What follows belongs to an exercise in optimizing a design on an open flow for small area and a short achievable clock period; a production flow would make more cautious choices. RTL that was checked went through simulation tests only; none was proved equivalent to the original. The series may have gaps, and a smaller design here may also do less where the tests do not look. Only the layout flow was run in run 3; the RTL was not checked for function there. Power figures rest on the tool's default switching activity, not on a simulated workload.

--- design/flow/design.v ---
module ALU (reg_one, reg_two, opcode, zero_flag, out);
	input wire [18:0] reg_one, reg_two;  
	input wire [2:0] opcode;
	output reg zero_flag;
	output reg [18:0] out;
	always @(*)
		begin
		case(opcode)
			3'b000: out = reg_one + reg_two;
			3'b001: out = reg_one - reg_two;
			3'b010: out = reg_one & reg_two;
			3'b011: out = reg_one | reg_two;
			3'b100: out = ($signed(reg_one) < $signed(reg_two)) 
								? 1 : 0;
			default: out = 0;
		endcase
		zero_flag = (out == 0) ? 1'b1 : 1'b0;
	end
endmodule
module ControlUnit(
	input [18:0] instruction,
	output reg [2:0] ALU_Code,
	output reg reg_write,
	output reg mem_write,
	output reg reg_mem_flag,
	output reg branch_flag,
	output reg lea_flag,
	output reg mvz_flag,
	output reg pcm_flag,
	output reg I_Flag,
	output reg J_Flag
);
	wire [1:0] itype = instruction[18:17];  
	wire [1:0] code = instruction[16:15];  
	wire [2:0] funct  = instruction[2:0];
	always @(*) begin
	mem_write = 1'b0;
	lea_flag = 1'b0;
	mvz_flag = 1'b0;
	pcm_flag = 1'b0;
	branch_flag = 1'b0;
	reg_mem_flag = 1'b0;
	ALU_Code = 3'b000;  
		case(itype)
			2'b00: begin  
				reg_write = 1'b1;
				I_Flag = 1'b0;
				J_Flag = 1'b0;
				case(funct) 
					3'b000: ALU_Code = 3'b000;  
					3'b010: ALU_Code = 3'b001;  
					3'b100: ALU_Code = 3'b010;  
					3'b101: ALU_Code = 3'b011;  
					3'b111: ALU_Code = 3'b100;  
					3'b001: begin  
							ALU_Code = 3'b000;
							mvz_flag = 1'b1;
						end
					default: ALU_Code = 3'b000;
				endcase
			end
			2'b01: begin  
				reg_write = 1'b1;
				I_Flag = 1'b1;
				J_Flag = 1'b0;
				case(code)
					2'b00: ALU_Code = 3'b000;  
					2'b01: ALU_Code = 3'b010;  
					2'b10: begin  
							ALU_Code = 3'b000;
							reg_mem_flag = 1'b1;
						end
					2'b11: begin  
						ALU_Code = 3'b000;
						lea_flag = 1'b1;
					end
				endcase
			end
			2'b10: begin  
				reg_write = 1'b0;
				I_Flag = 1'b1;
				J_Flag = 1'b0;
				case(code)
					2'b00: begin  
							ALU_Code = 3'b000;
							mem_write = 1'b1;
						end
					2'b01: begin  
							ALU_Code = 3'b000;
							mem_write = 1'b1;
							pcm_flag = 1'b1;
						end
					2'b10: begin  
							ALU_Code = 3'b001;
							branch_flag = 1'b1;
						end
					default: ;
				endcase
			end
			2'b11: begin  
				reg_write = 1'b0;
				I_Flag = 1'b0;
				J_Flag = 1'b1;
			end
		endcase
    end
endmodule
module RAM (clk, reset, address_write, data_write, 
write_enable, address_read, data_read);
	parameter D_WIDTH = 19;
	parameter A_WIDTH = 5;
	parameter A_MAX = 32;  
	input clk;
	input reset;
	input [A_WIDTH-1:0] address_write;
	input [D_WIDTH-1:0] data_write;
	input write_enable;
	input [A_WIDTH-1:0] address_read;
	output reg [D_WIDTH-1:0] data_read;
	reg [D_WIDTH-1:0] memory [A_MAX-1:0];
	integer i;
	always @(posedge clk or posedge reset) begin
		if (reset) begin
			for (i = 0; i < A_MAX; i = i + 1) begin
				memory[i] <= 19'b0;
			end
		end
		else if (write_enable) begin
			memory[address_write] <= data_write;
		end
	end
	always @(*) begin
		data_read <= memory[address_read];
	end
endmodule
module PC(
	input clk,  
	input reset,  
	input [4:0] address,  
	output reg [4:0] newAddress  
);
    always @(posedge clk or posedge reset) begin
        if (reset) begin
            newAddress <= 5'b0;
        end
        else begin
            newAddress <= address;
        end
    end
endmodule
module Registers(
	input clk,                
	input reset, 				  
	input w_enable,           
	input [2:0] add1,         
	input [2:0] add2,         
	input [2:0] add3,         
	input [18:0] data_in,     
	output reg [18:0] reg1,   
	output reg [18:0] reg2    
);
	reg [18:0] registers [0:7];
	integer i;
	always @(*) begin
		reg1 <= (add1 == 0) ? 19'b0 : registers[add1];
		reg2 <= (add2 == 0) ? 19'b0 : registers[add2];
	end
	always @(posedge clk or posedge reset) begin
		if (reset) begin
			for (i = 0; i < 8; i = i + 1) begin
				registers[i] <= 19'b0;
			end
		end
		else begin
			if (w_enable && (add3 != 0)) begin   
				registers[add3] <= data_in;
			end
		end
	end
endmodule
module CPU(
	input clk,
	input reset,
	output [4:0] instr_addr,
	input [18:0] instr,
	output [18:0] alu_result,
	output rf_we,
	output [2:0] rf_waddr,
	output [18:0] rf_wdata,
	output mem_we,
	output [4:0] mem_waddr,
	output [18:0] mem_wdata
);
	wire [18:0] instruction = instr;
	wire [4:0] instructionAddress;
	wire [4:0] newInstructionAddress;
	wire [2:0] ALU_Code;
	wire reg_write;
	wire mem_write;
	wire reg_write_enable;
	wire I_Flag, J_Flag, branch_flag,
		reg_mem_flag, zero_flag, lea_flag, mvz_flag, pcm_flag;
	wire [1:0] flags;
	wire signed [8:0]  immediate_9bit = instruction[8:0];  
	wire signed [18:0] immediate_19bit;  
	wire [11:0]  jump_address = instruction[11:0];
	wire [2:0] add1 = instruction[14:12];  
	wire [2:0] add2 = instruction[11:9];  
	wire [2:0] add3;  
	assign add3 = I_Flag ? add2 : instruction[8:6];
	wire [18:0] reg_data1;  
	wire [18:0] reg_data2;  
	wire [4:0] read_add;
	wire [4:0] write_add = alu_result[4:0];
	assign read_add = pcm_flag ? reg_data2 : alu_result[4:0];
	reg [18:0] alu_input1;
	reg [18:0] alu_input2;
	wire [18:0] mem_data;
	wire [18:0] mem_data_in;
	wire [18:0] reg_write_data;
	assign reg_write_data = 
		mvz_flag ? reg_data1 :
		reg_mem_flag ? mem_data : alu_result;
	wire [4:0] pc_plus_1 = newInstructionAddress + 1;
	assign instructionAddress = 
		pcm_flag ? mem_data :
		J_Flag ? jump_address :
		(branch_flag && zero_flag) ? pc_plus_1 + immediate_9bit :
		pc_plus_1;
	assign mem_data_in = pcm_flag ? mem_data + 1 : reg_data2;
	assign reg_write_enable = (reg_write & ~mvz_flag) | (reg_write & zero_flag);
	PC pc (
		.clk(clk),
		.reset(reset),
		.address(instructionAddress),
		.newAddress(newInstructionAddress)
	);
	assign instr_addr = newInstructionAddress;
	assign rf_we = reg_write_enable && (add3 != 0);
	assign rf_waddr = add3;
	assign rf_wdata = reg_write_data;
	assign mem_we = mem_write;
	assign mem_waddr = write_add;
	assign mem_wdata = mem_data_in;
	ControlUnit cu (
		.instruction(instruction),
		.ALU_Code(ALU_Code),
		.reg_write(reg_write),
		.mem_write(mem_write),
		.reg_mem_flag(reg_mem_flag),
		.branch_flag(branch_flag),
		.lea_flag(lea_flag),
		.mvz_flag(mvz_flag),
		.pcm_flag(pcm_flag),
		.I_Flag(I_Flag),
		.J_Flag(J_Flag)
	);
	Registers regs (
		.clk(clk),
		.reset(reset),
		.w_enable(reg_write_enable),
		.add1(add1),
		.add2(add2),
		.add3(add3),
		.data_in(reg_write_data),
		.reg1(reg_data1),
		.reg2(reg_data2)
	);
	RAM ram (
		.clk(clk),
		.reset(reset),
		.address_write(write_add),
		.data_write(mem_data_in),
		.write_enable(mem_write),
		.address_read(read_add),
		.data_read(mem_data)
	);
	ALU alu (
		.reg_one(alu_input1),
		.reg_two(alu_input2),
		.opcode(ALU_Code),
		.zero_flag(zero_flag),
		.out(alu_result)
	);
	assign flags = {I_Flag, J_Flag};
	assign immediate_19bit = {{10{immediate_9bit[8]}}, immediate_9bit};
	always @(*) begin
		case(flags)
			2'b00: begin  
				alu_input1 <= mvz_flag ? 0 : reg_data1;
				alu_input2 <= reg_data2;
			end
			2'b10: begin  
				alu_input1 <= reg_data1;
				alu_input2 <= branch_flag ? reg_data2 : 
									lea_flag ? (reg_data2 * immediate_9bit) : immediate_19bit;
			end
			default: begin  
				alu_input1 <= reg_data1;
				alu_input2 <= reg_data2;
			end
		endcase
	end
endmodule
--- design/flow/run.sh ---
#!/bin/bash
# synth_recipe.tcl (not shown) runs the flow's synth.tcl, then flattens the netlist and writes it again
# the make line also repeats each setting of config.mk as NAME=value (left out here)
make -C /OpenROAD-flow-scripts/flow DESIGN_CONFIG=/design/flow/config.mk WORK_HOME=/design/flow/orfs CLKGATE_MAP_FILE= SYNTH_SCRIPT=/design/flow/synth_recipe.tcl finish
--- design/flow/config.mk ---
export PLATFORM = sky130hd
export DESIGN_NAME = CPU
export DESIGN_NICKNAME = CPU
export VERILOG_FILES = /design/flow/design.v
export SDC_FILE = /design/flow/constraint.sdc
export NUM_CORES = 4
export LEC_CHECK = 0
export CAP_MARGIN = 20
export CORE_MARGIN = 2
export CORE_UTILIZATION = 40
export SLEW_MARGIN = 20
--- design/flow/constraint.sdc ---
create_clock -name core_clock -period 19.0 [get_ports {clk}]
set_input_delay 3.8000 -clock core_clock [delete_from_list [all_inputs] [get_ports {clk}]]
set_output_delay 3.8000 -clock core_clock [all_outputs]
set_load 0.01 [all_outputs]
run_1/gate_families.png
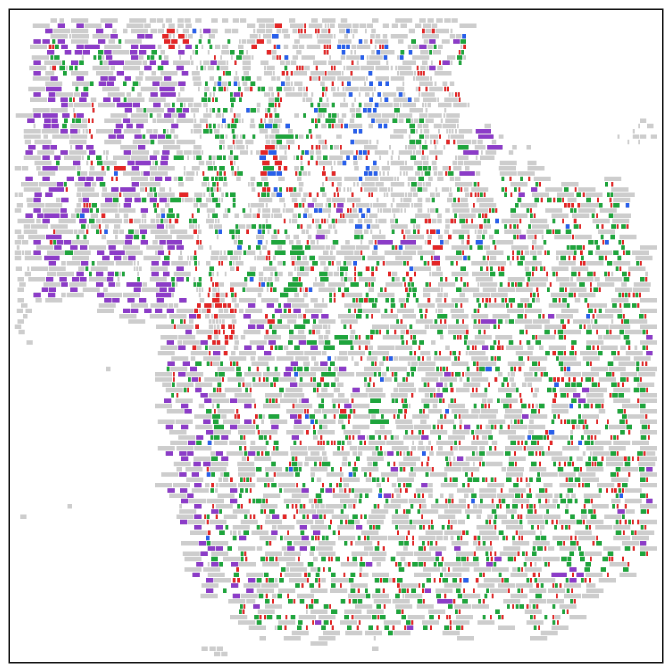
Red is NAND gates, cells 973. Blue is AND and OR gates, cells 121. Green is inverting AOI/OAI gates, cells 1,173. Purple is multiplexers, cells 383.
most frequent standard cell in the layout excluding fill and tap cells: sky130_fd_sc_hd__nand2_1
multi-input logic portion of the cell area: 0.458
post-route insts no fill: 6,225

run_1/pdn.png
Pins as bars on the die edge.
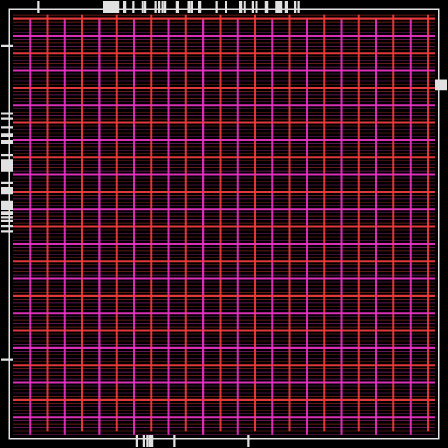
Magenta is VSS. Red is VDD.
122 met1 rails follow the rows. 24 straps on met5. The core has 121 rows.
largest voltage drop on the vdd net: 0.175 mV
Die Wd: 336 um

==> reports/qor.csv, run 1 <==
stage,metric,value,unit
outcome,run status,no timing/DRC/antenna violations,
worst_setup_path,critical path data arrival time,14.87,ns
placement,HPWL after detailed placement,112000,um
run,Max Cap Violations,0,
logic_synthesis,nets in the synthesized netlist,4807,
logic_synthesis,Mapped Cells,4599,
global_route,number of antenna violations at the first check in global routing,5,
clock_tree,clock latency of the later-clocked register in the worst-skew pair,0.71,ns
power_and_ir_drop,overall power after layout,10.1,mW
logic_synthesis,area of the mapped netlist,0.0441,sq mm
logic_synthesis,number of storage elements in the synthesis netlist,746,
sta,final max-slew violation count,0,
floorplan,I/O pins,93,
clock_tree,TritonCTS buffer count,85,
drt,Total Wirelength,171000,um
logic_synthesis,share of synthesized flip-flops with an asynchronous set or reset,1.00,
floorplan,initial cell density of the core,0.404,
clock_tree,maximum root-to-sink buffer count,3,
sta,f_max,53.6,MHz
drt,average wire per standard cell,27.5,um
finish,layout-stage area growth over the synthesis result,16.2,%
floorplan,floorplan die area,0.113,sq mm
clock_tree,Root Buffer,sky130_fd_sc_hd__clkbuf_16,
finish,Final #Nets,4956,
logic_synthesis,predominant post-synthesis flop cell,sky130_fd_sc_hd__dfrtp_1,
worst_setup_path,Setup Crit Path Kind,primary input to primary output,
drt,count of routing violations after the opening detailed-route iteration,4834,
logic_synthesis,area share of the leading cell type in the synthesized netlist,0.424,
floorplan,Core Region,0.109,sq mm
worst_setup_path,Slowest Stage Delay on Critical Path,0.54,ns
drt,remaining routing DRC violations,0,
global_route,pin count of the biggest net entering global routing,175,
clock_tree,register clock-pin slew on the reported worst setup and hold paths,0.06,ns
logic_synthesis,distinct cell type count of the synthesized netlist,117,
global_route,met3 track utilization from global routing,0.0631,
logic_synthesis,synthesized area per cell,9.58,sq um
sta,unrepaired setup endpoints after global routing,yes,
global_route,number of global-route vias before repair,36800,
clock_tree,H-Tree Depth,3,
logic_synthesis,most repeated cell in the gate-level netlist after synthesis,sky130_fd_sc_hd__nand2_1,
power_and_ir_drop,power density cells,197,mW/mm^2
sta,Max-Slew Margin vs Limit,0.225,
run_1/final_routing.png
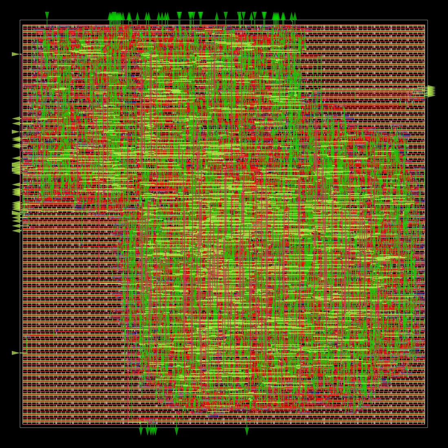
total routing usage reported by global routing: 0.301
metal2 WL: 73,600 um
routed length on met3: 17,400 um

==> run 1: stage by stage <==
| step | TNS (ns) | cells | setup WS, ns |
|---|---|---|---|
| 3_5_place_dp | -0.284 | 6067 | -0.122 |
| 2_1_floorplan | 0 | 4599 | 0.314 |
| 5_1_grt | -1.02 | 6224 | -0.121 |
| 3_3_place_gp | -0.101 | 6067 | -0.0592 |
| 4_1_cts | 0 | 6216 | 0.0241 |
| 6_report | 0 | 6225 | 0.328 |
==> run 1: cell type report <==
| class | instances | area, sq um |
|---|---|---|
| fillers | 10300 | 57800 |
| multi-input cells | 3278 | 23400 |
| flip-flops and latches | 746 | 18700 |
| repair buffers | 429 | 3680 |
| clock buffers | 123 | 2480 |
| well taps | 1414 | 1770 |
| inverters | 208 | 787 |
| clock inverters | 26 | 363 |
| diodes | 1 | 2.50 |
==> run 1: sequential cells by signal, indices dropped and copies added, names as in the netlist <==
| register | count |
|---|---|
| regs.registers | 133 |
| pc.newAddress | 5 |
| ram.memory | 608 |
==> run 1: critical path, delay by kind of cell <==
kind	cells	cell delay (ns)
XOR/XNOR	2	0.32
AO/OA/AOI/OAI	22	3.39
multiplexers	1	0.12
AND/OR/NAND/NOR	8	1.89
buffers and inverters	15	2.46
adder cells (fa/ha/maj)	7	2.83
==> run 1: final timing paths <==
check	start	end	slack (ns)	cells past startpoint
worst max register to register	regs.registers[7][5]	ram.memory[23][14]	7.82	54
worst min register to register	ram.memory[28][14]	ram.memory[28][14]	0.47	2
worst min-delay path	ram.memory[28][14]	ram.memory[28][14]	0.47	2
max in group asynchronous	reset	ram.memory[16][13]	12.29	6
min in group asynchronous	reset	ram.memory[11][3]	3.61	2
worst max-delay path	instr[11]	mem_wdata[16]	0.33	55
==> run 1: repair_timing <==
item | 4_1_cts | 5_1_grt
setup endpoints to repair | 6 | 37
resized for setup | 4 | 59
gates cloned | 0 | 1
setup buffers | 0 | 5
pin swaps | 1 | 22
==> run 1: cell families after synthesis <==
group | share of synthesized area
adders and majority gates | 0.0686
and+or+nand+nor | 0.137
buffers and inverters | 0.0578
DFF | 0.424
muxes | 0.102
xor gates and xnor gates | 0.0117
AOI/OAI and AO/OA | 0.199
==> run 1: power by group <==
part	internal (mW)	switching, mW
logic	2.25	3.61
registers	2.17	0.354
clock network	0.958	0.721
total	5.38	4.69
==> run 2, diff against run 1 <==
==> design/flow/design.v (replaced) <==
module CPU(
	input clk,
	input reset,
	output [4:0] instr_addr,
	input [18:0] instr,
	output reg [18:0] alu_result,
	output rf_we,
	output [2:0] rf_waddr,
	output reg [18:0] rf_wdata,
	output mem_we,
	output [4:0] mem_waddr,
	output [18:0] mem_wdata
);
	wire [1:0] ty    = instr[18:17];
	wire [1:0] code  = instr[16:15];
	wire [2:0] rs    = instr[14:12];
	wire [2:0] rt    = instr[11:9];
	wire [2:0] rd    = instr[8:6];
	wire [2:0] funct = instr[2:0];
	wire [8:0] imm   = instr[8:0];
	wire [18:0] simm = {{10{imm[8]}}, imm};
	wire t_r = (ty == 2'b00);
	wire t_i = (ty == 2'b01);
	wire t_m = (ty == 2'b10);
	wire t_j = (ty == 2'b11);
	reg [4:0] pc;
	reg [18:0] rf [1:7];
	reg [7:1] rf_v;
	reg [18:0] mem [0:31];
	reg [31:0] mem_v;
	reg [18:0] a, b;
	always @(*) begin
		case (rs)
			3'd1: a = rf_v[1] ? rf[1] : 19'd0;
			3'd2: a = rf_v[2] ? rf[2] : 19'd0;
			3'd3: a = rf_v[3] ? rf[3] : 19'd0;
			3'd4: a = rf_v[4] ? rf[4] : 19'd0;
			3'd5: a = rf_v[5] ? rf[5] : 19'd0;
			3'd6: a = rf_v[6] ? rf[6] : 19'd0;
			3'd7: a = rf_v[7] ? rf[7] : 19'd0;
			default: a = 19'd0;
		endcase
		case (rt)
			3'd1: b = rf_v[1] ? rf[1] : 19'd0;
			3'd2: b = rf_v[2] ? rf[2] : 19'd0;
			3'd3: b = rf_v[3] ? rf[3] : 19'd0;
			3'd4: b = rf_v[4] ? rf[4] : 19'd0;
			3'd5: b = rf_v[5] ? rf[5] : 19'd0;
			3'd6: b = rf_v[6] ? rf[6] : 19'd0;
			3'd7: b = rf_v[7] ? rf[7] : 19'd0;
			default: b = 19'd0;
		endcase
	end
	wire [18:0] sum_rr = a + b;
	wire [18:0] dif_rr = a - b;
	wire [18:0] sum_ri = a + simm;
	wire [18:0] lea    = a + b * imm;
	wire        slt    = (a[18] != b[18]) ? a[18] : dif_rr[18];
	wire        b_zero = (b == 19'd0);
	wire        equal  = (a == b);
	wire pcm = t_m && (code == 2'b01);
	wire [4:0] raddr = pcm ? b[4:0] : sum_ri[4:0];
	wire [18:0] mrd = mem_v[raddr] ? mem[raddr] : 19'd0;
	always @(*) begin
		case (ty)
			2'b00:
				case (funct)
					3'b010: alu_result = dif_rr;
					3'b100: alu_result = a & b;
					3'b101: alu_result = a | b;
					3'b111: alu_result = {18'd0, slt};
					3'b001: alu_result = b;
					default: alu_result = sum_rr;
				endcase
			2'b01:
				case (code)
					2'b01: alu_result = a & simm;
					2'b11: alu_result = lea;
					default: alu_result = sum_ri;
				endcase
			default:
				alu_result = (code == 2'b10) ? dif_rr : sum_ri;
		endcase
	end
	wire mvz = (funct == 3'b001);
	wire [2:0] wa = (t_i || t_m) ? rt : rd;
	wire wen = (t_r && (!mvz || b_zero)) || t_i;
	assign rf_we = wen && (wa != 3'd0);
	assign rf_waddr = wa;
	always @(*) begin
		if (t_r && mvz) rf_wdata = a;
		else if (t_i && code == 2'b10) rf_wdata = mrd;
		else rf_wdata = alu_result;
	end
	assign mem_we = t_m && !code[1];
	assign mem_waddr = sum_ri[4:0];
	assign mem_wdata = pcm ? mrd + 19'd1 : b;
	wire [4:0] pc1 = pc + 5'd1;
	wire beq = t_m && (code == 2'b10);
	wire [4:0] npc = pcm ? mrd[4:0] :
	                 t_j ? instr[4:0] :
	                 (beq && equal) ? pc1 + imm[4:0] : pc1;
	assign instr_addr = pc;
	always @(posedge clk or posedge reset)
		if (reset) pc <= 5'd0;
		else pc <= npc;
	integer i;
	always @(posedge clk)
		for (i = 1; i < 8; i = i + 1)
			if (rf_we && wa == i) rf[i] <= rf_wdata;
	always @(posedge clk or posedge reset)
		if (reset) rf_v <= 7'd0;
		else if (rf_we) rf_v[wa] <= 1'b1;
	integer j;
	always @(posedge clk)
		for (j = 0; j < 32; j = j + 1)
			if (mem_we && mem_waddr == j) mem[j] <= mem_wdata;
	always @(posedge clk or posedge reset)
		if (reset) mem_v <= 32'd0;
		else if (mem_we) mem_v[mem_waddr] <= 1'b1;
endmodule
run_2/registers.png
Bar = 100 um. Other cells in gray.
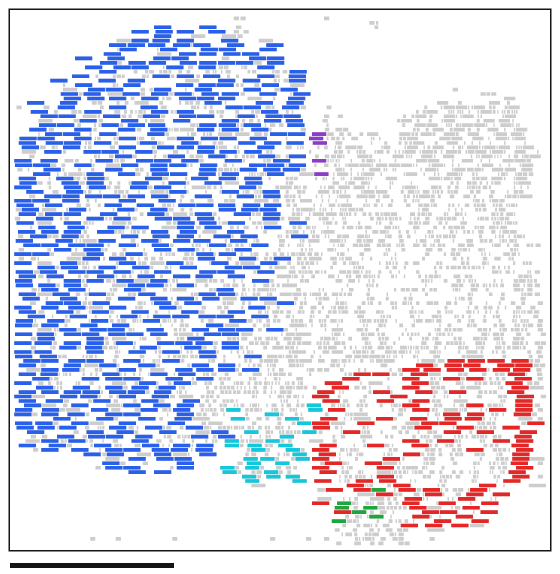
Cyan is mem_v, flops 32, where bottom middle. Purple is pc, flops 5, where top middle. Green is rf_v, flops 7. Blue is mem, flops 608. Red is rf, flops 133, where bottom right.
power attributed to sequential cells: 2.12 mW
final design utilization: 0.461
register share of the cell area: 0.481
register area: 0.0234 sq mm

run_2/gate_families.png
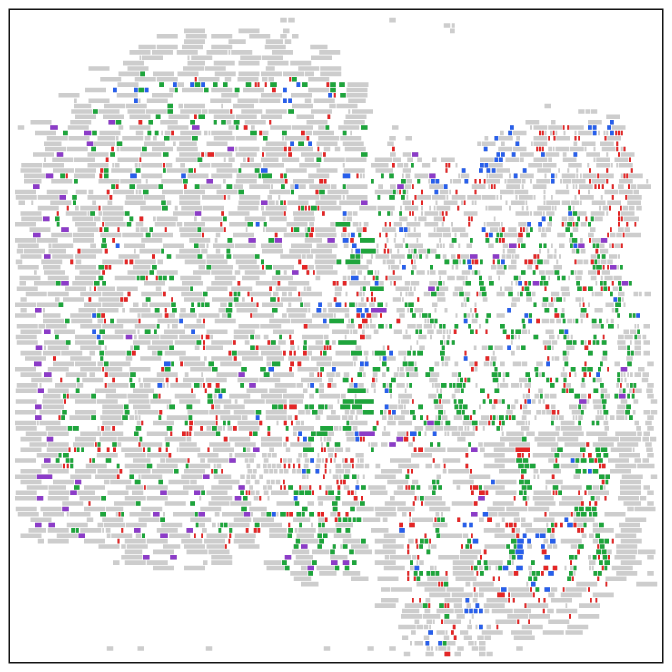
Green is inverting AOI/OAI gates, cells 770. Red is NAND gates, cells 591. Purple is multiplexers, cells 87. Blue is AND and OR gates, cells 164.
multi-input logic portion of the cell area: 0.369
most frequent standard cell in the layout excluding fill and tap cells: sky130_fd_sc_hd__edfxtp_1
post-route insts no fill: 5,225

==> reports/qor.csv, run 2 <==
stage,metric,value,unit,change
outcome,run status,no timing/DRC/antenna violations,,unchanged
clock_tree,H-Tree Depth,3,,unchanged
logic_synthesis,Mapped Cells,3632,,"was 4,599"
logic_synthesis,most repeated cell in the gate-level netlist after synthesis,sky130_fd_sc_hd__edfxtp_1,,was sky130_fd_sc_hd__nand2_1
global_route,met3 track utilization from global routing,0.0625,,was 0.0631
worst_setup_path,FF-to-FF End,mem[20][10],,was ram.memory[23][14]
logic_synthesis,nets in the synthesized netlist,3895,,"was 4,807"
logic_synthesis,total of warnings raised by yosys,3,,was 8
clock_tree,maximum root-to-sink buffer count,3,,unchanged
run,Max Cap Violations,0,,unchanged
finish,max FFs per register,608,,unchanged
drt,remaining routing DRC violations,0,,unchanged
logic_synthesis,share of synthesized flip-flops with an asynchronous set or reset,0.0561,,was 1.00
global_route,number of antenna violations at the first check in global routing,5,,unchanged
sta,Worst Tran Pin Value,1.14,ns,was 1.16 ns
drt,number of vias per cell,6.48,,was 6.13
floorplan,initial cell density of the core,0.404,,about the same
floorplan,I/O pins,93,,unchanged
logic_synthesis,area of the mapped netlist,0.0426,sq mm,was 0.0441 sq mm
worst_hold_path,origin of the worst min-delay path,mem_v[11],,was ram.memory[28][14]
clock_tree,hold-fix buffer count after cts,0,,unchanged
clock_tree,register clock-pin slew on the reported worst setup and hold paths,0.06,ns,about the same
worst_setup_path,worst reg2reg path startpoint,rf_v[2],,was regs.registers[7][5]
sta,unrepaired setup endpoints after global routing,no,,was yes
finish,Final #Nets,4025,,"was 4,956"
sta,Fin Setup TNS,0,ns,unchanged
finish,layout-stage area growth over the synthesis result,14.1,%,was 16.2%
drt,count of routing violations after the opening detailed-route iteration,5126,,"was 4,834"
worst_setup_path,Setup Crit Path Kind,primary input to primary output,,unchanged
worst_setup_path,worst reg-to-reg setup slack,10.08,ns,was 7.82 ns
logic_synthesis,number of storage elements in the synthesis netlist,785,,was 746
logic_synthesis,"area leader, netlist",sky130_fd_sc_hd__edfxtp_1,,was sky130_fd_sc_hd__dfrtp_1
drt,average wire per standard cell,32.1,um,was 27.5 um
logic_synthesis,area share of the leading cell type in the synthesized netlist,0.523,,was 0.424
floorplan,Die Wd,330,um,was 336 um
clock_tree,Root Buffer,sky130_fd_sc_hd__clkbuf_16,,unchanged
clock_tree,clock latency of the later-clocked register in the worst-skew pair,0.69,ns,was 0.71 ns
worst_setup_path,Reg2Reg Depth,23,,was 54
sta,final max-slew violation count,0,,unchanged
global_route,pin count of the biggest net entering global routing,45,,was 175
finish,register containing the most flip-flops in the final layout,mem,,was ram.memory
logic_synthesis,distinct cell type count of the synthesized netlist,112,,was 117
worst_hold_path,hold-critical path depth,1,,was 2
logic_synthesis,synthesized area per cell,11.7,sq um,was 9.58 sq um
sta,Max-Slew Margin vs Limit,0.241,,was 0.225
logic_synthesis,predominant post-synthesis flop cell,sky130_fd_sc_hd__edfxtp_1,,was sky130_fd_sc_hd__dfrtp_1
placement,HPWL after detailed placement,113000,um,"was 112,000 um"
power_and_ir_drop,largest voltage drop on the vdd net,0.0786,mV,was 0.175 mV
power_and_ir_drop,power density cells,133,mW/mm^2,was 197 mW/mm^2
global_route,most heavily used metal layer in global routing,met2,,unchanged
clock_tree,TritonCTS buffer count,83,,was 85
drt,metal2 WL,75400,um,"was 73,600 um"
placement,Inst Count DP,5068,,"was 6,067"
finish,number of filler instances in the final layout,9589,,"was 10,300"
clock_tree,number of gates resized after CTS,0,,was 4
worst_setup_path,cell type group with the largest total delay on the critical path,compound AO/OA/AOI/OAI gates,,unchanged
sta,f_max,58.5,MHz,was 53.6 MHz
floorplan,Core Region,0.105,sq mm,was 0.109 sq mm
worst_setup_path,critical path data arrival time,13.28,ns,was 14.87 ns
worst_setup_path,worst path buffer plus inverter count,4,,was 15
global_route,number of global-route vias before repair,31700,,"was 36,800"
finish,Largest regs,"mem: 608 flops, rf: 133 flops, mem_v: 32 flops",,"was ram.memory: 608 flops, regs.registers: 133 flops, pc.newAddress: 5 flops"
run_2/final_routing.png
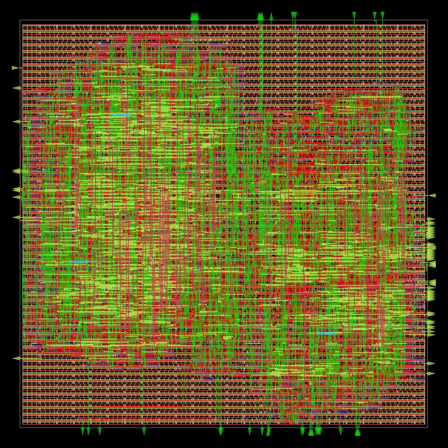
routed length on met3: 19,200 um
wl on met1: 63,400 um
highest metal layer with signal wires: met5
Total Wirelength: 168,000 um
total routing usage reported by global routing: 0.305

==> run 2: changes by cell type after synthesis, moves of 46 or more <==
cell	previous run	this run
sky130_fd_sc_hd__nor2_1	145	221
sky130_fd_sc_hd__edfxtp_1	0	741
sky130_fd_sc_hd__dfrtp_1	746	44
sky130_fd_sc_hd__o21ai_2	89	0
sky130_fd_sc_hd__o21ai_0	406	111
sky130_fd_sc_hd__a22oi_1	52	104
sky130_fd_sc_hd__nand2_1	836	372
sky130_fd_sc_hd__mux2_2	269	16
sky130_fd_sc_hd__nand3_1	89	146
sky130_fd_sc_hd__o31ai_1	111	8
sky130_fd_sc_hd__o22ai_1	38	84
sky130_fd_sc_hd__clkbuf_1	226	128
==> run 2: worst max-delay path by stage <==
stage               from       endpoint  slack (ns)  depth (start not counted)
6_report       instr[12]  mem_wdata[12]        1.92                         23
5_1_grt        instr[10]   rf_wdata[17]        1.47                         26
4_1_cts        instr[10]   rf_wdata[17]        2.10                         26
3_5_place_dp   instr[10]   rf_wdata[17]        2.10                         28
3_3_place_gp   instr[10]   rf_wdata[16]        2.08                         27
2_1_floorplan  instr[12]   mem_wdata[9]        4.70                         23
==> run 2: cell families after synthesis <==
logic type	after synthesis	share of synthesized area
AO/OA/AOI/OAI	902	0.149
XOR/XNOR	91	0.0196
adder cells (fa/ha/maj)	242	0.0900
buffers and inverters	400	0.0398
flip-flops	785	0.549
multiplexers	87	0.0212
AND/OR/NAND/NOR	1125	0.131
==> run 2: area by class of cell <==
type,count,area (sq um),share of cell area
Timing Repair Buffer,257,2160,0.0445
Sequential cell,785,23400,0.481
Multi-Input combinational cell,2447,17900,0.369
Clock inverter,44,405,0.00835
Antenna cell,2,5.00,0.000103
Tap cell,1391,1740,0.0358
Clock buffer,111,2270,0.0468
Inverter,188,708,0.0146
==> run 2: metrics by stage <==
stage | instance area, sq um | hold WS [ns] | setup slack, ns | total power [mW]
2_1_floorplan | 42600 | 0.421 | 4.70 | 3.75
3_3_place_gp | 45900 | 0.445 | 2.08 | 4.81
3_5_place_dp | 45900 | 0.450 | 2.10 | 4.82
4_1_cts | 48600 | 0.470 | 2.10 | 6.41
5_1_grt | 48600 | 0.488 | 1.47 | 6.71
6_report | 48600 | 0.466 | 1.92 | 6.47
==> run 2: power breakdown <==
group	switching, mW	internal [mW]
clock	0.699	0.904
combinational	1.86	0.888
sequential	0.0496	2.07
## Run 3: files that changed since run 2, shown whole
removed: design/flow/run.sh
==> design/flow/design.v <==
module ALU(
	input [18:0] a,
	input [18:0] b,
	input [18:0] simm,
	input [4:0] one,    
	input [4:0] two,    
	input [4:0] neg,    
	input sel_imm,      
	output [18:0] sum
);
	wire [18:0] pp0;
	assign pp0[0] = ((one[0] & b[0]) | (sel_imm & simm[0])) ^ neg[0];
	assign pp0[1] = ((one[0] & b[1]) | (two[0] & b[0]) | (sel_imm & simm[1])) ^ neg[0];
	assign pp0[2] = ((one[0] & b[2]) | (two[0] & b[1]) | (sel_imm & simm[2])) ^ neg[0];
	assign pp0[3] = ((one[0] & b[3]) | (two[0] & b[2]) | (sel_imm & simm[3])) ^ neg[0];
	assign pp0[4] = ((one[0] & b[4]) | (two[0] & b[3]) | (sel_imm & simm[4])) ^ neg[0];
	assign pp0[5] = ((one[0] & b[5]) | (two[0] & b[4]) | (sel_imm & simm[5])) ^ neg[0];
	assign pp0[6] = ((one[0] & b[6]) | (two[0] & b[5]) | (sel_imm & simm[6])) ^ neg[0];
	assign pp0[7] = ((one[0] & b[7]) | (two[0] & b[6]) | (sel_imm & simm[7])) ^ neg[0];
	assign pp0[8] = ((one[0] & b[8]) | (two[0] & b[7]) | (sel_imm & simm[8])) ^ neg[0];
	assign pp0[9] = ((one[0] & b[9]) | (two[0] & b[8]) | (sel_imm & simm[9])) ^ neg[0];
	assign pp0[10] = ((one[0] & b[10]) | (two[0] & b[9]) | (sel_imm & simm[10])) ^ neg[0];
	assign pp0[11] = ((one[0] & b[11]) | (two[0] & b[10]) | (sel_imm & simm[11])) ^ neg[0];
	assign pp0[12] = ((one[0] & b[12]) | (two[0] & b[11]) | (sel_imm & simm[12])) ^ neg[0];
	assign pp0[13] = ((one[0] & b[13]) | (two[0] & b[12]) | (sel_imm & simm[13])) ^ neg[0];
	assign pp0[14] = ((one[0] & b[14]) | (two[0] & b[13]) | (sel_imm & simm[14])) ^ neg[0];
	assign pp0[15] = ((one[0] & b[15]) | (two[0] & b[14]) | (sel_imm & simm[15])) ^ neg[0];
	assign pp0[16] = ((one[0] & b[16]) | (two[0] & b[15]) | (sel_imm & simm[16])) ^ neg[0];
	assign pp0[17] = ((one[0] & b[17]) | (two[0] & b[16]) | (sel_imm & simm[17])) ^ neg[0];
	assign pp0[18] = ((one[0] & b[18]) | (two[0] & b[17]) | (sel_imm & simm[18])) ^ neg[0];
	wire [18:0] pp1;
	assign pp1[2] = ((one[1] & b[0])) ^ neg[1];
	assign pp1[3] = ((one[1] & b[1]) | (two[1] & b[0])) ^ neg[1];
	assign pp1[4] = ((one[1] & b[2]) | (two[1] & b[1])) ^ neg[1];
	assign pp1[5] = ((one[1] & b[3]) | (two[1] & b[2])) ^ neg[1];
	assign pp1[6] = ((one[1] & b[4]) | (two[1] & b[3])) ^ neg[1];
	assign pp1[7] = ((one[1] & b[5]) | (two[1] & b[4])) ^ neg[1];
	assign pp1[8] = ((one[1] & b[6]) | (two[1] & b[5])) ^ neg[1];
	assign pp1[9] = ((one[1] & b[7]) | (two[1] & b[6])) ^ neg[1];
	assign pp1[10] = ((one[1] & b[8]) | (two[1] & b[7])) ^ neg[1];
	assign pp1[11] = ((one[1] & b[9]) | (two[1] & b[8])) ^ neg[1];
	assign pp1[12] = ((one[1] & b[10]) | (two[1] & b[9])) ^ neg[1];
	assign pp1[13] = ((one[1] & b[11]) | (two[1] & b[10])) ^ neg[1];
	assign pp1[14] = ((one[1] & b[12]) | (two[1] & b[11])) ^ neg[1];
	assign pp1[15] = ((one[1] & b[13]) | (two[1] & b[12])) ^ neg[1];
	assign pp1[16] = ((one[1] & b[14]) | (two[1] & b[13])) ^ neg[1];
	assign pp1[17] = ((one[1] & b[15]) | (two[1] & b[14])) ^ neg[1];
	assign pp1[18] = ((one[1] & b[16]) | (two[1] & b[15])) ^ neg[1];
	wire [18:0] pp2;
	assign pp2[4] = ((one[2] & b[0])) ^ neg[2];
	assign pp2[5] = ((one[2] & b[1]) | (two[2] & b[0])) ^ neg[2];
	assign pp2[6] = ((one[2] & b[2]) | (two[2] & b[1])) ^ neg[2];
	assign pp2[7] = ((one[2] & b[3]) | (two[2] & b[2])) ^ neg[2];
	assign pp2[8] = ((one[2] & b[4]) | (two[2] & b[3])) ^ neg[2];
	assign pp2[9] = ((one[2] & b[5]) | (two[2] & b[4])) ^ neg[2];
	assign pp2[10] = ((one[2] & b[6]) | (two[2] & b[5])) ^ neg[2];
	assign pp2[11] = ((one[2] & b[7]) | (two[2] & b[6])) ^ neg[2];
	assign pp2[12] = ((one[2] & b[8]) | (two[2] & b[7])) ^ neg[2];
	assign pp2[13] = ((one[2] & b[9]) | (two[2] & b[8])) ^ neg[2];
	assign pp2[14] = ((one[2] & b[10]) | (two[2] & b[9])) ^ neg[2];
	assign pp2[15] = ((one[2] & b[11]) | (two[2] & b[10])) ^ neg[2];
	assign pp2[16] = ((one[2] & b[12]) | (two[2] & b[11])) ^ neg[2];
	assign pp2[17] = ((one[2] & b[13]) | (two[2] & b[12])) ^ neg[2];
	assign pp2[18] = ((one[2] & b[14]) | (two[2] & b[13])) ^ neg[2];
	wire [18:0] pp3;
	assign pp3[6] = ((one[3] & b[0])) ^ neg[3];
	assign pp3[7] = ((one[3] & b[1]) | (two[3] & b[0])) ^ neg[3];
	assign pp3[8] = ((one[3] & b[2]) | (two[3] & b[1])) ^ neg[3];
	assign pp3[9] = ((one[3] & b[3]) | (two[3] & b[2])) ^ neg[3];
	assign pp3[10] = ((one[3] & b[4]) | (two[3] & b[3])) ^ neg[3];
	assign pp3[11] = ((one[3] & b[5]) | (two[3] & b[4])) ^ neg[3];
	assign pp3[12] = ((one[3] & b[6]) | (two[3] & b[5])) ^ neg[3];
	assign pp3[13] = ((one[3] & b[7]) | (two[3] & b[6])) ^ neg[3];
	assign pp3[14] = ((one[3] & b[8]) | (two[3] & b[7])) ^ neg[3];
	assign pp3[15] = ((one[3] & b[9]) | (two[3] & b[8])) ^ neg[3];
	assign pp3[16] = ((one[3] & b[10]) | (two[3] & b[9])) ^ neg[3];
	assign pp3[17] = ((one[3] & b[11]) | (two[3] & b[10])) ^ neg[3];
	assign pp3[18] = ((one[3] & b[12]) | (two[3] & b[11])) ^ neg[3];
	wire [18:0] pp4;
	assign pp4[8] = ((one[4] & b[0])) ^ neg[4];
	assign pp4[9] = ((one[4] & b[1]) | (two[4] & b[0])) ^ neg[4];
	assign pp4[10] = ((one[4] & b[2]) | (two[4] & b[1])) ^ neg[4];
	assign pp4[11] = ((one[4] & b[3]) | (two[4] & b[2])) ^ neg[4];
	assign pp4[12] = ((one[4] & b[4]) | (two[4] & b[3])) ^ neg[4];
	assign pp4[13] = ((one[4] & b[5]) | (two[4] & b[4])) ^ neg[4];
	assign pp4[14] = ((one[4] & b[6]) | (two[4] & b[5])) ^ neg[4];
	assign pp4[15] = ((one[4] & b[7]) | (two[4] & b[6])) ^ neg[4];
	assign pp4[16] = ((one[4] & b[8]) | (two[4] & b[7])) ^ neg[4];
	assign pp4[17] = ((one[4] & b[9]) | (two[4] & b[8])) ^ neg[4];
	assign pp4[18] = ((one[4] & b[10]) | (two[4] & b[9])) ^ neg[4];
	wire t1 = a[8] ^ pp0[8];
	wire t2 = a[8] & pp0[8];
	wire t3 = a[9] ^ pp0[9];
	wire t4 = a[9] & pp0[9];
	wire t5 = a[10] ^ pp0[10];
	wire t6 = a[10] & pp0[10];
	wire t7 = a[11] ^ pp0[11];
	wire t8 = a[11] & pp0[11];
	wire t9 = a[12] ^ pp0[12];
	wire t10 = a[12] & pp0[12];
	wire t11 = a[13] ^ pp0[13];
	wire t12 = a[13] & pp0[13];
	wire t13 = a[14] ^ pp0[14];
	wire t14 = a[14] & pp0[14];
	wire t15 = a[15] ^ pp0[15];
	wire t16 = a[15] & pp0[15];
	wire t17 = a[16] ^ pp0[16];
	wire t18 = a[16] & pp0[16];
	wire t19 = a[17] ^ pp0[17];
	wire t20 = a[17] & pp0[17];
	wire t21 = a[18] ^ pp0[18];
	wire t23 = a[4] ^ pp0[4];
	wire t24 = a[4] & pp0[4];
	wire t25 = a[5] ^ pp0[5];
	wire t26 = a[5] & pp0[5];
	wire t27 = a[6] ^ pp0[6] ^ pp1[6];
	wire t28 = (a[6] & pp0[6]) | (a[6] & pp1[6]) | (pp0[6] & pp1[6]);
	wire t29 = pp2[6] ^ pp3[6];
	wire t30 = pp2[6] & pp3[6];
	wire t31 = a[7] ^ pp0[7] ^ pp1[7];
	wire t32 = (a[7] & pp0[7]) | (a[7] & pp1[7]) | (pp0[7] & pp1[7]);
	wire t33 = pp2[7] ^ pp3[7];
	wire t34 = pp2[7] & pp3[7];
	wire t35 = t1 ^ pp1[8] ^ pp2[8];
	wire t36 = (t1 & pp1[8]) | (t1 & pp2[8]) | (pp1[8] & pp2[8]);
	wire t37 = pp3[8] ^ pp4[8] ^ neg[4];
	wire t38 = (pp3[8] & pp4[8]) | (pp3[8] & neg[4]) | (pp4[8] & neg[4]);
	wire t39 = t3 ^ pp1[9] ^ pp2[9];
	wire t40 = (t3 & pp1[9]) | (t3 & pp2[9]) | (pp1[9] & pp2[9]);
	wire t41 = pp3[9] ^ pp4[9] ^ t2;
	wire t42 = (pp3[9] & pp4[9]) | (pp3[9] & t2) | (pp4[9] & t2);
	wire t43 = t5 ^ pp1[10] ^ pp2[10];
	wire t44 = (t5 & pp1[10]) | (t5 & pp2[10]) | (pp1[10] & pp2[10]);
	wire t45 = pp3[10] ^ pp4[10] ^ t4;
	wire t46 = (pp3[10] & pp4[10]) | (pp3[10] & t4) | (pp4[10] & t4);
	wire t47 = t7 ^ pp1[11] ^ pp2[11];
	wire t48 = (t7 & pp1[11]) | (t7 & pp2[11]) | (pp1[11] & pp2[11]);
	wire t49 = pp3[11] ^ pp4[11] ^ t6;
	wire t50 = (pp3[11] & pp4[11]) | (pp3[11] & t6) | (pp4[11] & t6);
	wire t51 = t9 ^ pp1[12] ^ pp2[12];
	wire t52 = (t9 & pp1[12]) | (t9 & pp2[12]) | (pp1[12] & pp2[12]);
	wire t53 = pp3[12] ^ pp4[12] ^ t8;
	wire t54 = (pp3[12] & pp4[12]) | (pp3[12] & t8) | (pp4[12] & t8);
	wire t55 = t11 ^ pp1[13] ^ pp2[13];
	wire t56 = (t11 & pp1[13]) | (t11 & pp2[13]) | (pp1[13] & pp2[13]);
	wire t57 = pp3[13] ^ pp4[13] ^ t10;
	wire t58 = (pp3[13] & pp4[13]) | (pp3[13] & t10) | (pp4[13] & t10);
	wire t59 = t13 ^ pp1[14] ^ pp2[14];
	wire t60 = (t13 & pp1[14]) | (t13 & pp2[14]) | (pp1[14] & pp2[14]);
	wire t61 = pp3[14] ^ pp4[14] ^ t12;
	wire t62 = (pp3[14] & pp4[14]) | (pp3[14] & t12) | (pp4[14] & t12);
	wire t63 = t15 ^ pp1[15] ^ pp2[15];
	wire t64 = (t15 & pp1[15]) | (t15 & pp2[15]) | (pp1[15] & pp2[15]);
	wire t65 = pp3[15] ^ pp4[15] ^ t14;
	wire t66 = (pp3[15] & pp4[15]) | (pp3[15] & t14) | (pp4[15] & t14);
	wire t67 = t17 ^ pp1[16] ^ pp2[16];
	wire t68 = (t17 & pp1[16]) | (t17 & pp2[16]) | (pp1[16] & pp2[16]);
	wire t69 = pp3[16] ^ pp4[16] ^ t16;
	wire t70 = (pp3[16] & pp4[16]) | (pp3[16] & t16) | (pp4[16] & t16);
	wire t71 = t19 ^ pp1[17] ^ pp2[17];
	wire t72 = (t19 & pp1[17]) | (t19 & pp2[17]) | (pp1[17] & pp2[17]);
	wire t73 = pp3[17] ^ pp4[17] ^ t18;
	wire t74 = (pp3[17] & pp4[17]) | (pp3[17] & t18) | (pp4[17] & t18);
	wire t75 = t21 ^ pp1[18] ^ pp2[18];
	wire t77 = pp3[18] ^ pp4[18] ^ t20;
	wire t79 = a[2] ^ pp0[2];
	wire t80 = a[2] & pp0[2];
	wire t81 = a[3] ^ pp0[3];
	wire t82 = a[3] & pp0[3];
	wire t83 = t23 ^ pp1[4] ^ pp2[4];
	wire t84 = (t23 & pp1[4]) | (t23 & pp2[4]) | (pp1[4] & pp2[4]);
	wire t85 = t25 ^ pp1[5] ^ pp2[5];
	wire t86 = (t25 & pp1[5]) | (t25 & pp2[5]) | (pp1[5] & pp2[5]);
	wire t87 = t27 ^ t29 ^ neg[3];
	wire t88 = (t27 & t29) | (t27 & neg[3]) | (t29 & neg[3]);
	wire t89 = t31 ^ t33 ^ t28;
	wire t90 = (t31 & t33) | (t31 & t28) | (t33 & t28);
	wire t91 = t35 ^ t37 ^ t32;
	wire t92 = (t35 & t37) | (t35 & t32) | (t37 & t32);
	wire t93 = t39 ^ t41 ^ t36;
	wire t94 = (t39 & t41) | (t39 & t36) | (t41 & t36);
	wire t95 = t43 ^ t45 ^ t40;
	wire t96 = (t43 & t45) | (t43 & t40) | (t45 & t40);
	wire t97 = t47 ^ t49 ^ t44;
	wire t98 = (t47 & t49) | (t47 & t44) | (t49 & t44);
	wire t99 = t51 ^ t53 ^ t48;
	wire t100 = (t51 & t53) | (t51 & t48) | (t53 & t48);
	wire t101 = t55 ^ t57 ^ t52;
	wire t102 = (t55 & t57) | (t55 & t52) | (t57 & t52);
	wire t103 = t59 ^ t61 ^ t56;
	wire t104 = (t59 & t61) | (t59 & t56) | (t61 & t56);
	wire t105 = t63 ^ t65 ^ t60;
	wire t106 = (t63 & t65) | (t63 & t60) | (t65 & t60);
	wire t107 = t67 ^ t69 ^ t64;
	wire t108 = (t67 & t69) | (t67 & t64) | (t69 & t64);
	wire t109 = t71 ^ t73 ^ t68;
	wire t110 = (t71 & t73) | (t71 & t68) | (t73 & t68);
	wire t111 = t75 ^ t77 ^ t72;
	wire t113 = a[0] ^ pp0[0];
	wire t114 = a[0] & pp0[0];
	wire t115 = a[1] ^ pp0[1];
	wire t116 = a[1] & pp0[1];
	wire t117 = t79 ^ pp1[2] ^ neg[1];
	wire t118 = (t79 & pp1[2]) | (t79 & neg[1]) | (pp1[2] & neg[1]);
	wire t119 = t81 ^ pp1[3] ^ t80;
	wire t120 = (t81 & pp1[3]) | (t81 & t80) | (pp1[3] & t80);
	wire t121 = t83 ^ neg[2] ^ t82;
	wire t122 = (t83 & neg[2]) | (t83 & t82) | (neg[2] & t82);
	wire t123 = t85 ^ t24 ^ t84;
	wire t124 = (t85 & t24) | (t85 & t84) | (t24 & t84);
	wire t125 = t87 ^ t26 ^ t86;
	wire t126 = (t87 & t26) | (t87 & t86) | (t26 & t86);
	wire t127 = t89 ^ t30 ^ t88;
	wire t128 = (t89 & t30) | (t89 & t88) | (t30 & t88);
	wire t129 = t91 ^ t34 ^ t90;
	wire t130 = (t91 & t34) | (t91 & t90) | (t34 & t90);
	wire t131 = t93 ^ t38 ^ t92;
	wire t132 = (t93 & t38) | (t93 & t92) | (t38 & t92);
	wire t133 = t95 ^ t42 ^ t94;
	wire t134 = (t95 & t42) | (t95 & t94) | (t42 & t94);
	wire t135 = t97 ^ t46 ^ t96;
	wire t136 = (t97 & t46) | (t97 & t96) | (t46 & t96);
	wire t137 = t99 ^ t50 ^ t98;
	wire t138 = (t99 & t50) | (t99 & t98) | (t50 & t98);
	wire t139 = t101 ^ t54 ^ t100;
	wire t140 = (t101 & t54) | (t101 & t100) | (t54 & t100);
	wire t141 = t103 ^ t58 ^ t102;
	wire t142 = (t103 & t58) | (t103 & t102) | (t58 & t102);
	wire t143 = t105 ^ t62 ^ t104;
	wire t144 = (t105 & t62) | (t105 & t104) | (t62 & t104);
	wire t145 = t107 ^ t66 ^ t106;
	wire t146 = (t107 & t66) | (t107 & t106) | (t66 & t106);
	wire t147 = t109 ^ t70 ^ t108;
	wire t148 = (t109 & t70) | (t109 & t108) | (t70 & t108);
	wire t149 = t111 ^ t74 ^ t110;
	wire [18:0] r0 = {t149, t147, t145, t143, t141, t139, t137, t135, t133, t131, t129, t127, t125, t123, t121, t119, t117, t115, t113};
	wire [18:0] r1 = {t148, t146, t144, t142, t140, t138, t136, t134, t132, t130, t128, t126, t124, t122, t120, t118, t116, t114, neg[0]};
	assign sum = r0 + r1;
endmodule
module CPU(
	input clk,
	input reset,
	output [4:0] instr_addr,
	input [18:0] instr,
	output reg [18:0] alu_result,
	output rf_we,
	output [2:0] rf_waddr,
	output reg [18:0] rf_wdata,
	output mem_we,
	output [4:0] mem_waddr,
	output [18:0] mem_wdata
);
	wire [1:0] ty    = instr[18:17];
	wire [1:0] code  = instr[16:15];
	wire [2:0] rs    = instr[14:12];
	wire [2:0] rt    = instr[11:9];
	wire [2:0] rd    = instr[8:6];
	wire [2:0] funct = instr[2:0];
	wire [8:0] imm   = instr[8:0];
	wire [18:0] simm = {{10{imm[8]}}, imm};
	wire t_r = (ty == 2'b00);
	wire t_i = (ty == 2'b01);
	wire t_m = (ty == 2'b10);
	wire t_j = (ty == 2'b11);
	wire is_lea = t_i && (code == 2'b11);
	wire is_sub = t_r ? (funct == 3'b010 || funct == 3'b111) : (t_m && code == 2'b10);
	wire is_imm = !t_r && !is_lea && !is_sub;
	reg [4:0] pc;
	reg [18:0] rf [1:7];
	reg [7:1] rf_v;
	reg [18:0] mem [0:31];
	reg [31:0] mem_v;
	reg [18:0] a, b;
	integer x;
	always @(*) begin
		a = 19'd0;
		b = 19'd0;
		for (x = 1; x < 8; x = x + 1) begin
			a = a | ({19{rs == x && rf_v[x]}} & rf[x]);
			b = b | ({19{rt == x && rf_v[x]}} & rf[x]);
		end
	end
	wire [9:0] k = {imm, 1'b0};
	reg [4:0] one, two, neg;
	integer i;
	always @(*) begin
		for (i = 0; i < 5; i = i + 1) begin
			if (is_lea) begin
				one[i] = k[2*i+1] ^ k[2*i];
				if (i < 4) begin
					two[i] = (k[2*i+2] & ~k[2*i+1] & ~k[2*i]) | (~k[2*i+2] & k[2*i+1] & k[2*i]);
					neg[i] = k[2*i+2];
				end else begin
					two[i] = k[2*i+1] & k[2*i];
					neg[i] = 1'b0;
				end
			end else begin
				one[i] = (i == 0) && !is_imm;
				two[i] = 1'b0;
				neg[i] = (i == 0) && is_sub;
			end
		end
	end
	wire [18:0] sum;
	ALU alu (
		.a(a), .b(b), .simm(simm),
		.one(one), .two(two), .neg(neg), .sel_imm(is_imm),
		.sum(sum)
	);
	wire slt    = (a[18] != b[18]) ? a[18] : sum[18];
	wire b_zero = (b == 19'd0);
	wire equal  = (sum == 19'd0);
	wire [4:0] addr = a[4:0] + imm[4:0];
	wire pcm = t_m && (code == 2'b01);
	wire [4:0] raddr = pcm ? b[4:0] : addr;
	reg [18:0] mrd;
	integer y;
	always @(*) begin
		mrd = 19'd0;
		for (y = 0; y < 32; y = y + 1)
			mrd = mrd | ({19{raddr == y && mem_v[y]}} & mem[y]);
	end
	always @(*) begin
		if (t_r && funct == 3'b100) alu_result = a & b;
		else if (t_r && funct == 3'b101) alu_result = a | b;
		else if (t_r && funct == 3'b111) alu_result = {18'd0, slt};
		else if (t_r && funct == 3'b001) alu_result = b;
		else if (t_i && code == 2'b01) alu_result = a & simm;
		else alu_result = sum;
	end
	wire mvz = (funct == 3'b001);
	wire [2:0] wa = (t_i || t_m) ? rt : rd;
	wire wen = (t_r && (!mvz || b_zero)) || t_i;
	assign rf_we = wen && (wa != 3'd0);
	assign rf_waddr = wa;
	always @(*) begin
		if (t_r && mvz) rf_wdata = a;
		else if (t_i && code == 2'b10) rf_wdata = mrd;
		else rf_wdata = alu_result;
	end
	assign mem_we = t_m && !code[1];
	assign mem_waddr = addr;
	assign mem_wdata = pcm ? mrd + 19'd1 : b;
	wire [4:0] pc1 = pc + 5'd1;
	wire beq = t_m && (code == 2'b10);
	wire [4:0] npc = pcm ? mrd[4:0] :
	                 t_j ? instr[4:0] :
	                 (beq && equal) ? pc1 + imm[4:0] : pc1;
	assign instr_addr = pc;
	always @(posedge clk or posedge reset)
		if (reset) pc <= 5'd0;
		else pc <= npc;
	integer w;
	always @(posedge clk)
		for (w = 1; w < 8; w = w + 1)
			if (rf_we && wa == w) rf[w] <= rf_wdata;
	always @(posedge clk or posedge reset)
		if (reset) rf_v <= 7'd0;
		else if (rf_we) rf_v[wa] <= 1'b1;
	integer j;
	always @(posedge clk)
		for (j = 0; j < 32; j = j + 1)
			if (mem_we && addr == j) mem[j] <= mem_wdata;
	always @(posedge clk or posedge reset)
		if (reset) mem_v <= 32'd0;
		else if (mem_we) mem_v[addr] <= 1'b1;
endmodule
==> design/flow/flow/run.sh <==
#!/bin/bash
# The standard layout (standard.sh) with these changes:
#  - ABC maps the logic with flow/abc.script (area-recovering mapping) instead
#    of ORFS's abc_speed.script; the rest of the synthesis is synth_recipe.tcl;
#  - repair_timing aims for SETUP_SLACK_MARGIN ns of setup slack;
#  - clock tree: no dummy loads, larger sink clusters;
#  - ports are buffered with buf_2 (repair_timing resizes them as needed).
# The SDC (clock period, I/O delays, loads) is the standard flow's, unchanged.
set -euo pipefail
W=$(pwd)
cat > "$W/abc_wrap.tcl" <<EOT
proc abc {args} {
  set i [lsearch \$args -script]
  if {\$i >= 0} { lset args [expr {\$i + 1}] $W/flow/abc.script }
  yosys abc {*}\$args
}
source $W/synth_recipe.tcl
EOT
sed "s#SYNTH_SCRIPT=[^ ]*#SYNTH_SCRIPT=$W/abc_wrap.tcl#" standard.sh > my_standard.sh
export SETUP_SLACK_MARGIN=${MARGIN:-5}
export CTS_ARGS="-sink_clustering_enable -repair_clock_nets -dont_use_dummy_load -sink_clustering_size 30 -sink_clustering_max_diameter 80"
export BUFFER_PORTS_ARGS="-buffer_cell sky130_fd_sc_hd__buf_2"
bash my_standard.sh finish > standard.log 2>&1
==> design/flow/flow/abc.script <==
&get -n
&st
&dch
&nf -R 1000
&st
&dch
&nf -R 1000
&put
buffer -c
topo
stime -c
upsize -c
dnsize -c
==> design/flow/standard.sh <==
#!/bin/bash
# synth_recipe.tcl (not shown) runs the flow's synth.tcl, then flattens the netlist and writes it again
# the make line also repeats each setting of config.mk as NAME=value (left out here)
make -C /OpenROAD-flow-scripts/flow DESIGN_CONFIG=/design/flow/config.mk WORK_HOME=/design/flow/orfs CLKGATE_MAP_FILE= SYNTH_SCRIPT=/design/flow/synth_recipe.tcl "${@:-finish}"
run_3/gate_families.png
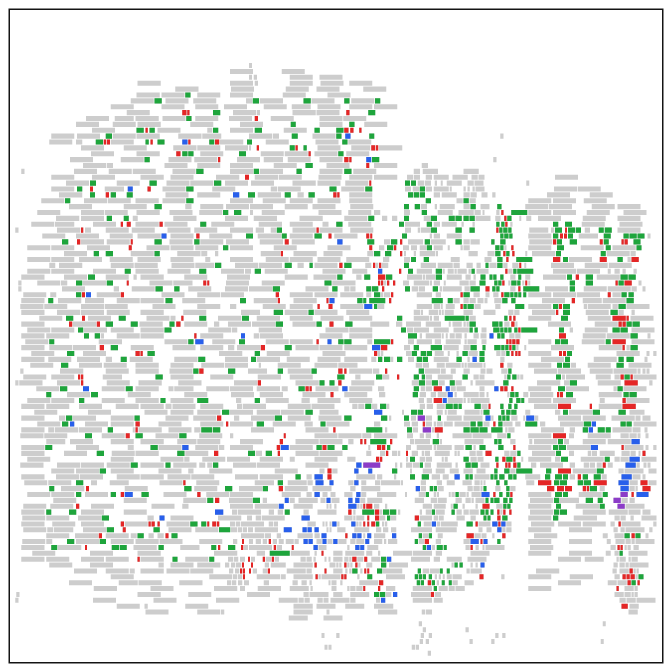
Red is NAND gates, cells 309. Green is inverting AOI/OAI gates, cells 596. Blue is AND and OR gates, cells 91. Purple is multiplexers, cells 6, where bottom right.
post-route insts no fill: 3,885
multi-input logic portion of the cell area: 0.299

run_3/final_routing.png
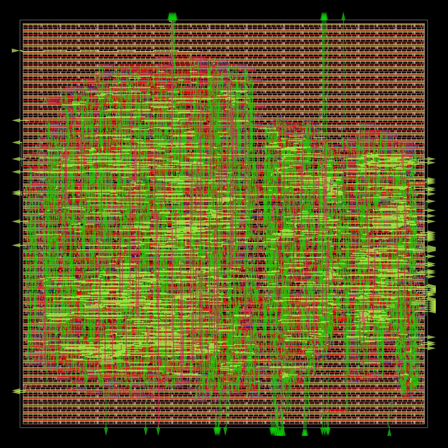
wl on met1: 45,500 um
detailed-route via count: 25,400
average wire per standard cell: 32.6 um
metal2 WL: 60,600 um
highest metal layer with signal wires: met4

==> reports/qor.csv, run 3 <==
stage,metric,value,unit,change
logic_synthesis,most repeated cell in the gate-level netlist after synthesis,sky130_fd_sc_hd__edfxtp_1,,unchanged
worst_setup_path,critical path data arrival time,10.11,ns,was 13.28 ns
run,Max Cap Violations,0,,unchanged
worst_setup_path,Slowest Stage Delay on Critical Path,0.52,ns,was 0.96 ns
worst_setup_path,Setup Crit Path Kind,primary input to primary output,,unchanged
clock_tree,H-Tree Depth,2,,was 3
finish,area of the multi-input gates,0.0121,sq mm,was 0.0179 sq mm
worst_setup_path,worst reg2reg path startpoint,rf_v[1],,was rf_v[2]
worst_setup_path,endpoint class of the critical path,primary output,,unchanged
worst_setup_path,data required time at the worst endpoint,15.20,ns,about the same
floorplan,Die Wd,302,um,was 330 um
sta,worst clock skew,0.131,ns,was 0.0467 ns
floorplan,Die Span Y,302,um,was 330 um
finish,Largest regs,"mem: 608 flops, rf: 133 flops, mem_v: 32 flops",,unchanged
worst_setup_path,worst path buffer plus inverter count,6,,was 4
worst_setup_path,cell with the largest stage delay on the worst path,sky130_fd_sc_hd__fa_1,,was sky130_fd_sc_hd__a2111oi_1
worst_hold_path,worst-case hold path end point,mem_v[27],,was mem_v[11]
finish,Final #Nets,2865,,"was 4,025"
worst_setup_path,cell type group with the largest total delay on the critical path,compound AO/OA/AOI/OAI gates,,unchanged
logic_synthesis,leading post-synthesis cells by cell area,"sky130_fd_sc_hd__edfxtp_1 63%, sky130_fd_sc_hd__a22oi_1 4.0%, sky130_fd_sc_hd__a222oi_1 3.9%",,"was sky130_fd_sc_hd__edfxtp_1 52%, sky130_fd_sc_hd__fa_1 5.0%, sky130_fd_sc_hd__ha_1 4.0%"
worst_setup_path,FF-to-FF End,pc[4],,was mem[20][10]
floorplan,initial cell density of the core,0.403,,was 0.404
global_route,first-pass GRT wire length,177000,um,"was 238,000 um"
floorplan,floorplan die area,0.0911,sq mm,was 0.109 sq mm
global_route,pin count of the biggest net entering global routing,49,,was 45
finish,number of filler instances in the final layout,7787,,"was 9,589"
global_route,total routing usage reported by global routing,0.270,,was 0.305
logic_synthesis,Mapped Cells,2540,,"was 3,632"
finish,fraction of final layout cells with drive strength greater than 1,0.197,,was 0.114
drt,first drt pass iteration count,10,,was 19
sta,Final Cycle Share,0.732,,was 0.899
worst_hold_path,Min-Delay Path Class,flop to flop,,unchanged
logic_synthesis,sequential share of the synthesized area,0.658,,was 0.549
placement,Inst Count DP,3741,,"was 5,068"
floorplan,I/O pins,93,,unchanged
floorplan,Core Region,0.0881,sq mm,was 0.105 sq mm
logic_synthesis,area share of the leading cell type in the synthesized netlist,0.627,,was 0.523
power_and_ir_drop,power density cells,112,mW/mm^2,was 133 mW/mm^2
logic_synthesis,share of synthesized flip-flops with an asynchronous set or reset,0.0561,,unchanged
sta,Worst Tran Pin Value,1.16,ns,was 1.14 ns
sta,final count of negative-setup-slack endpoints,0,,unchanged
sta,final max-slew violation count,0,,unchanged
finish,max FFs per register,608,,unchanged
clock_tree,TritonCTS buffer count,38,,was 83
worst_setup_path,worst reg-to-reg setup slack,11.53,ns,was 10.08 ns
logic_synthesis,area of the mapped netlist,0.0355,sq mm,was 0.0426 sq mm
logic_synthesis,distinct cell type count of the synthesized netlist,70,,was 112
sta,Final Critical Period,13.91,ns,was 17.08 ns
sta,Hold Fails Final Rpt,0,,unchanged
sta,Max-Slew Margin vs Limit,0.226,,was 0.241
logic_synthesis,"EDFF count, synth",741,,unchanged
drt,Antenna Violating Nets Remaining,0,,unchanged
clock_tree,CTS tree,done,,unchanged
clock_tree,clock latency of the later-clocked register in the worst-skew pair,0.65,ns,was 0.69 ns
logic_synthesis,number of storage elements in the synthesis netlist,785,,unchanged
worst_setup_path,CP endpoint,rf_wdata[18],,was mem_wdata[12]
logic_synthesis,nets in the synthesized netlist,2686,,"was 3,895"
worst_setup_path,critical path depth in cells,30,,was 23
clock_tree,register clock-pin slew on the reported worst setup and hold paths,0.08,ns,was 0.06 ns
clock_tree,TritonCTS sink count,785,,unchanged
global_route,overflow left after global routing,0,,unchanged
logic_synthesis,synthesized area per cell,14.0,sq um,was 11.7 sq um
drt,count of routing violations after the opening detailed-route iteration,4568,,"was 5,126"
global_route,number of global-route vias before repair,24400,,"was 31,700"
finish,most frequent standard cell in the layout excluding fill and tap cells,sky130_fd_sc_hd__edfxtp_1,,unchanged
floorplan,Cell Rows,109,,was 119
placement,number of buffers added on ports,92,,unchanged
clock_tree,maximum root-to-sink buffer count,3,,unchanged
logic_synthesis,predominant post-synthesis flop cell,sky130_fd_sc_hd__edfxtp_1,,unchanged
placement,HPWL after detailed placement,75900,um,"was 113,000 um"
sta,Fin Setup TNS,0,ns,unchanged
sta,unrepaired setup endpoints after global routing,yes,,was no
finish,layout-stage area growth over the synthesis result,14.2,%,was 14.1%
logic_synthesis,total of warnings raised by yosys,3,,unchanged
drt,number of vias per cell,6.55,,was 6.48
finish,register containing the most flip-flops in the final layout,mem,,unchanged
logic_synthesis,commonest cells in the synthesized netlist,"741 x sky130_fd_sc_hd__edfxtp_1, 188 x sky130_fd_sc_hd__a22oi_1, 167 x sky130_fd_sc_hd__nand2_1, 137 x sky130_fd_sc_hd__a222oi_1, 132 x sky130_fd_sc_hd__nor2_1",,"was 741 x sky130_fd_sc_hd__edfxtp_1, 372 x sky130_fd_sc_hd__nand2_1, 221 x sky130_fd_sc_hd__nor2_1, 183 x sky130_fd_sc_hd__inv_1, 151 x sky130_fd_sc_hd__a21oi_1"
worst_setup_path,category of the worst setup path launch point,primary input,,unchanged
placement,final weighted congestion of routability-driven global placement,0.893,,was 0.990
drt,Total Wirelength,126000,um,"was 168,000 um"
sta,f_max,71.9,MHz,was 58.5 MHz
power_and_ir_drop,Leakage,14.1,nW,was 17.2 nW
worst_hold_path,origin of the worst min-delay path,mem_v[27],,was mem_v[11]
finish,"top library cells by usage in the layout, fill and taps aside","741 x sky130_fd_sc_hd__edfxtp_1, 187 x sky130_fd_sc_hd__a22oi_1, 171 x sky130_fd_sc_hd__buf_4, 161 x sky130_fd_sc_hd__nand2_1, 137 x sky130_fd_sc_hd__a222oi_1",,"was 741 x sky130_fd_sc_hd__edfxtp_1, 372 x sky130_fd_sc_hd__nand2_1, 187 x sky130_fd_sc_hd__nor2_1, 182 x sky130_fd_sc_hd__inv_1, 163 x sky130_fd_sc_hd__buf_4"
worst_setup_path,Reg2Reg Depth,30,,was 23
worst_setup_path,Crit Path Max Fanout,9,,was 33
clock_tree,Root Buffer,sky130_fd_sc_hd__clkbuf_16,,unchanged
finish,register area,0.0234,sq mm,unchanged
worst_setup_path,Critical Path Source,instr[10],,was instr[12]
logic_synthesis,"area leader, netlist",sky130_fd_sc_hd__edfxtp_1,,unchanged
power_and_ir_drop,largest voltage drop on the vdd net,0.0721,mV,was 0.0786 mV
outcome,run status,no timing/DRC/antenna violations,,unchanged
clock_tree,hold-fix buffer count after cts,0,,unchanged
drt,remaining routing DRC violations,0,,unchanged
global_route,number of antenna violations at the first check in global routing,2,,was 5
worst_hold_path,hold-critical path depth,1,,unchanged
run_3/registers.png
Bar = 100 um. Other cells in gray.
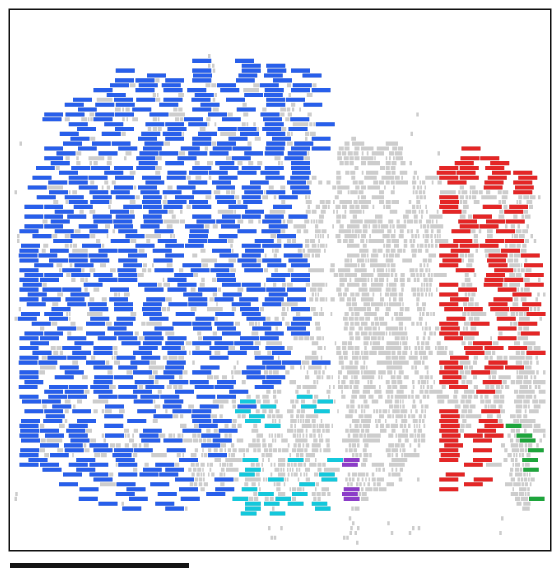
Blue is mem, flops 608. Purple is pc, flops 5. Green is rf_v, flops 7, where bottom right. Red is rf, flops 133. Cyan is mem_v, flops 32, where bottom middle.
final design utilization: 0.460
register share of the cell area: 0.577
power attributed to sequential cells: 2.17 mW

run 3: cell count changes after synthesis, moves of 48 or more:
cell,previous run,this run
sky130_fd_sc_hd__nand2_1,372,167
sky130_fd_sc_hd__a222oi_1,6,137
sky130_fd_sc_hd__inv_1,183,85
sky130_fd_sc_hd__nor2_1,221,132
sky130_fd_sc_hd__a22oi_1,104,188
sky130_fd_sc_hd__o22ai_1,84,4
sky130_fd_sc_hd__a21oi_1,151,77
sky130_fd_sc_hd__mux2i_1,70,5
sky130_fd_sc_hd__ha_1,135,72
sky130_fd_sc_hd__fa_1,107,53
sky130_fd_sc_hd__nor3_1,66,13
sky130_fd_sc_hd__and2_1,60,12
run 3: area by class of cell:
class,count,share of cell area
antenna,3,0.000185
clock buffer,38,0.0235
inverter,88,0.00828
multi-input combinational,1505,0.299
sequential,785,0.577
tap,1165,0.0360
timing repair buffer,301,0.0567
run 3: cell families (layout without fill, tap and decap cells):
logic type / Yosys count / after routing / synth area share
flops: 785 / 785 / 0.658
compound gates: 690 / 691 / 0.149
simple gates: 565 / 567 / 0.0780
buf+inv: 253 / 427 / 0.0290
fa+ha+maj: 125 / 125 / 0.0553
xor+xnor: 116 / 116 / 0.0286
mux: 6 / 6 / 0.00173
other cells: 0 / 3 / 0
run 3: per-stage QoR:
stage | setup WS [ns] | cell area (sq um) | hold WS [ns] | util | total power [mW]
global placement | 3.57 | 37800 | 0.431 | 0.429 | 3.47
detailed placement | 3.61 | 37800 | 0.436 | 0.429 | 3.50
finish | 5.09 | 40500 | 0.463 | 0.460 | 4.55
CTS | 4.99 | 39500 | 0.454 | 0.449 | 4.42
floorplan | 5.09 | 35500 | 0.420 | - | 2.97
global route | 4.86 | 40500 | 0.470 | 0.460 | 4.72
run 3: power by group:
group          leakage (nW)  internal, mW  switching (mW)
Sequential             7.35          2.12          0.0522
Clock                 0.468         0.359           0.516
Combinational          6.29         0.534           0.972
run 3: repair_timing:
item	4_1_cts	5_1_grt
gates resized for setup	100	108
gates cloned	2	3
setup endpoints to repair	41	28
setup buffers	42	54
endpoints found under the hold margin	0	0
pin swaps	30	53
run 3: per-layer routing:
metal  up-vias  track usage  routed length, um
met5         -            0                  0
met4         0        0.108               5700
met3       323       0.0519              14700
met1     12800        0.348              45500
li1      10400            -                  -
met2      1896        0.451              60600
--- run 4 (changed files replaced; the others as in run 3) ---
==> design/flow/design.v <==
module ALU(
	input [18:0] a,
	input [18:0] b,
	input [18:0] simm,
	input [4:0] p1,     
	input [4:0] n1,     
	input [4:0] p2,     
	input [4:0] n2,     
	input [4:0] neg,    
	input sel_imm,      
	output [18:0] sum
);
	wire [18:0] pp0;
	assign pp0[0] = (p1[0] & b[0]) | (n1[0] & ~b[0]) | n2[0] | (sel_imm & simm[0]);
	assign pp0[1] = (p1[0] & b[1]) | (n1[0] & ~b[1]) | (p2[0] & b[0]) | (n2[0] & ~b[0]) | (sel_imm & simm[1]);
	assign pp0[2] = (p1[0] & b[2]) | (n1[0] & ~b[2]) | (p2[0] & b[1]) | (n2[0] & ~b[1]) | (sel_imm & simm[2]);
	assign pp0[3] = (p1[0] & b[3]) | (n1[0] & ~b[3]) | (p2[0] & b[2]) | (n2[0] & ~b[2]) | (sel_imm & simm[3]);
	assign pp0[4] = (p1[0] & b[4]) | (n1[0] & ~b[4]) | (p2[0] & b[3]) | (n2[0] & ~b[3]) | (sel_imm & simm[4]);
	assign pp0[5] = (p1[0] & b[5]) | (n1[0] & ~b[5]) | (p2[0] & b[4]) | (n2[0] & ~b[4]) | (sel_imm & simm[5]);
	assign pp0[6] = (p1[0] & b[6]) | (n1[0] & ~b[6]) | (p2[0] & b[5]) | (n2[0] & ~b[5]) | (sel_imm & simm[6]);
	assign pp0[7] = (p1[0] & b[7]) | (n1[0] & ~b[7]) | (p2[0] & b[6]) | (n2[0] & ~b[6]) | (sel_imm & simm[7]);
	assign pp0[8] = (p1[0] & b[8]) | (n1[0] & ~b[8]) | (p2[0] & b[7]) | (n2[0] & ~b[7]) | (sel_imm & simm[8]);
	assign pp0[9] = (p1[0] & b[9]) | (n1[0] & ~b[9]) | (p2[0] & b[8]) | (n2[0] & ~b[8]) | (sel_imm & simm[9]);
	assign pp0[10] = (p1[0] & b[10]) | (n1[0] & ~b[10]) | (p2[0] & b[9]) | (n2[0] & ~b[9]) | (sel_imm & simm[10]);
	assign pp0[11] = (p1[0] & b[11]) | (n1[0] & ~b[11]) | (p2[0] & b[10]) | (n2[0] & ~b[10]) | (sel_imm & simm[11]);
	assign pp0[12] = (p1[0] & b[12]) | (n1[0] & ~b[12]) | (p2[0] & b[11]) | (n2[0] & ~b[11]) | (sel_imm & simm[12]);
	assign pp0[13] = (p1[0] & b[13]) | (n1[0] & ~b[13]) | (p2[0] & b[12]) | (n2[0] & ~b[12]) | (sel_imm & simm[13]);
	assign pp0[14] = (p1[0] & b[14]) | (n1[0] & ~b[14]) | (p2[0] & b[13]) | (n2[0] & ~b[13]) | (sel_imm & simm[14]);
	assign pp0[15] = (p1[0] & b[15]) | (n1[0] & ~b[15]) | (p2[0] & b[14]) | (n2[0] & ~b[14]) | (sel_imm & simm[15]);
	assign pp0[16] = (p1[0] & b[16]) | (n1[0] & ~b[16]) | (p2[0] & b[15]) | (n2[0] & ~b[15]) | (sel_imm & simm[16]);
	assign pp0[17] = (p1[0] & b[17]) | (n1[0] & ~b[17]) | (p2[0] & b[16]) | (n2[0] & ~b[16]) | (sel_imm & simm[17]);
	assign pp0[18] = (p1[0] & b[18]) | (n1[0] & ~b[18]) | (p2[0] & b[17]) | (n2[0] & ~b[17]) | (sel_imm & simm[18]);
	wire [18:0] pp1;
	assign pp1[2] = (p1[1] & b[0]) | (n1[1] & ~b[0]) | n2[1];
	assign pp1[3] = (p1[1] & b[1]) | (n1[1] & ~b[1]) | (p2[1] & b[0]) | (n2[1] & ~b[0]);
	assign pp1[4] = (p1[1] & b[2]) | (n1[1] & ~b[2]) | (p2[1] & b[1]) | (n2[1] & ~b[1]);
	assign pp1[5] = (p1[1] & b[3]) | (n1[1] & ~b[3]) | (p2[1] & b[2]) | (n2[1] & ~b[2]);
	assign pp1[6] = (p1[1] & b[4]) | (n1[1] & ~b[4]) | (p2[1] & b[3]) | (n2[1] & ~b[3]);
	assign pp1[7] = (p1[1] & b[5]) | (n1[1] & ~b[5]) | (p2[1] & b[4]) | (n2[1] & ~b[4]);
	assign pp1[8] = (p1[1] & b[6]) | (n1[1] & ~b[6]) | (p2[1] & b[5]) | (n2[1] & ~b[5]);
	assign pp1[9] = (p1[1] & b[7]) | (n1[1] & ~b[7]) | (p2[1] & b[6]) | (n2[1] & ~b[6]);
	assign pp1[10] = (p1[1] & b[8]) | (n1[1] & ~b[8]) | (p2[1] & b[7]) | (n2[1] & ~b[7]);
	assign pp1[11] = (p1[1] & b[9]) | (n1[1] & ~b[9]) | (p2[1] & b[8]) | (n2[1] & ~b[8]);
	assign pp1[12] = (p1[1] & b[10]) | (n1[1] & ~b[10]) | (p2[1] & b[9]) | (n2[1] & ~b[9]);
	assign pp1[13] = (p1[1] & b[11]) | (n1[1] & ~b[11]) | (p2[1] & b[10]) | (n2[1] & ~b[10]);
	assign pp1[14] = (p1[1] & b[12]) | (n1[1] & ~b[12]) | (p2[1] & b[11]) | (n2[1] & ~b[11]);
	assign pp1[15] = (p1[1] & b[13]) | (n1[1] & ~b[13]) | (p2[1] & b[12]) | (n2[1] & ~b[12]);
	assign pp1[16] = (p1[1] & b[14]) | (n1[1] & ~b[14]) | (p2[1] & b[13]) | (n2[1] & ~b[13]);
	assign pp1[17] = (p1[1] & b[15]) | (n1[1] & ~b[15]) | (p2[1] & b[14]) | (n2[1] & ~b[14]);
	assign pp1[18] = (p1[1] & b[16]) | (n1[1] & ~b[16]) | (p2[1] & b[15]) | (n2[1] & ~b[15]);
	wire [18:0] pp2;
	assign pp2[4] = (p1[2] & b[0]) | (n1[2] & ~b[0]) | n2[2];
	assign pp2[5] = (p1[2] & b[1]) | (n1[2] & ~b[1]) | (p2[2] & b[0]) | (n2[2] & ~b[0]);
	assign pp2[6] = (p1[2] & b[2]) | (n1[2] & ~b[2]) | (p2[2] & b[1]) | (n2[2] & ~b[1]);
	assign pp2[7] = (p1[2] & b[3]) | (n1[2] & ~b[3]) | (p2[2] & b[2]) | (n2[2] & ~b[2]);
	assign pp2[8] = (p1[2] & b[4]) | (n1[2] & ~b[4]) | (p2[2] & b[3]) | (n2[2] & ~b[3]);
	assign pp2[9] = (p1[2] & b[5]) | (n1[2] & ~b[5]) | (p2[2] & b[4]) | (n2[2] & ~b[4]);
	assign pp2[10] = (p1[2] & b[6]) | (n1[2] & ~b[6]) | (p2[2] & b[5]) | (n2[2] & ~b[5]);
	assign pp2[11] = (p1[2] & b[7]) | (n1[2] & ~b[7]) | (p2[2] & b[6]) | (n2[2] & ~b[6]);
	assign pp2[12] = (p1[2] & b[8]) | (n1[2] & ~b[8]) | (p2[2] & b[7]) | (n2[2] & ~b[7]);
	assign pp2[13] = (p1[2] & b[9]) | (n1[2] & ~b[9]) | (p2[2] & b[8]) | (n2[2] & ~b[8]);
	assign pp2[14] = (p1[2] & b[10]) | (n1[2] & ~b[10]) | (p2[2] & b[9]) | (n2[2] & ~b[9]);
	assign pp2[15] = (p1[2] & b[11]) | (n1[2] & ~b[11]) | (p2[2] & b[10]) | (n2[2] & ~b[10]);
	assign pp2[16] = (p1[2] & b[12]) | (n1[2] & ~b[12]) | (p2[2] & b[11]) | (n2[2] & ~b[11]);
	assign pp2[17] = (p1[2] & b[13]) | (n1[2] & ~b[13]) | (p2[2] & b[12]) | (n2[2] & ~b[12]);
	assign pp2[18] = (p1[2] & b[14]) | (n1[2] & ~b[14]) | (p2[2] & b[13]) | (n2[2] & ~b[13]);
	wire [18:0] pp3;
	assign pp3[6] = (p1[3] & b[0]) | (n1[3] & ~b[0]) | n2[3];
	assign pp3[7] = (p1[3] & b[1]) | (n1[3] & ~b[1]) | (p2[3] & b[0]) | (n2[3] & ~b[0]);
	assign pp3[8] = (p1[3] & b[2]) | (n1[3] & ~b[2]) | (p2[3] & b[1]) | (n2[3] & ~b[1]);
	assign pp3[9] = (p1[3] & b[3]) | (n1[3] & ~b[3]) | (p2[3] & b[2]) | (n2[3] & ~b[2]);
	assign pp3[10] = (p1[3] & b[4]) | (n1[3] & ~b[4]) | (p2[3] & b[3]) | (n2[3] & ~b[3]);
	assign pp3[11] = (p1[3] & b[5]) | (n1[3] & ~b[5]) | (p2[3] & b[4]) | (n2[3] & ~b[4]);
	assign pp3[12] = (p1[3] & b[6]) | (n1[3] & ~b[6]) | (p2[3] & b[5]) | (n2[3] & ~b[5]);
	assign pp3[13] = (p1[3] & b[7]) | (n1[3] & ~b[7]) | (p2[3] & b[6]) | (n2[3] & ~b[6]);
	assign pp3[14] = (p1[3] & b[8]) | (n1[3] & ~b[8]) | (p2[3] & b[7]) | (n2[3] & ~b[7]);
	assign pp3[15] = (p1[3] & b[9]) | (n1[3] & ~b[9]) | (p2[3] & b[8]) | (n2[3] & ~b[8]);
	assign pp3[16] = (p1[3] & b[10]) | (n1[3] & ~b[10]) | (p2[3] & b[9]) | (n2[3] & ~b[9]);
	assign pp3[17] = (p1[3] & b[11]) | (n1[3] & ~b[11]) | (p2[3] & b[10]) | (n2[3] & ~b[10]);
	assign pp3[18] = (p1[3] & b[12]) | (n1[3] & ~b[12]) | (p2[3] & b[11]) | (n2[3] & ~b[11]);
	wire [18:0] pp4;
	assign pp4[8] = (p1[4] & b[0]) | (n1[4] & ~b[0]) | n2[4];
	assign pp4[9] = (p1[4] & b[1]) | (n1[4] & ~b[1]) | (p2[4] & b[0]) | (n2[4] & ~b[0]);
	assign pp4[10] = (p1[4] & b[2]) | (n1[4] & ~b[2]) | (p2[4] & b[1]) | (n2[4] & ~b[1]);
	assign pp4[11] = (p1[4] & b[3]) | (n1[4] & ~b[3]) | (p2[4] & b[2]) | (n2[4] & ~b[2]);
	assign pp4[12] = (p1[4] & b[4]) | (n1[4] & ~b[4]) | (p2[4] & b[3]) | (n2[4] & ~b[3]);
	assign pp4[13] = (p1[4] & b[5]) | (n1[4] & ~b[5]) | (p2[4] & b[4]) | (n2[4] & ~b[4]);
	assign pp4[14] = (p1[4] & b[6]) | (n1[4] & ~b[6]) | (p2[4] & b[5]) | (n2[4] & ~b[5]);
	assign pp4[15] = (p1[4] & b[7]) | (n1[4] & ~b[7]) | (p2[4] & b[6]) | (n2[4] & ~b[6]);
	assign pp4[16] = (p1[4] & b[8]) | (n1[4] & ~b[8]) | (p2[4] & b[7]) | (n2[4] & ~b[7]);
	assign pp4[17] = (p1[4] & b[9]) | (n1[4] & ~b[9]) | (p2[4] & b[8]) | (n2[4] & ~b[8]);
	assign pp4[18] = (p1[4] & b[10]) | (n1[4] & ~b[10]) | (p2[4] & b[9]) | (n2[4] & ~b[9]);
	wire t1 = a[8] ^ pp0[8];
	wire t2 = a[8] & pp0[8];
	wire t3 = a[9] ^ pp0[9];
	wire t4 = a[9] & pp0[9];
	wire t5 = a[10] ^ pp0[10];
	wire t6 = a[10] & pp0[10];
	wire t7 = a[11] ^ pp0[11];
	wire t8 = a[11] & pp0[11];
	wire t9 = a[12] ^ pp0[12];
	wire t10 = a[12] & pp0[12];
	wire t11 = a[13] ^ pp0[13];
	wire t12 = a[13] & pp0[13];
	wire t13 = a[14] ^ pp0[14];
	wire t14 = a[14] & pp0[14];
	wire t15 = a[15] ^ pp0[15];
	wire t16 = a[15] & pp0[15];
	wire t17 = a[16] ^ pp0[16];
	wire t18 = a[16] & pp0[16];
	wire t19 = a[17] ^ pp0[17];
	wire t20 = a[17] & pp0[17];
	wire t21 = a[18] ^ pp0[18];
	wire t23 = a[4] ^ pp0[4];
	wire t24 = a[4] & pp0[4];
	wire t25 = a[5] ^ pp0[5];
	wire t26 = a[5] & pp0[5];
	wire t27 = a[6] ^ pp0[6] ^ pp1[6];
	wire t28 = (a[6] & pp0[6]) | (a[6] & pp1[6]) | (pp0[6] & pp1[6]);
	wire t29 = pp2[6] ^ pp3[6];
	wire t30 = pp2[6] & pp3[6];
	wire t31 = a[7] ^ pp0[7] ^ pp1[7];
	wire t32 = (a[7] & pp0[7]) | (a[7] & pp1[7]) | (pp0[7] & pp1[7]);
	wire t33 = pp2[7] ^ pp3[7];
	wire t34 = pp2[7] & pp3[7];
	wire t35 = t1 ^ pp1[8] ^ pp2[8];
	wire t36 = (t1 & pp1[8]) | (t1 & pp2[8]) | (pp1[8] & pp2[8]);
	wire t37 = pp3[8] ^ pp4[8] ^ neg[4];
	wire t38 = (pp3[8] & pp4[8]) | (pp3[8] & neg[4]) | (pp4[8] & neg[4]);
	wire t39 = t3 ^ pp1[9] ^ pp2[9];
	wire t40 = (t3 & pp1[9]) | (t3 & pp2[9]) | (pp1[9] & pp2[9]);
	wire t41 = pp3[9] ^ pp4[9] ^ t2;
	wire t42 = (pp3[9] & pp4[9]) | (pp3[9] & t2) | (pp4[9] & t2);
	wire t43 = t5 ^ pp1[10] ^ pp2[10];
	wire t44 = (t5 & pp1[10]) | (t5 & pp2[10]) | (pp1[10] & pp2[10]);
	wire t45 = pp3[10] ^ pp4[10] ^ t4;
	wire t46 = (pp3[10] & pp4[10]) | (pp3[10] & t4) | (pp4[10] & t4);
	wire t47 = t7 ^ pp1[11] ^ pp2[11];
	wire t48 = (t7 & pp1[11]) | (t7 & pp2[11]) | (pp1[11] & pp2[11]);
	wire t49 = pp3[11] ^ pp4[11] ^ t6;
	wire t50 = (pp3[11] & pp4[11]) | (pp3[11] & t6) | (pp4[11] & t6);
	wire t51 = t9 ^ pp1[12] ^ pp2[12];
	wire t52 = (t9 & pp1[12]) | (t9 & pp2[12]) | (pp1[12] & pp2[12]);
	wire t53 = pp3[12] ^ pp4[12] ^ t8;
	wire t54 = (pp3[12] & pp4[12]) | (pp3[12] & t8) | (pp4[12] & t8);
	wire t55 = t11 ^ pp1[13] ^ pp2[13];
	wire t56 = (t11 & pp1[13]) | (t11 & pp2[13]) | (pp1[13] & pp2[13]);
	wire t57 = pp3[13] ^ pp4[13] ^ t10;
	wire t58 = (pp3[13] & pp4[13]) | (pp3[13] & t10) | (pp4[13] & t10);
	wire t59 = t13 ^ pp1[14] ^ pp2[14];
	wire t60 = (t13 & pp1[14]) | (t13 & pp2[14]) | (pp1[14] & pp2[14]);
	wire t61 = pp3[14] ^ pp4[14] ^ t12;
	wire t62 = (pp3[14] & pp4[14]) | (pp3[14] & t12) | (pp4[14] & t12);
	wire t63 = t15 ^ pp1[15] ^ pp2[15];
	wire t64 = (t15 & pp1[15]) | (t15 & pp2[15]) | (pp1[15] & pp2[15]);
	wire t65 = pp3[15] ^ pp4[15] ^ t14;
	wire t66 = (pp3[15] & pp4[15]) | (pp3[15] & t14) | (pp4[15] & t14);
	wire t67 = t17 ^ pp1[16] ^ pp2[16];
	wire t68 = (t17 & pp1[16]) | (t17 & pp2[16]) | (pp1[16] & pp2[16]);
	wire t69 = pp3[16] ^ pp4[16] ^ t16;
	wire t70 = (pp3[16] & pp4[16]) | (pp3[16] & t16) | (pp4[16] & t16);
	wire t71 = t19 ^ pp1[17] ^ pp2[17];
	wire t72 = (t19 & pp1[17]) | (t19 & pp2[17]) | (pp1[17] & pp2[17]);
	wire t73 = pp3[17] ^ pp4[17] ^ t18;
	wire t74 = (pp3[17] & pp4[17]) | (pp3[17] & t18) | (pp4[17] & t18);
	wire t75 = t21 ^ pp1[18] ^ pp2[18];
	wire t77 = pp3[18] ^ pp4[18] ^ t20;
	wire t79 = a[2] ^ pp0[2];
	wire t80 = a[2] & pp0[2];
	wire t81 = a[3] ^ pp0[3];
	wire t82 = a[3] & pp0[3];
	wire t83 = t23 ^ pp1[4] ^ pp2[4];
	wire t84 = (t23 & pp1[4]) | (t23 & pp2[4]) | (pp1[4] & pp2[4]);
	wire t85 = t25 ^ pp1[5] ^ pp2[5];
	wire t86 = (t25 & pp1[5]) | (t25 & pp2[5]) | (pp1[5] & pp2[5]);
	wire t87 = t27 ^ t29 ^ neg[3];
	wire t88 = (t27 & t29) | (t27 & neg[3]) | (t29 & neg[3]);
	wire t89 = t31 ^ t33 ^ t28;
	wire t90 = (t31 & t33) | (t31 & t28) | (t33 & t28);
	wire t91 = t35 ^ t37 ^ t32;
	wire t92 = (t35 & t37) | (t35 & t32) | (t37 & t32);
	wire t93 = t39 ^ t41 ^ t36;
	wire t94 = (t39 & t41) | (t39 & t36) | (t41 & t36);
	wire t95 = t43 ^ t45 ^ t40;
	wire t96 = (t43 & t45) | (t43 & t40) | (t45 & t40);
	wire t97 = t47 ^ t49 ^ t44;
	wire t98 = (t47 & t49) | (t47 & t44) | (t49 & t44);
	wire t99 = t51 ^ t53 ^ t48;
	wire t100 = (t51 & t53) | (t51 & t48) | (t53 & t48);
	wire t101 = t55 ^ t57 ^ t52;
	wire t102 = (t55 & t57) | (t55 & t52) | (t57 & t52);
	wire t103 = t59 ^ t61 ^ t56;
	wire t104 = (t59 & t61) | (t59 & t56) | (t61 & t56);
	wire t105 = t63 ^ t65 ^ t60;
	wire t106 = (t63 & t65) | (t63 & t60) | (t65 & t60);
	wire t107 = t67 ^ t69 ^ t64;
	wire t108 = (t67 & t69) | (t67 & t64) | (t69 & t64);
	wire t109 = t71 ^ t73 ^ t68;
	wire t110 = (t71 & t73) | (t71 & t68) | (t73 & t68);
	wire t111 = t75 ^ t77 ^ t72;
	wire t113 = a[0] ^ pp0[0];
	wire t114 = a[0] & pp0[0];
	wire t115 = a[1] ^ pp0[1];
	wire t116 = a[1] & pp0[1];
	wire t117 = t79 ^ pp1[2] ^ neg[1];
	wire t118 = (t79 & pp1[2]) | (t79 & neg[1]) | (pp1[2] & neg[1]);
	wire t119 = t81 ^ pp1[3] ^ t80;
	wire t120 = (t81 & pp1[3]) | (t81 & t80) | (pp1[3] & t80);
	wire t121 = t83 ^ neg[2] ^ t82;
	wire t122 = (t83 & neg[2]) | (t83 & t82) | (neg[2] & t82);
	wire t123 = t85 ^ t24 ^ t84;
	wire t124 = (t85 & t24) | (t85 & t84) | (t24 & t84);
	wire t125 = t87 ^ t26 ^ t86;
	wire t126 = (t87 & t26) | (t87 & t86) | (t26 & t86);
	wire t127 = t89 ^ t30 ^ t88;
	wire t128 = (t89 & t30) | (t89 & t88) | (t30 & t88);
	wire t129 = t91 ^ t34 ^ t90;
	wire t130 = (t91 & t34) | (t91 & t90) | (t34 & t90);
	wire t131 = t93 ^ t38 ^ t92;
	wire t132 = (t93 & t38) | (t93 & t92) | (t38 & t92);
	wire t133 = t95 ^ t42 ^ t94;
	wire t134 = (t95 & t42) | (t95 & t94) | (t42 & t94);
	wire t135 = t97 ^ t46 ^ t96;
	wire t136 = (t97 & t46) | (t97 & t96) | (t46 & t96);
	wire t137 = t99 ^ t50 ^ t98;
	wire t138 = (t99 & t50) | (t99 & t98) | (t50 & t98);
	wire t139 = t101 ^ t54 ^ t100;
	wire t140 = (t101 & t54) | (t101 & t100) | (t54 & t100);
	wire t141 = t103 ^ t58 ^ t102;
	wire t142 = (t103 & t58) | (t103 & t102) | (t58 & t102);
	wire t143 = t105 ^ t62 ^ t104;
	wire t144 = (t105 & t62) | (t105 & t104) | (t62 & t104);
	wire t145 = t107 ^ t66 ^ t106;
	wire t146 = (t107 & t66) | (t107 & t106) | (t66 & t106);
	wire t147 = t109 ^ t70 ^ t108;
	wire t148 = (t109 & t70) | (t109 & t108) | (t70 & t108);
	wire t149 = t111 ^ t74 ^ t110;
	wire [18:0] r0 = {t149, t147, t145, t143, t141, t139, t137, t135, t133, t131, t129, t127, t125, t123, t121, t119, t117, t115, t113};
	wire [18:0] r1 = {t148, t146, t144, t142, t140, t138, t136, t134, t132, t130, t128, t126, t124, t122, t120, t118, t116, t114, neg[0]};
	assign sum = r0 + r1;
endmodule
module CPU(
	input clk,
	input reset,
	output [4:0] instr_addr,
	input [18:0] instr,
	output reg [18:0] alu_result,
	output rf_we,
	output [2:0] rf_waddr,
	output reg [18:0] rf_wdata,
	output mem_we,
	output [4:0] mem_waddr,
	output [18:0] mem_wdata
);
	wire [1:0] ty    = instr[18:17];
	wire [1:0] code  = instr[16:15];
	wire [2:0] rs    = instr[14:12];
	wire [2:0] rt    = instr[11:9];
	wire [2:0] rd    = instr[8:6];
	wire [2:0] funct = instr[2:0];
	wire [8:0] imm   = instr[8:0];
	wire [18:0] simm = {{10{imm[8]}}, imm};
	wire t_r = (ty == 2'b00);
	wire t_i = (ty == 2'b01);
	wire t_m = (ty == 2'b10);
	wire t_j = (ty == 2'b11);
	wire is_lea = t_i && (code == 2'b11);
	wire is_sub = t_r ? (funct == 3'b010 || funct == 3'b111) : (t_m && code == 2'b10);
	wire is_imm = !t_r && !is_lea && !is_sub;
	reg [4:0] pc;
	reg [18:0] rf [1:7];
	reg [7:1] rf_v;
	reg [18:0] mem [0:31];
	reg [31:0] mem_v;
	reg [18:0] a, b;
	integer x;
	always @(*) begin
		a = 19'd0;
		b = 19'd0;
		for (x = 1; x < 8; x = x + 1) begin
			a = a | ({19{rs == x && rf_v[x]}} & rf[x]);
			b = b | ({19{rt == x && rf_v[x]}} & rf[x]);
		end
	end
	wire [11:0] k = {2'b00, imm, 1'b0};
	reg [4:0] p1, n1, p2, n2;
	reg h, m1, l;
	integer i;
	always @(*) begin
		for (i = 0; i < 5; i = i + 1) begin
			h = k[2*i+2];
			m1 = k[2*i+1];
			l = k[2*i];
			if (is_lea) begin
				p1[i] = ~h & (m1 ^ l);
				n1[i] = h & (m1 ^ l);
				p2[i] = ~h & m1 & l;
				n2[i] = h & ~m1 & ~l;
			end else begin
				p1[i] = (i == 0) && !is_imm && !is_sub;
				n1[i] = (i == 0) && is_sub;
				p2[i] = 1'b0;
				n2[i] = 1'b0;
			end
		end
	end
	wire [18:0] sum;
	ALU alu (
		.a(a), .b(b), .simm(simm),
		.p1(p1), .n1(n1), .p2(p2), .n2(n2), .neg(n1 | n2), .sel_imm(is_imm),
		.sum(sum)
	);
	wire slt    = (a[18] != b[18]) ? a[18] : sum[18];
	wire b_zero = (b == 19'd0);
	wire equal  = (sum == 19'd0);
	wire [4:0] addr = a[4:0] + imm[4:0];
	wire pcm = t_m && (code == 2'b01);
	wire [4:0] raddr = pcm ? b[4:0] : addr;
	reg [18:0] mrd;
	integer y;
	always @(*) begin
		mrd = 19'd0;
		for (y = 0; y < 32; y = y + 1)
			mrd = mrd | ({19{raddr == y && mem_v[y]}} & mem[y]);
	end
	wire mvz   = (funct == 3'b001);
	wire s_and = t_r && funct == 3'b100;
	wire s_or  = t_r && funct == 3'b101;
	wire s_slt = t_r && funct == 3'b111;
	wire s_mvz = t_r && mvz;
	wire s_andi = t_i && code == 2'b01;
	wire s_lw  = t_i && code == 2'b10;
	wire s_sum = !(s_and || s_or || s_slt || s_mvz || s_andi);
	wire [18:0] logic_res = ({19{s_and}} & (a & b)) | ({19{s_or}} & (a | b)) |
	                        ({19{s_andi}} & (a & simm)) | {18'd0, s_slt & slt};
	always @(*) begin
		alu_result = ({19{s_sum}} & sum) | ({19{s_mvz}} & b) | logic_res;
		rf_wdata = ({19{s_sum && !s_lw}} & sum) | ({19{s_mvz}} & a) |
		           ({19{s_lw}} & mrd) | logic_res;
	end
	wire [2:0] wa = (t_i || t_m) ? rt : rd;
	wire wen = (t_r && (!mvz || b_zero)) || t_i;
	assign rf_we = wen && (wa != 3'd0);
	assign rf_waddr = wa;
	assign mem_we = t_m && !code[1];
	assign mem_waddr = addr;
	assign mem_wdata = pcm ? mrd + 19'd1 : b;
	wire [4:0] pc1 = pc + 5'd1;
	wire beq = t_m && (code == 2'b10);
	wire [4:0] npc = pcm ? mrd[4:0] :
	                 t_j ? instr[4:0] :
	                 (beq && equal) ? pc1 + imm[4:0] : pc1;
	assign instr_addr = pc;
	always @(posedge clk or posedge reset)
		if (reset) pc <= 5'd0;
		else pc <= npc;
	integer w;
	always @(posedge clk)
		for (w = 1; w < 8; w = w + 1)
			if (rf_we && wa == w) rf[w] <= rf_wdata;
	always @(posedge clk or posedge reset)
		if (reset) rf_v <= 7'd0;
		else if (rf_we) rf_v[wa] <= 1'b1;
	integer j;
	always @(posedge clk)
		for (j = 0; j < 32; j = j + 1)
			if (mem_we && addr == j) mem[j] <= mem_wdata;
	always @(posedge clk or posedge reset)
		if (reset) mem_v <= 32'd0;
		else if (mem_we) mem_v[addr] <= 1'b1;
endmodule
==> design/flow/flow/run.sh <==
#!/bin/bash
# The standard layout (standard.sh) with these changes:
#  - ABC maps the logic with flow/abc.script (area-recovering mapping) instead
#    of ORFS's abc_speed.script; the rest of the synthesis is synth_recipe.tcl;
#  - no full/half-adder cell extraction (ADDER_MAP_FILE empty), so ABC sees
#    and times the adders together with the rest of the logic;
#  - repair_timing aims for SETUP_SLACK_MARGIN ns of setup slack;
#  - clock tree: no dummy loads, larger sink clusters;
#  - ports are buffered with buf_2 (repair_timing resizes them as needed).
# The SDC (clock period, I/O delays, loads) is the standard flow's, unchanged.
set -euo pipefail
W=$(pwd)
cat > "$W/abc_wrap.tcl" <<EOT
proc abc {args} {
  set i [lsearch \$args -script]
  if {\$i >= 0} { lset args [expr {\$i + 1}] $W/flow/abc.script }
  yosys abc {*}\$args
}
source $W/synth_recipe.tcl
EOT
sed "s#SYNTH_SCRIPT=[^ ]*#SYNTH_SCRIPT=$W/abc_wrap.tcl#" standard.sh > my_standard.sh
export ADDER_MAP_FILE=
export SETUP_SLACK_MARGIN=${MARGIN:-5}
export CTS_ARGS="-sink_clustering_enable -repair_clock_nets -dont_use_dummy_load -sink_clustering_size 30 -sink_clustering_max_diameter 80"
export BUFFER_PORTS_ARGS="-buffer_cell sky130_fd_sc_hd__buf_2"
bash my_standard.sh finish > standard.log 2>&1
run_4/registers.png
Bar = 100 um. Other cells in gray.
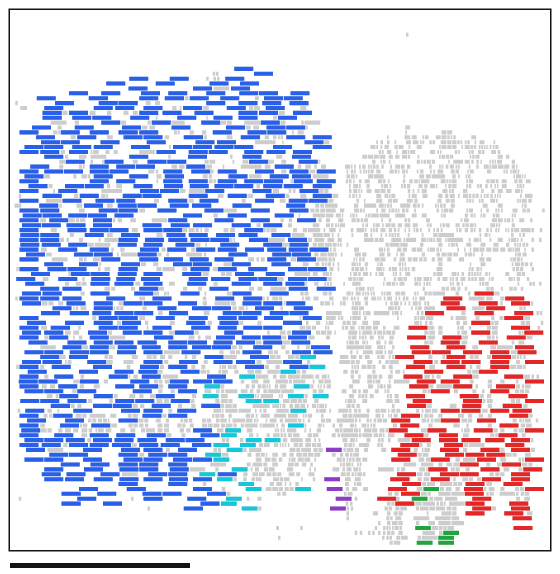
Blue is mem, flops 608. Green is rf_v, flops 7, where bottom right. Purple is pc, flops 5, where bottom middle. Red is rf, flops 133. Cyan is mem_v, flops 32, where bottom middle.
power attributed to sequential cells: 2.29 mW
register share of the cell area: 0.565

run_4/final_routing.png
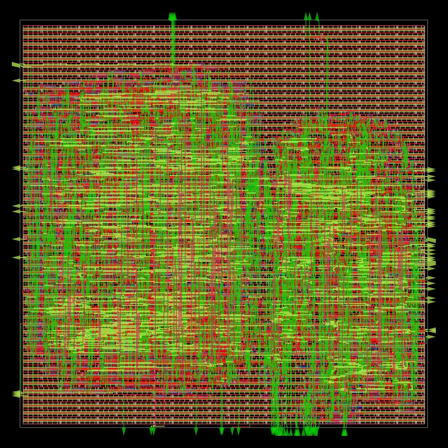
wl on met1: 47,600 um
total routing usage reported by global routing: 0.283
metal2 WL: 62,800 um

==> reports/qor.csv, run 4 <==
stage,metric,value,unit,change
outcome,run status,no timing/DRC/antenna violations,,unchanged
drt,first drt pass iteration count,7,,was 10
floorplan,floorplan die area,0.0904,sq mm,was 0.0911 sq mm
clock_tree,maximum root-to-sink buffer count,3,,unchanged
sta,Hold Fails Final Rpt,0,,unchanged
sta,final max-slew violation count,0,,unchanged
logic_synthesis,area of the mapped netlist,0.0352,sq mm,was 0.0355 sq mm
worst_setup_path,endpoint class of the critical path,primary output,,unchanged
power_and_ir_drop,internal cell power,3.42,mW,was 3.01 mW
power_and_ir_drop,Switching Power,2.13,mW,was 1.54 mW
sta,Fin Setup TNS,0,ns,unchanged
sta,worst clock skew,0.139,ns,was 0.131 ns
clock_tree,CTS tree,done,,unchanged
global_route,number of antenna violations at the first check in global routing,2,,unchanged
finish,number of filler instances in the final layout,7669,,"was 7,787"
finish,Largest regs,"mem: 608 flops, rf: 133 flops, mem_v: 32 flops",,unchanged
worst_setup_path,worst reg2reg path startpoint,rf_v[7],,was rf_v[1]
clock_tree,H-Tree Depth,2,,unchanged
power_and_ir_drop,sequential share of power,0.413,,was 0.477
floorplan,Die Span Y,301,um,was 302 um
worst_setup_path,worst reg-to-reg setup slack,11.61,ns,was 11.53 ns
logic_synthesis,total of warnings raised by yosys,3,,unchanged
worst_setup_path,Crit Path Max Fanout,8,,was 9
worst_setup_path,category of the worst setup path launch point,primary input,,unchanged
worst_hold_path,worst-case hold path end point,mem_v[6],,was mem_v[27]
global_route,number of global-route vias before repair,25400,,"was 24,400"
power_and_ir_drop,Leakage,14.3,nW,was 14.1 nW
logic_synthesis,combinational family with the most area after synthesis,compound AO/OA/AOI/OAI gates,,unchanged
drt,remaining routing DRC violations,0,,unchanged
logic_synthesis,"EDFF count, synth",741,,unchanged
power_and_ir_drop,power density cells,134,mW/mm^2,was 112 mW/mm^2
finish,most frequent standard cell in the layout excluding fill and tap cells,sky130_fd_sc_hd__edfxtp_1,,unchanged
floorplan,initial cell density of the core,0.405,,was 0.403
worst_hold_path,origin of the worst min-delay path,mem_v[6],,was mem_v[27]
drt,Antenna Violating Nets Remaining,0,,unchanged
drt,count of routing violations after the opening detailed-route iteration,5162,,"was 4,568"
sta,f_max,69.9,MHz,was 71.9 MHz
finish,fraction of final layout cells with drive strength greater than 1,0.224,,was 0.197
clock_tree,register clock-pin slew on the reported worst setup and hold paths,0.10,ns,was 0.08 ns
clock_tree,TritonCTS sink count,785,,unchanged
worst_hold_path,hold-critical path depth,1,,unchanged
power_and_ir_drop,switching share of power,0.383,,was 0.338
clock_tree,Root Buffer,sky130_fd_sc_hd__clkbuf_16,,unchanged
placement,Inst Count DP,3926,,"was 3,741"
sta,unrepaired setup endpoints after global routing,yes,,unchanged
floorplan,I/O pins,93,,unchanged
logic_synthesis,most repeated cell in the gate-level netlist after synthesis,sky130_fd_sc_hd__edfxtp_1,,unchanged
worst_setup_path,cell with the largest stage delay on the worst path,sky130_fd_sc_hd__or4_4,,was sky130_fd_sc_hd__fa_1
finish,Final #Nets,3005,,"was 2,865"
finish,register containing the most flip-flops in the final layout,mem,,unchanged
worst_setup_path,data required time at the worst endpoint,15.20,ns,about the same
worst_setup_path,cell type group with the largest total delay on the critical path,simple AND/OR/NAND/NOR gates,,was compound AO/OA/AOI/OAI gates
sta,Max-Slew Margin vs Limit,0.234,,was 0.226
logic_synthesis,distinct cell type count of the synthesized netlist,75,,was 70
sta,Worst Tran Pin Value,1.14,ns,was 1.16 ns
worst_setup_path,worst path buffer plus inverter count,8,,was 6
logic_synthesis,leading post-synthesis cells by cell area,"sky130_fd_sc_hd__edfxtp_1 63%, sky130_fd_sc_hd__a222oi_1 4.1%, sky130_fd_sc_hd__dfrtp_1 3.1%",,"was sky130_fd_sc_hd__edfxtp_1 63%, sky130_fd_sc_hd__a22oi_1 4.0%, sky130_fd_sc_hd__a222oi_1 3.9%"
sta,Final Critical Period,14.31,ns,was 13.91 ns
logic_synthesis,Adder-Cell Fraction of Synth Area,0.00547,,was 0.0553
power_and_ir_drop,share of power burned in the clock network,0.155,,was 0.192
floorplan,Die Wd,301,um,was 302 um
worst_setup_path,Setup Crit Path Kind,primary input to primary output,,unchanged
power_and_ir_drop,combinational power,2.40,mW,was 1.51 mW
logic_synthesis,nets in the synthesized netlist,2744,,"was 2,686"
sta,final count of negative-setup-slack endpoints,0,,unchanged
floorplan,Core Region,0.0870,sq mm,was 0.0881 sq mm
logic_synthesis,synthesized area per cell,12.9,sq um,was 14.0 sq um
finish,"top library cells by usage in the layout, fill and taps aside","741 x sky130_fd_sc_hd__edfxtp_1, 285 x sky130_fd_sc_hd__nand2_1, 243 x sky130_fd_sc_hd__buf_4, 174 x sky130_fd_sc_hd__nor2_1, 143 x sky130_fd_sc_hd__a222oi_1",,"was 741 x sky130_fd_sc_hd__edfxtp_1, 187 x sky130_fd_sc_hd__a22oi_1, 171 x sky130_fd_sc_hd__buf_4, 161 x sky130_fd_sc_hd__nand2_1, 137 x sky130_fd_sc_hd__a222oi_1"
drt,number of vias per cell,6.57,,was 6.55
logic_synthesis,"basic-gate share of the synthesized area counting and, or, nand and nor cells",0.123,,was 0.0780
finish,max FFs per register,608,,unchanged
global_route,pin count of the biggest net entering global routing,48,,was 49
worst_setup_path,critical path data arrival time,10.51,ns,was 10.11 ns
worst_setup_path,Slowest Stage Delay on Critical Path,0.46,ns,was 0.52 ns
power_and_ir_drop,Power Clock,0.858,mW,was 0.875 mW
clock_tree,TritonCTS buffer count,37,,was 38
global_route,first-pass GRT wire length,185000,um,"was 177,000 um"
finish,register area,0.0234,sq mm,unchanged
logic_synthesis,predominant post-synthesis flop cell,sky130_fd_sc_hd__edfxtp_1,,unchanged
finish,layout-stage area growth over the synthesis result,17.4,%,was 14.2%
logic_synthesis,"area leader, netlist",sky130_fd_sc_hd__edfxtp_1,,unchanged
logic_synthesis,fraction of synthesized area in multiplexers,0.00149,,was 0.00173
logic_synthesis,Synth Area in XOR/XNOR,0.0366,,was 0.0286
power_and_ir_drop,main power-consuming group,combinational cells,,was sequential cells
global_route,overflow left after global routing,0,,unchanged
placement,HPWL after detailed placement,77100,um,"was 75,900 um"
logic_synthesis,number of storage elements in the synthesis netlist,785,,unchanged
run,Max Cap Violations,0,,unchanged
logic_synthesis,area share of the leading cell type in the synthesized netlist,0.632,,was 0.627
logic_synthesis,Compound-Gate Fraction of Synth Area,0.145,,was 0.149
worst_hold_path,Min-Delay Path Class,flop to flop,,unchanged
sta,Final Cycle Share,0.753,,was 0.732
finish,area of the multi-input gates,0.0120,sq mm,was 0.0121 sq mm
worst_setup_path,Reg2Reg Depth,30,,unchanged
logic_synthesis,commonest cells in the synthesized netlist,"741 x sky130_fd_sc_hd__edfxtp_1, 288 x sky130_fd_sc_hd__nand2_1, 189 x sky130_fd_sc_hd__nor2_1, 143 x sky130_fd_sc_hd__a222oi_1, 137 x sky130_fd_sc_hd__a22oi_1",,"was 741 x sky130_fd_sc_hd__edfxtp_1, 188 x sky130_fd_sc_hd__a22oi_1, 167 x sky130_fd_sc_hd__nand2_1, 137 x sky130_fd_sc_hd__a222oi_1, 132 x sky130_fd_sc_hd__nor2_1"
clock_tree,clock latency of the later-clocked register in the worst-skew pair,0.65,ns,about the same
logic_synthesis,Mapped Cells,2723,,"was 2,540"
logic_synthesis,share of synthesized flip-flops with an asynchronous set or reset,0.0561,,unchanged
logic_synthesis,sequential share of the synthesized area,0.663,,was 0.658
worst_setup_path,FF-to-FF End,pc[4],,unchanged
power_and_ir_drop,largest voltage drop on the vdd net,0.230,mV,was 0.0721 mV
finish,post-route insts no fill,4138,,"was 3,885"
run_4/wire_density.png
30 x 30 tiles, from black (low) to pale yellow (high), scaled to the fullest tile. Values are wire area over tile area, all layers added.
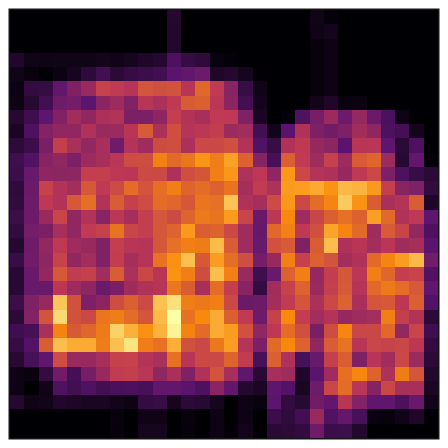
The densest ninth of the die: middle. The emptiest ninth of the die: top right. The fullest tile reaches 0.74. 19% of the tiles are nearly empty. 33% of the tiles are over half the peak. The mean over all tiles is 0.26.
average wire per standard cell: 32.2 um
detailed-route via count: 27,200
Total Wirelength: 133,000 um

run 4: kinds of logic after synthesis:
group	count (synthesis)
AOI/OAI and AO/OA	670
xor gates and xnor gates	145
adders and majority gates	19
buffers and inverters	203
DFF	785
muxes	5
and+or+nand+nor	896
run 4: what timing repair did:
action | CTS | global route
buffers inserted | 100 | 62
setup endpoints to repair | 34 | 17
gates resized for setup | 188 | 94
cloned | 5 | 6
pin swaps | 23 | 47
hold buffers | 0 | 0
run 4: worst max-delay path by stage:
stage                          from       endpoint  cells after the start
final                     instr[12]  mem_wdata[18]                     32
after floorplan           instr[14]  mem_wdata[18]                     27
after detailed placement  instr[12]  mem_wdata[18]                     29
after CTS                 instr[13]  mem_wdata[18]                     32
after global routing      instr[12]  mem_wdata[18]                     32
after global placement    instr[12]  mem_wdata[18]                     29
run 4: per-layer routing:
metal / share of wire / global-route usage / vias to the layer above
met5: 0 / 0 / -
met4: 0.047 / 0.105 / 0
met3: 0.12 / 0.0567 / 344
met2: 0.47 / 0.470 / 2089
met1: 0.36 / 0.369 / 13600
li1: - / - / 11200
run 4: area by class of cell:
| type | instances | share of cell area |
|---|---|---|
| inverters | 27 | 0.00248 |
| flip-flops and latches | 785 | 0.565 |
| diodes | 1 | 0.0000605 |
| well taps | 1155 | 0.0349 |
| clock buffers | 37 | 0.0224 |
| repair buffers | 395 | 0.0854 |
| multi-input cells | 1738 | 0.290 |
run 4: worst reg2reg max path: cells and delay by family (launching register included):
family | cells | cell delay, ns
and+or+nand+nor | 11 | 3.24
AOI/OAI and AO/OA | 7 | 1.29
xor gates and xnor gates | 6 | 0.99
adders and majority gates | 2 | 0.68
buffers and inverters | 4 | 0.59
DFF | 1 | 0.45
run 4: per-stage QoR:
| step | total power [mW] | cell area (sq um) | setup WS (ns) | hold WS, ns | util |
|---|---|---|---|---|---|
| 2_1_floorplan | 3.58 | 35200 | 5.13 | 0.420 | - |
| 3_3_place_gp | 4.39 | 37700 | 2.96 | 0.443 | 0.433 |
| 3_5_place_dp | 4.43 | 37700 | 2.91 | 0.447 | 0.433 |
| 4_1_cts | 5.40 | 40300 | 4.83 | 0.471 | 0.463 |
| 5_1_grt | 5.75 | 41300 | 4.52 | 0.489 | 0.475 |
| 6_report | 5.55 | 41400 | 4.69 | 0.475 | 0.475 |
==> run 5, diff against run 4 <==
==> design/flow/flow/run.sh (replaced) <==
#!/bin/bash
# The standard layout (standard.sh) with these changes:
#  - ABC maps the logic with flow/abc.script (area-recovering mapping) instead
#    of ORFS's abc_speed.script; the rest of the synthesis is synth_recipe.tcl;
#  - repair_timing aims for SETUP_SLACK_MARGIN ns of setup slack;
#  - clock tree: no dummy loads, larger sink clusters;
#  - ports are buffered with buf_2 (repair_timing resizes them as needed).
# The SDC (clock period, I/O delays, loads) is the standard flow's, unchanged.
set -euo pipefail
W=$(pwd)
cat > "$W/abc_wrap.tcl" <<EOT
proc abc {args} {
  set i [lsearch \$args -script]
  if {\$i >= 0} { lset args [expr {\$i + 1}] $W/flow/abc.script }
  yosys abc {*}\$args
}
source $W/synth_recipe.tcl
EOT
sed "s#SYNTH_SCRIPT=[^ ]*#SYNTH_SCRIPT=$W/abc_wrap.tcl#" standard.sh > my_standard.sh
export SETUP_SLACK_MARGIN=${MARGIN:-5}
export CTS_ARGS="-sink_clustering_enable -repair_clock_nets -dont_use_dummy_load -sink_clustering_size 24 -sink_clustering_max_diameter 70"
export BUFFER_PORTS_ARGS="-buffer_cell sky130_fd_sc_hd__buf_2"
bash my_standard.sh finish > standard.log 2>&1
--- a/design/flow/config.mk
+++ b/design/flow/config.mk
@@ -7,5 +7,5 @@
 export LEC_CHECK = 0
 export CAP_MARGIN = 20
 export CORE_MARGIN = 2
-export CORE_UTILIZATION = 40
+export CORE_UTILIZATION = 60
 export SLEW_MARGIN = 20
run_5/pdn.png
Pins as bars on the die edge.
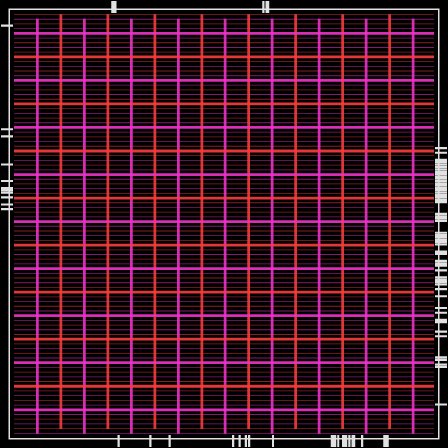
Magenta is VSS. Red is VDD.
The core has 89 rows. 93 signal pins sit on the boundary. 17 straps on met5. 17 straps on met4.
Die Wd: 247 um
largest voltage drop on the vdd net: 0.126 mV
Die Span Y: 247 um
Core Region: 0.0588 sq mm

run_5/gate_families.png
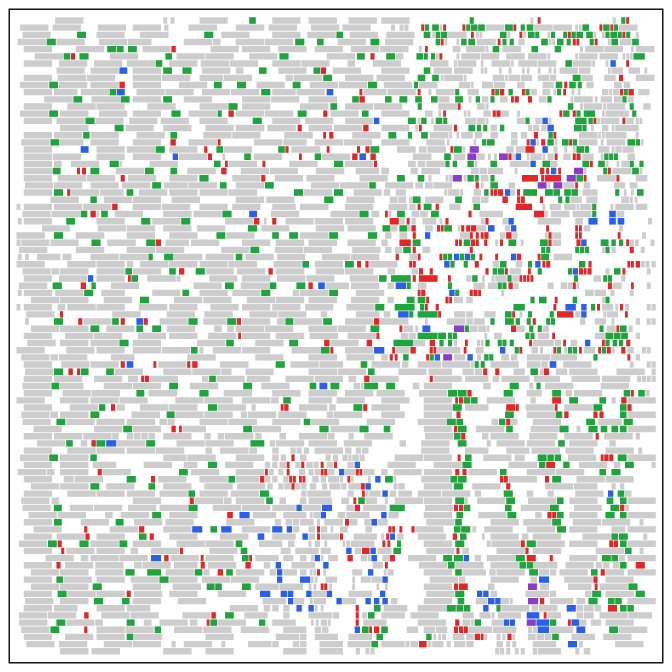
Blue is AND and OR gates, cells 112. Green is inverting AOI/OAI gates, cells 566, where spread over the die. Purple is multiplexers, cells 13. Red is NAND gates, cells 399, where spread over the die.
post-route insts no fill: 3,494
multi-input logic portion of the cell area: 0.297

==> reports/qor.csv, run 5 <==
stage,metric,value,unit,change
finish,register containing the most flip-flops in the final layout,mem,,unchanged
logic_synthesis,commonest cells in the synthesized netlist,"741 x sky130_fd_sc_hd__edfxtp_1, 237 x sky130_fd_sc_hd__nand2_1, 162 x sky130_fd_sc_hd__a222oi_1, 151 x sky130_fd_sc_hd__nor2_1, 132 x sky130_fd_sc_hd__a22oi_1",,"was 741 x sky130_fd_sc_hd__edfxtp_1, 288 x sky130_fd_sc_hd__nand2_1, 189 x sky130_fd_sc_hd__nor2_1, 143 x sky130_fd_sc_hd__a222oi_1, 137 x sky130_fd_sc_hd__a22oi_1"
global_route,number of global-route vias before repair,24300,,"was 25,400"
clock_tree,TritonCTS buffer count,42,,was 37
placement,HPWL after detailed placement,74700,um,"was 77,100 um"
clock_tree,Root Buffer,sky130_fd_sc_hd__clkbuf_16,,unchanged
drt,number of vias per cell,7.33,,was 6.57
run,Max Cap Violations,0,,unchanged
logic_synthesis,area of the mapped netlist,0.0356,sq mm,was 0.0352 sq mm
drt,count of routing violations after the opening detailed-route iteration,4363,,"was 5,162"
worst_setup_path,Crit Path Max Fanout,33,,was 8
finish,Final #Nets,2869,,"was 3,005"
worst_hold_path,worst-case hold path end point,mem_v[9],,was mem_v[6]
finish,number of filler instances in the final layout,4236,,"was 7,669"
placement,instance area at placement,0.0374,sq mm,was 0.0377 sq mm
placement,final weighted congestion of routability-driven global placement,0.960,,was 0.915
sta,Fin Setup TNS,0,ns,unchanged
floorplan,floorplan die area,0.0612,sq mm,was 0.0904 sq mm
global_route,total routing usage reported by global routing,0.399,,was 0.283
finish,most frequent standard cell in the layout excluding fill and tap cells,sky130_fd_sc_hd__edfxtp_1,,unchanged
worst_setup_path,Setup Crit Path Kind,primary input to primary output,,unchanged
drt,average wire per standard cell,35.1,um,was 32.2 um
worst_setup_path,worst reg2reg path startpoint,rf_v[5],,was rf_v[7]
clock_tree,TritonCTS sink count,785,,unchanged
worst_hold_path,Min-Delay Path Class,flop to flop,,unchanged
logic_synthesis,share of synthesized flip-flops with an asynchronous set or reset,0.0561,,unchanged
logic_synthesis,sequential share of the synthesized area,0.657,,was 0.663
logic_synthesis,"EDFF count, synth",741,,unchanged
sta,Worst Tran Pin Value,1.15,ns,was 1.14 ns
outcome,run status,no timing/DRC/antenna violations,,unchanged
clock_tree,CTS tree,done,,unchanged
sta,final max-slew violation count,0,,unchanged
logic_synthesis,area share of the leading cell type in the synthesized netlist,0.626,,was 0.632
worst_setup_path,cell with the largest stage delay on the worst path,sky130_fd_sc_hd__or4_4,,unchanged
drt,Total Wirelength,123000,um,"was 133,000 um"
logic_synthesis,"area leader, netlist",sky130_fd_sc_hd__edfxtp_1,,unchanged
clock_tree,clock latency of the later-clocked register in the worst-skew pair,0.63,ns,was 0.65 ns
sta,Hold Fails Final Rpt,0,,unchanged
logic_synthesis,most repeated cell in the gate-level netlist after synthesis,sky130_fd_sc_hd__edfxtp_1,,unchanged
clock_tree,register clock-pin slew on the reported worst setup and hold paths,0.07,ns,was 0.10 ns
sta,Final Critical Period,13.80,ns,was 14.31 ns
worst_setup_path,FF-to-FF End,pc[4],,unchanged
placement,number of buffers added on ports,92,,unchanged
worst_setup_path,data required time at the worst endpoint,15.20,ns,about the same
sta,Max-Slew Margin vs Limit,0.234,,about the same
worst_setup_path,worst reg-to-reg setup slack,11.88,ns,was 11.61 ns
sta,f_max,72.5,MHz,was 69.9 MHz
floorplan,Cell Rows,89,,was 108
sta,Final Cycle Share,0.726,,was 0.753
global_route,number of antenna violations at the first check in global routing,3,,was 2
power_and_ir_drop,power density cells,116,mW/mm^2,was 134 mW/mm^2
run_5/registers.png
Bar = 50 um. Other cells in gray.
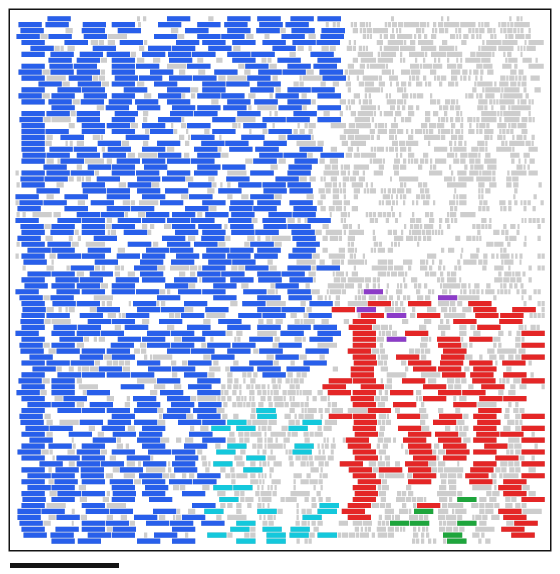
Cyan is mem_v, flops 32, where bottom middle. Purple is pc, flops 5. Green is rf_v, flops 7, where bottom right. Red is rf, flops 133, where bottom right. Blue is mem, flops 608.
final design utilization: 0.670
register share of the cell area: 0.593
power attributed to sequential cells: 2.18 mW

[run 5: cell count changes after synthesis, sizes merged, moves of 37 or more]
cell	before	now
fa	0	54
ha	0	72
inv	27	82
nand2	288	239
nor2	190	153
nor3	58	13
or2	48	11
xnor2	93	32
[run 5: timing repair]
action,in CTS,in global routing
gates cloned,0,3
setup endpoints to repair,30,16
hold endpoints to repair,0,0
pin swaps,6,26
buffers inserted,15,25
gates resized for setup,64,81
[run 5: worst max-delay path by stage]
stage,start,end,slack [ns]
floorplan,instr[14],mem_wdata[14],5.00
global placement,instr[13],mem_wdata[17],4.22
detailed placement,instr[13],mem_wdata[18],4.03
CTS,instr[14],mem_wdata[15],5.00
global route,instr[11],rf_wdata[0],4.97
finish,instr[12],mem_wdata[13],5.20
[run 5: through the flow]
stage	utilization	std cells	hold WS [ns]	setup WS, ns
global placement	0.636	3408	0.429	4.22
global route	0.670	3493	0.468	4.97
detailed placement	0.636	3408	0.436	4.03
finish	0.670	3494	0.455	5.20
floorplan	-	2603	0.420	5.00
CTS	0.660	3465	0.451	5.00
[run 5: per-layer routing]
metal,up-vias,wire (um),track usage
met2,1984,56500,0.636
met4,4,7360,0.190
met3,365,15700,0.0775
met5,-,23,0
met1,12800,43100,0.533
li1,10500,-,-
[run 5: logic make-up after synthesis]
| logic type | Yosys count | synth area share |
|---|---|---|
| compound gates | 663 | 0.145 |
| xor+xnor | 54 | 0.0133 |
| fa+ha+maj | 126 | 0.0557 |
| buf+inv | 264 | 0.0306 |
| flops | 785 | 0.657 |
| mux | 13 | 0.00373 |
| simple gates | 698 | 0.0951 |
[run 5: area by class of cell]
cell class	instances	area [sq um]	area share
Sequential cell	785	23400	0.593
Multi-Input combinational cell	1554	11700	0.297
Timing Repair Buffer	257	2020	0.0512
Clock buffer	42	1050	0.0267
Tap cell	773	967	0.0245
Inverter	82	309	0.00784
Antenna cell	1	2.50	0.0000635
[run 5: critical path: cells and delay by family]
kind / cells / cell delay, ns
xor+xnor: 2 / 0.45
buf+inv: 7 / 1.32
simple gates: 14 / 2.43
compound gates: 5 / 1.35
fa+ha+maj: 2 / 0.55
[run 5: power breakdown]
part	internal [mW]	switching (mW)
Clock	0.394	0.506
Combinational	0.470	1.04
Sequential	2.14	0.0406

==> screenshots <==
Floorplan with the power grid.
Pins as bars on the die edge.
image #1
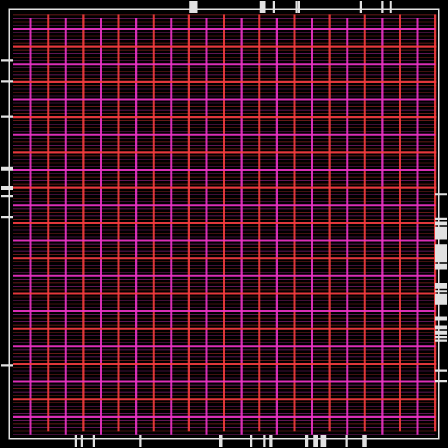
image #2
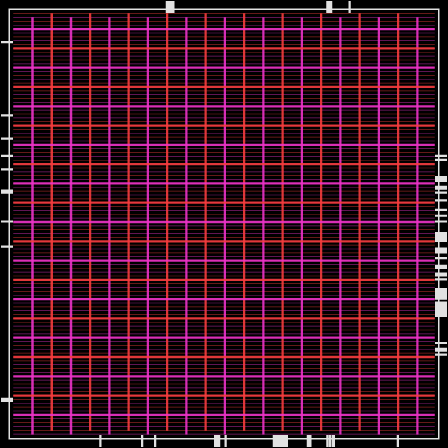
- largest die: image #1
| from | picture |
|---|---|
| run 3 | image #2 |
| run 2 | image #1 |

Key to image #2:
Red is VDD. Magenta is VSS.
The core has 109 rows. 21 straps on met5. 93 signal pins sit on the boundary. 21 straps on met4.


==> notes/layouts.md <==
Pictures saved along the way, in no particular order.

Wiring heat map.
Plate I
30 x 30 tiles, from black (low) to pale yellow (high), scaled to the fullest tile. Values are wire area over tile area, all layers added.
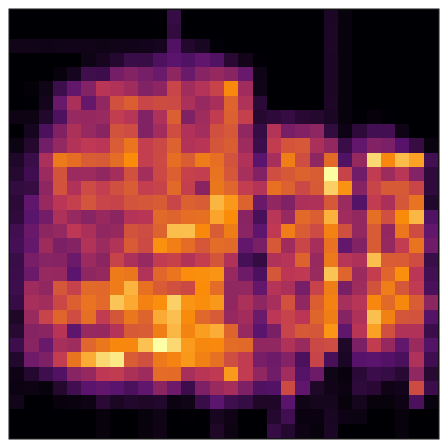
Plate II
33 x 33 tiles, from black (low) to pale yellow (high), scaled to the fullest tile. Values are wire area over tile area, all layers added.
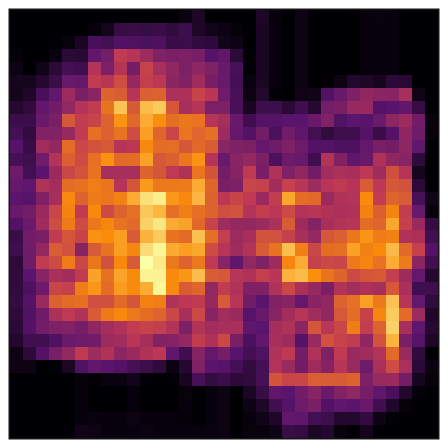
Plate III
25 x 25 tiles, from black (low) to pale yellow (high), scaled to the fullest tile. Values are wire area over tile area, all layers added.
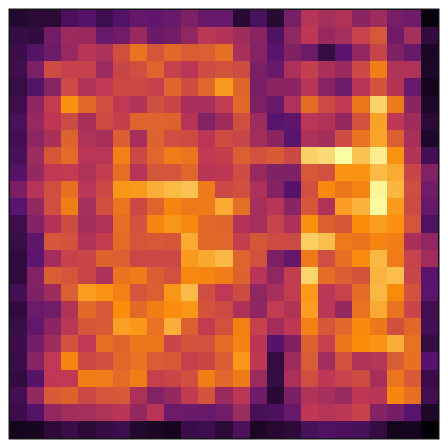
Plate IV
34 x 34 tiles, from black (low) to pale yellow (high), scaled to the fullest tile. Values are wire area over tile area, all layers added.
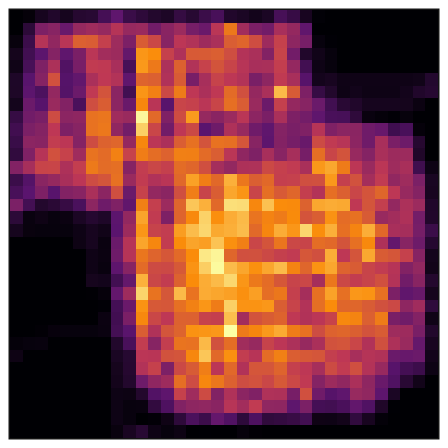
- Plate III = run 5
- Plate IV = run 1
- Plate II = run 2
- Plate I = run 3

Key to Plate II:
19% of the tiles are nearly empty. The mean over all tiles is 0.27. 29% of the tiles are over half the peak.

what the ideal ports hide:
No port has a modelled driver above. Below, the same layouts with a new extraction and two added sets of constraints. Step 1: set_driving_cell puts a clkbuf_16 on clk and a buf_2 on each other input, an assumption about the parent block. Step 2 times the ports against the registers' clock, not the clock port: input delays grow and output delays shrink by t, the midpoint of the rising clock arrivals with the driver on. Slacks: no drivers / after step 1 / after step 2; pairs: no drivers / after step 1.
| run | t, ns | setup slack, ns | worst setup path after step 2 | latest minus earliest clock arrival (ns) | worst data-port slew with drivers (ns) |
|---|---|---|---|---|---|
| run 1 | 0.745 | 0.328 / 0.306 / 0.306 | input to output | 0.070 / 0.070 | 0.04 |
| run 2 | 0.742 | 1.920 / 1.876 / 1.876 | input to output | 0.047 / 0.047 | 0.05 |
| run 3 | 0.645 | 5.091 / 5.055 / 5.055 | input to output | 0.137 / 0.137 | 0.11 |
| run 4 | 0.639 | 4.689 / 4.620 / 4.620 | input to output | 0.138 / 0.139 | 0.13 |
| run 5 | 0.650 | 5.204 / 5.182 / 5.182 | input to output | 0.109 / 0.110 | 0.04 |
After both steps every run listed still meets setup and hold. For run 4, which loses most, drivers alone change the setup slack by -0.069 ns; drivers and shift together by -0.069 ns.
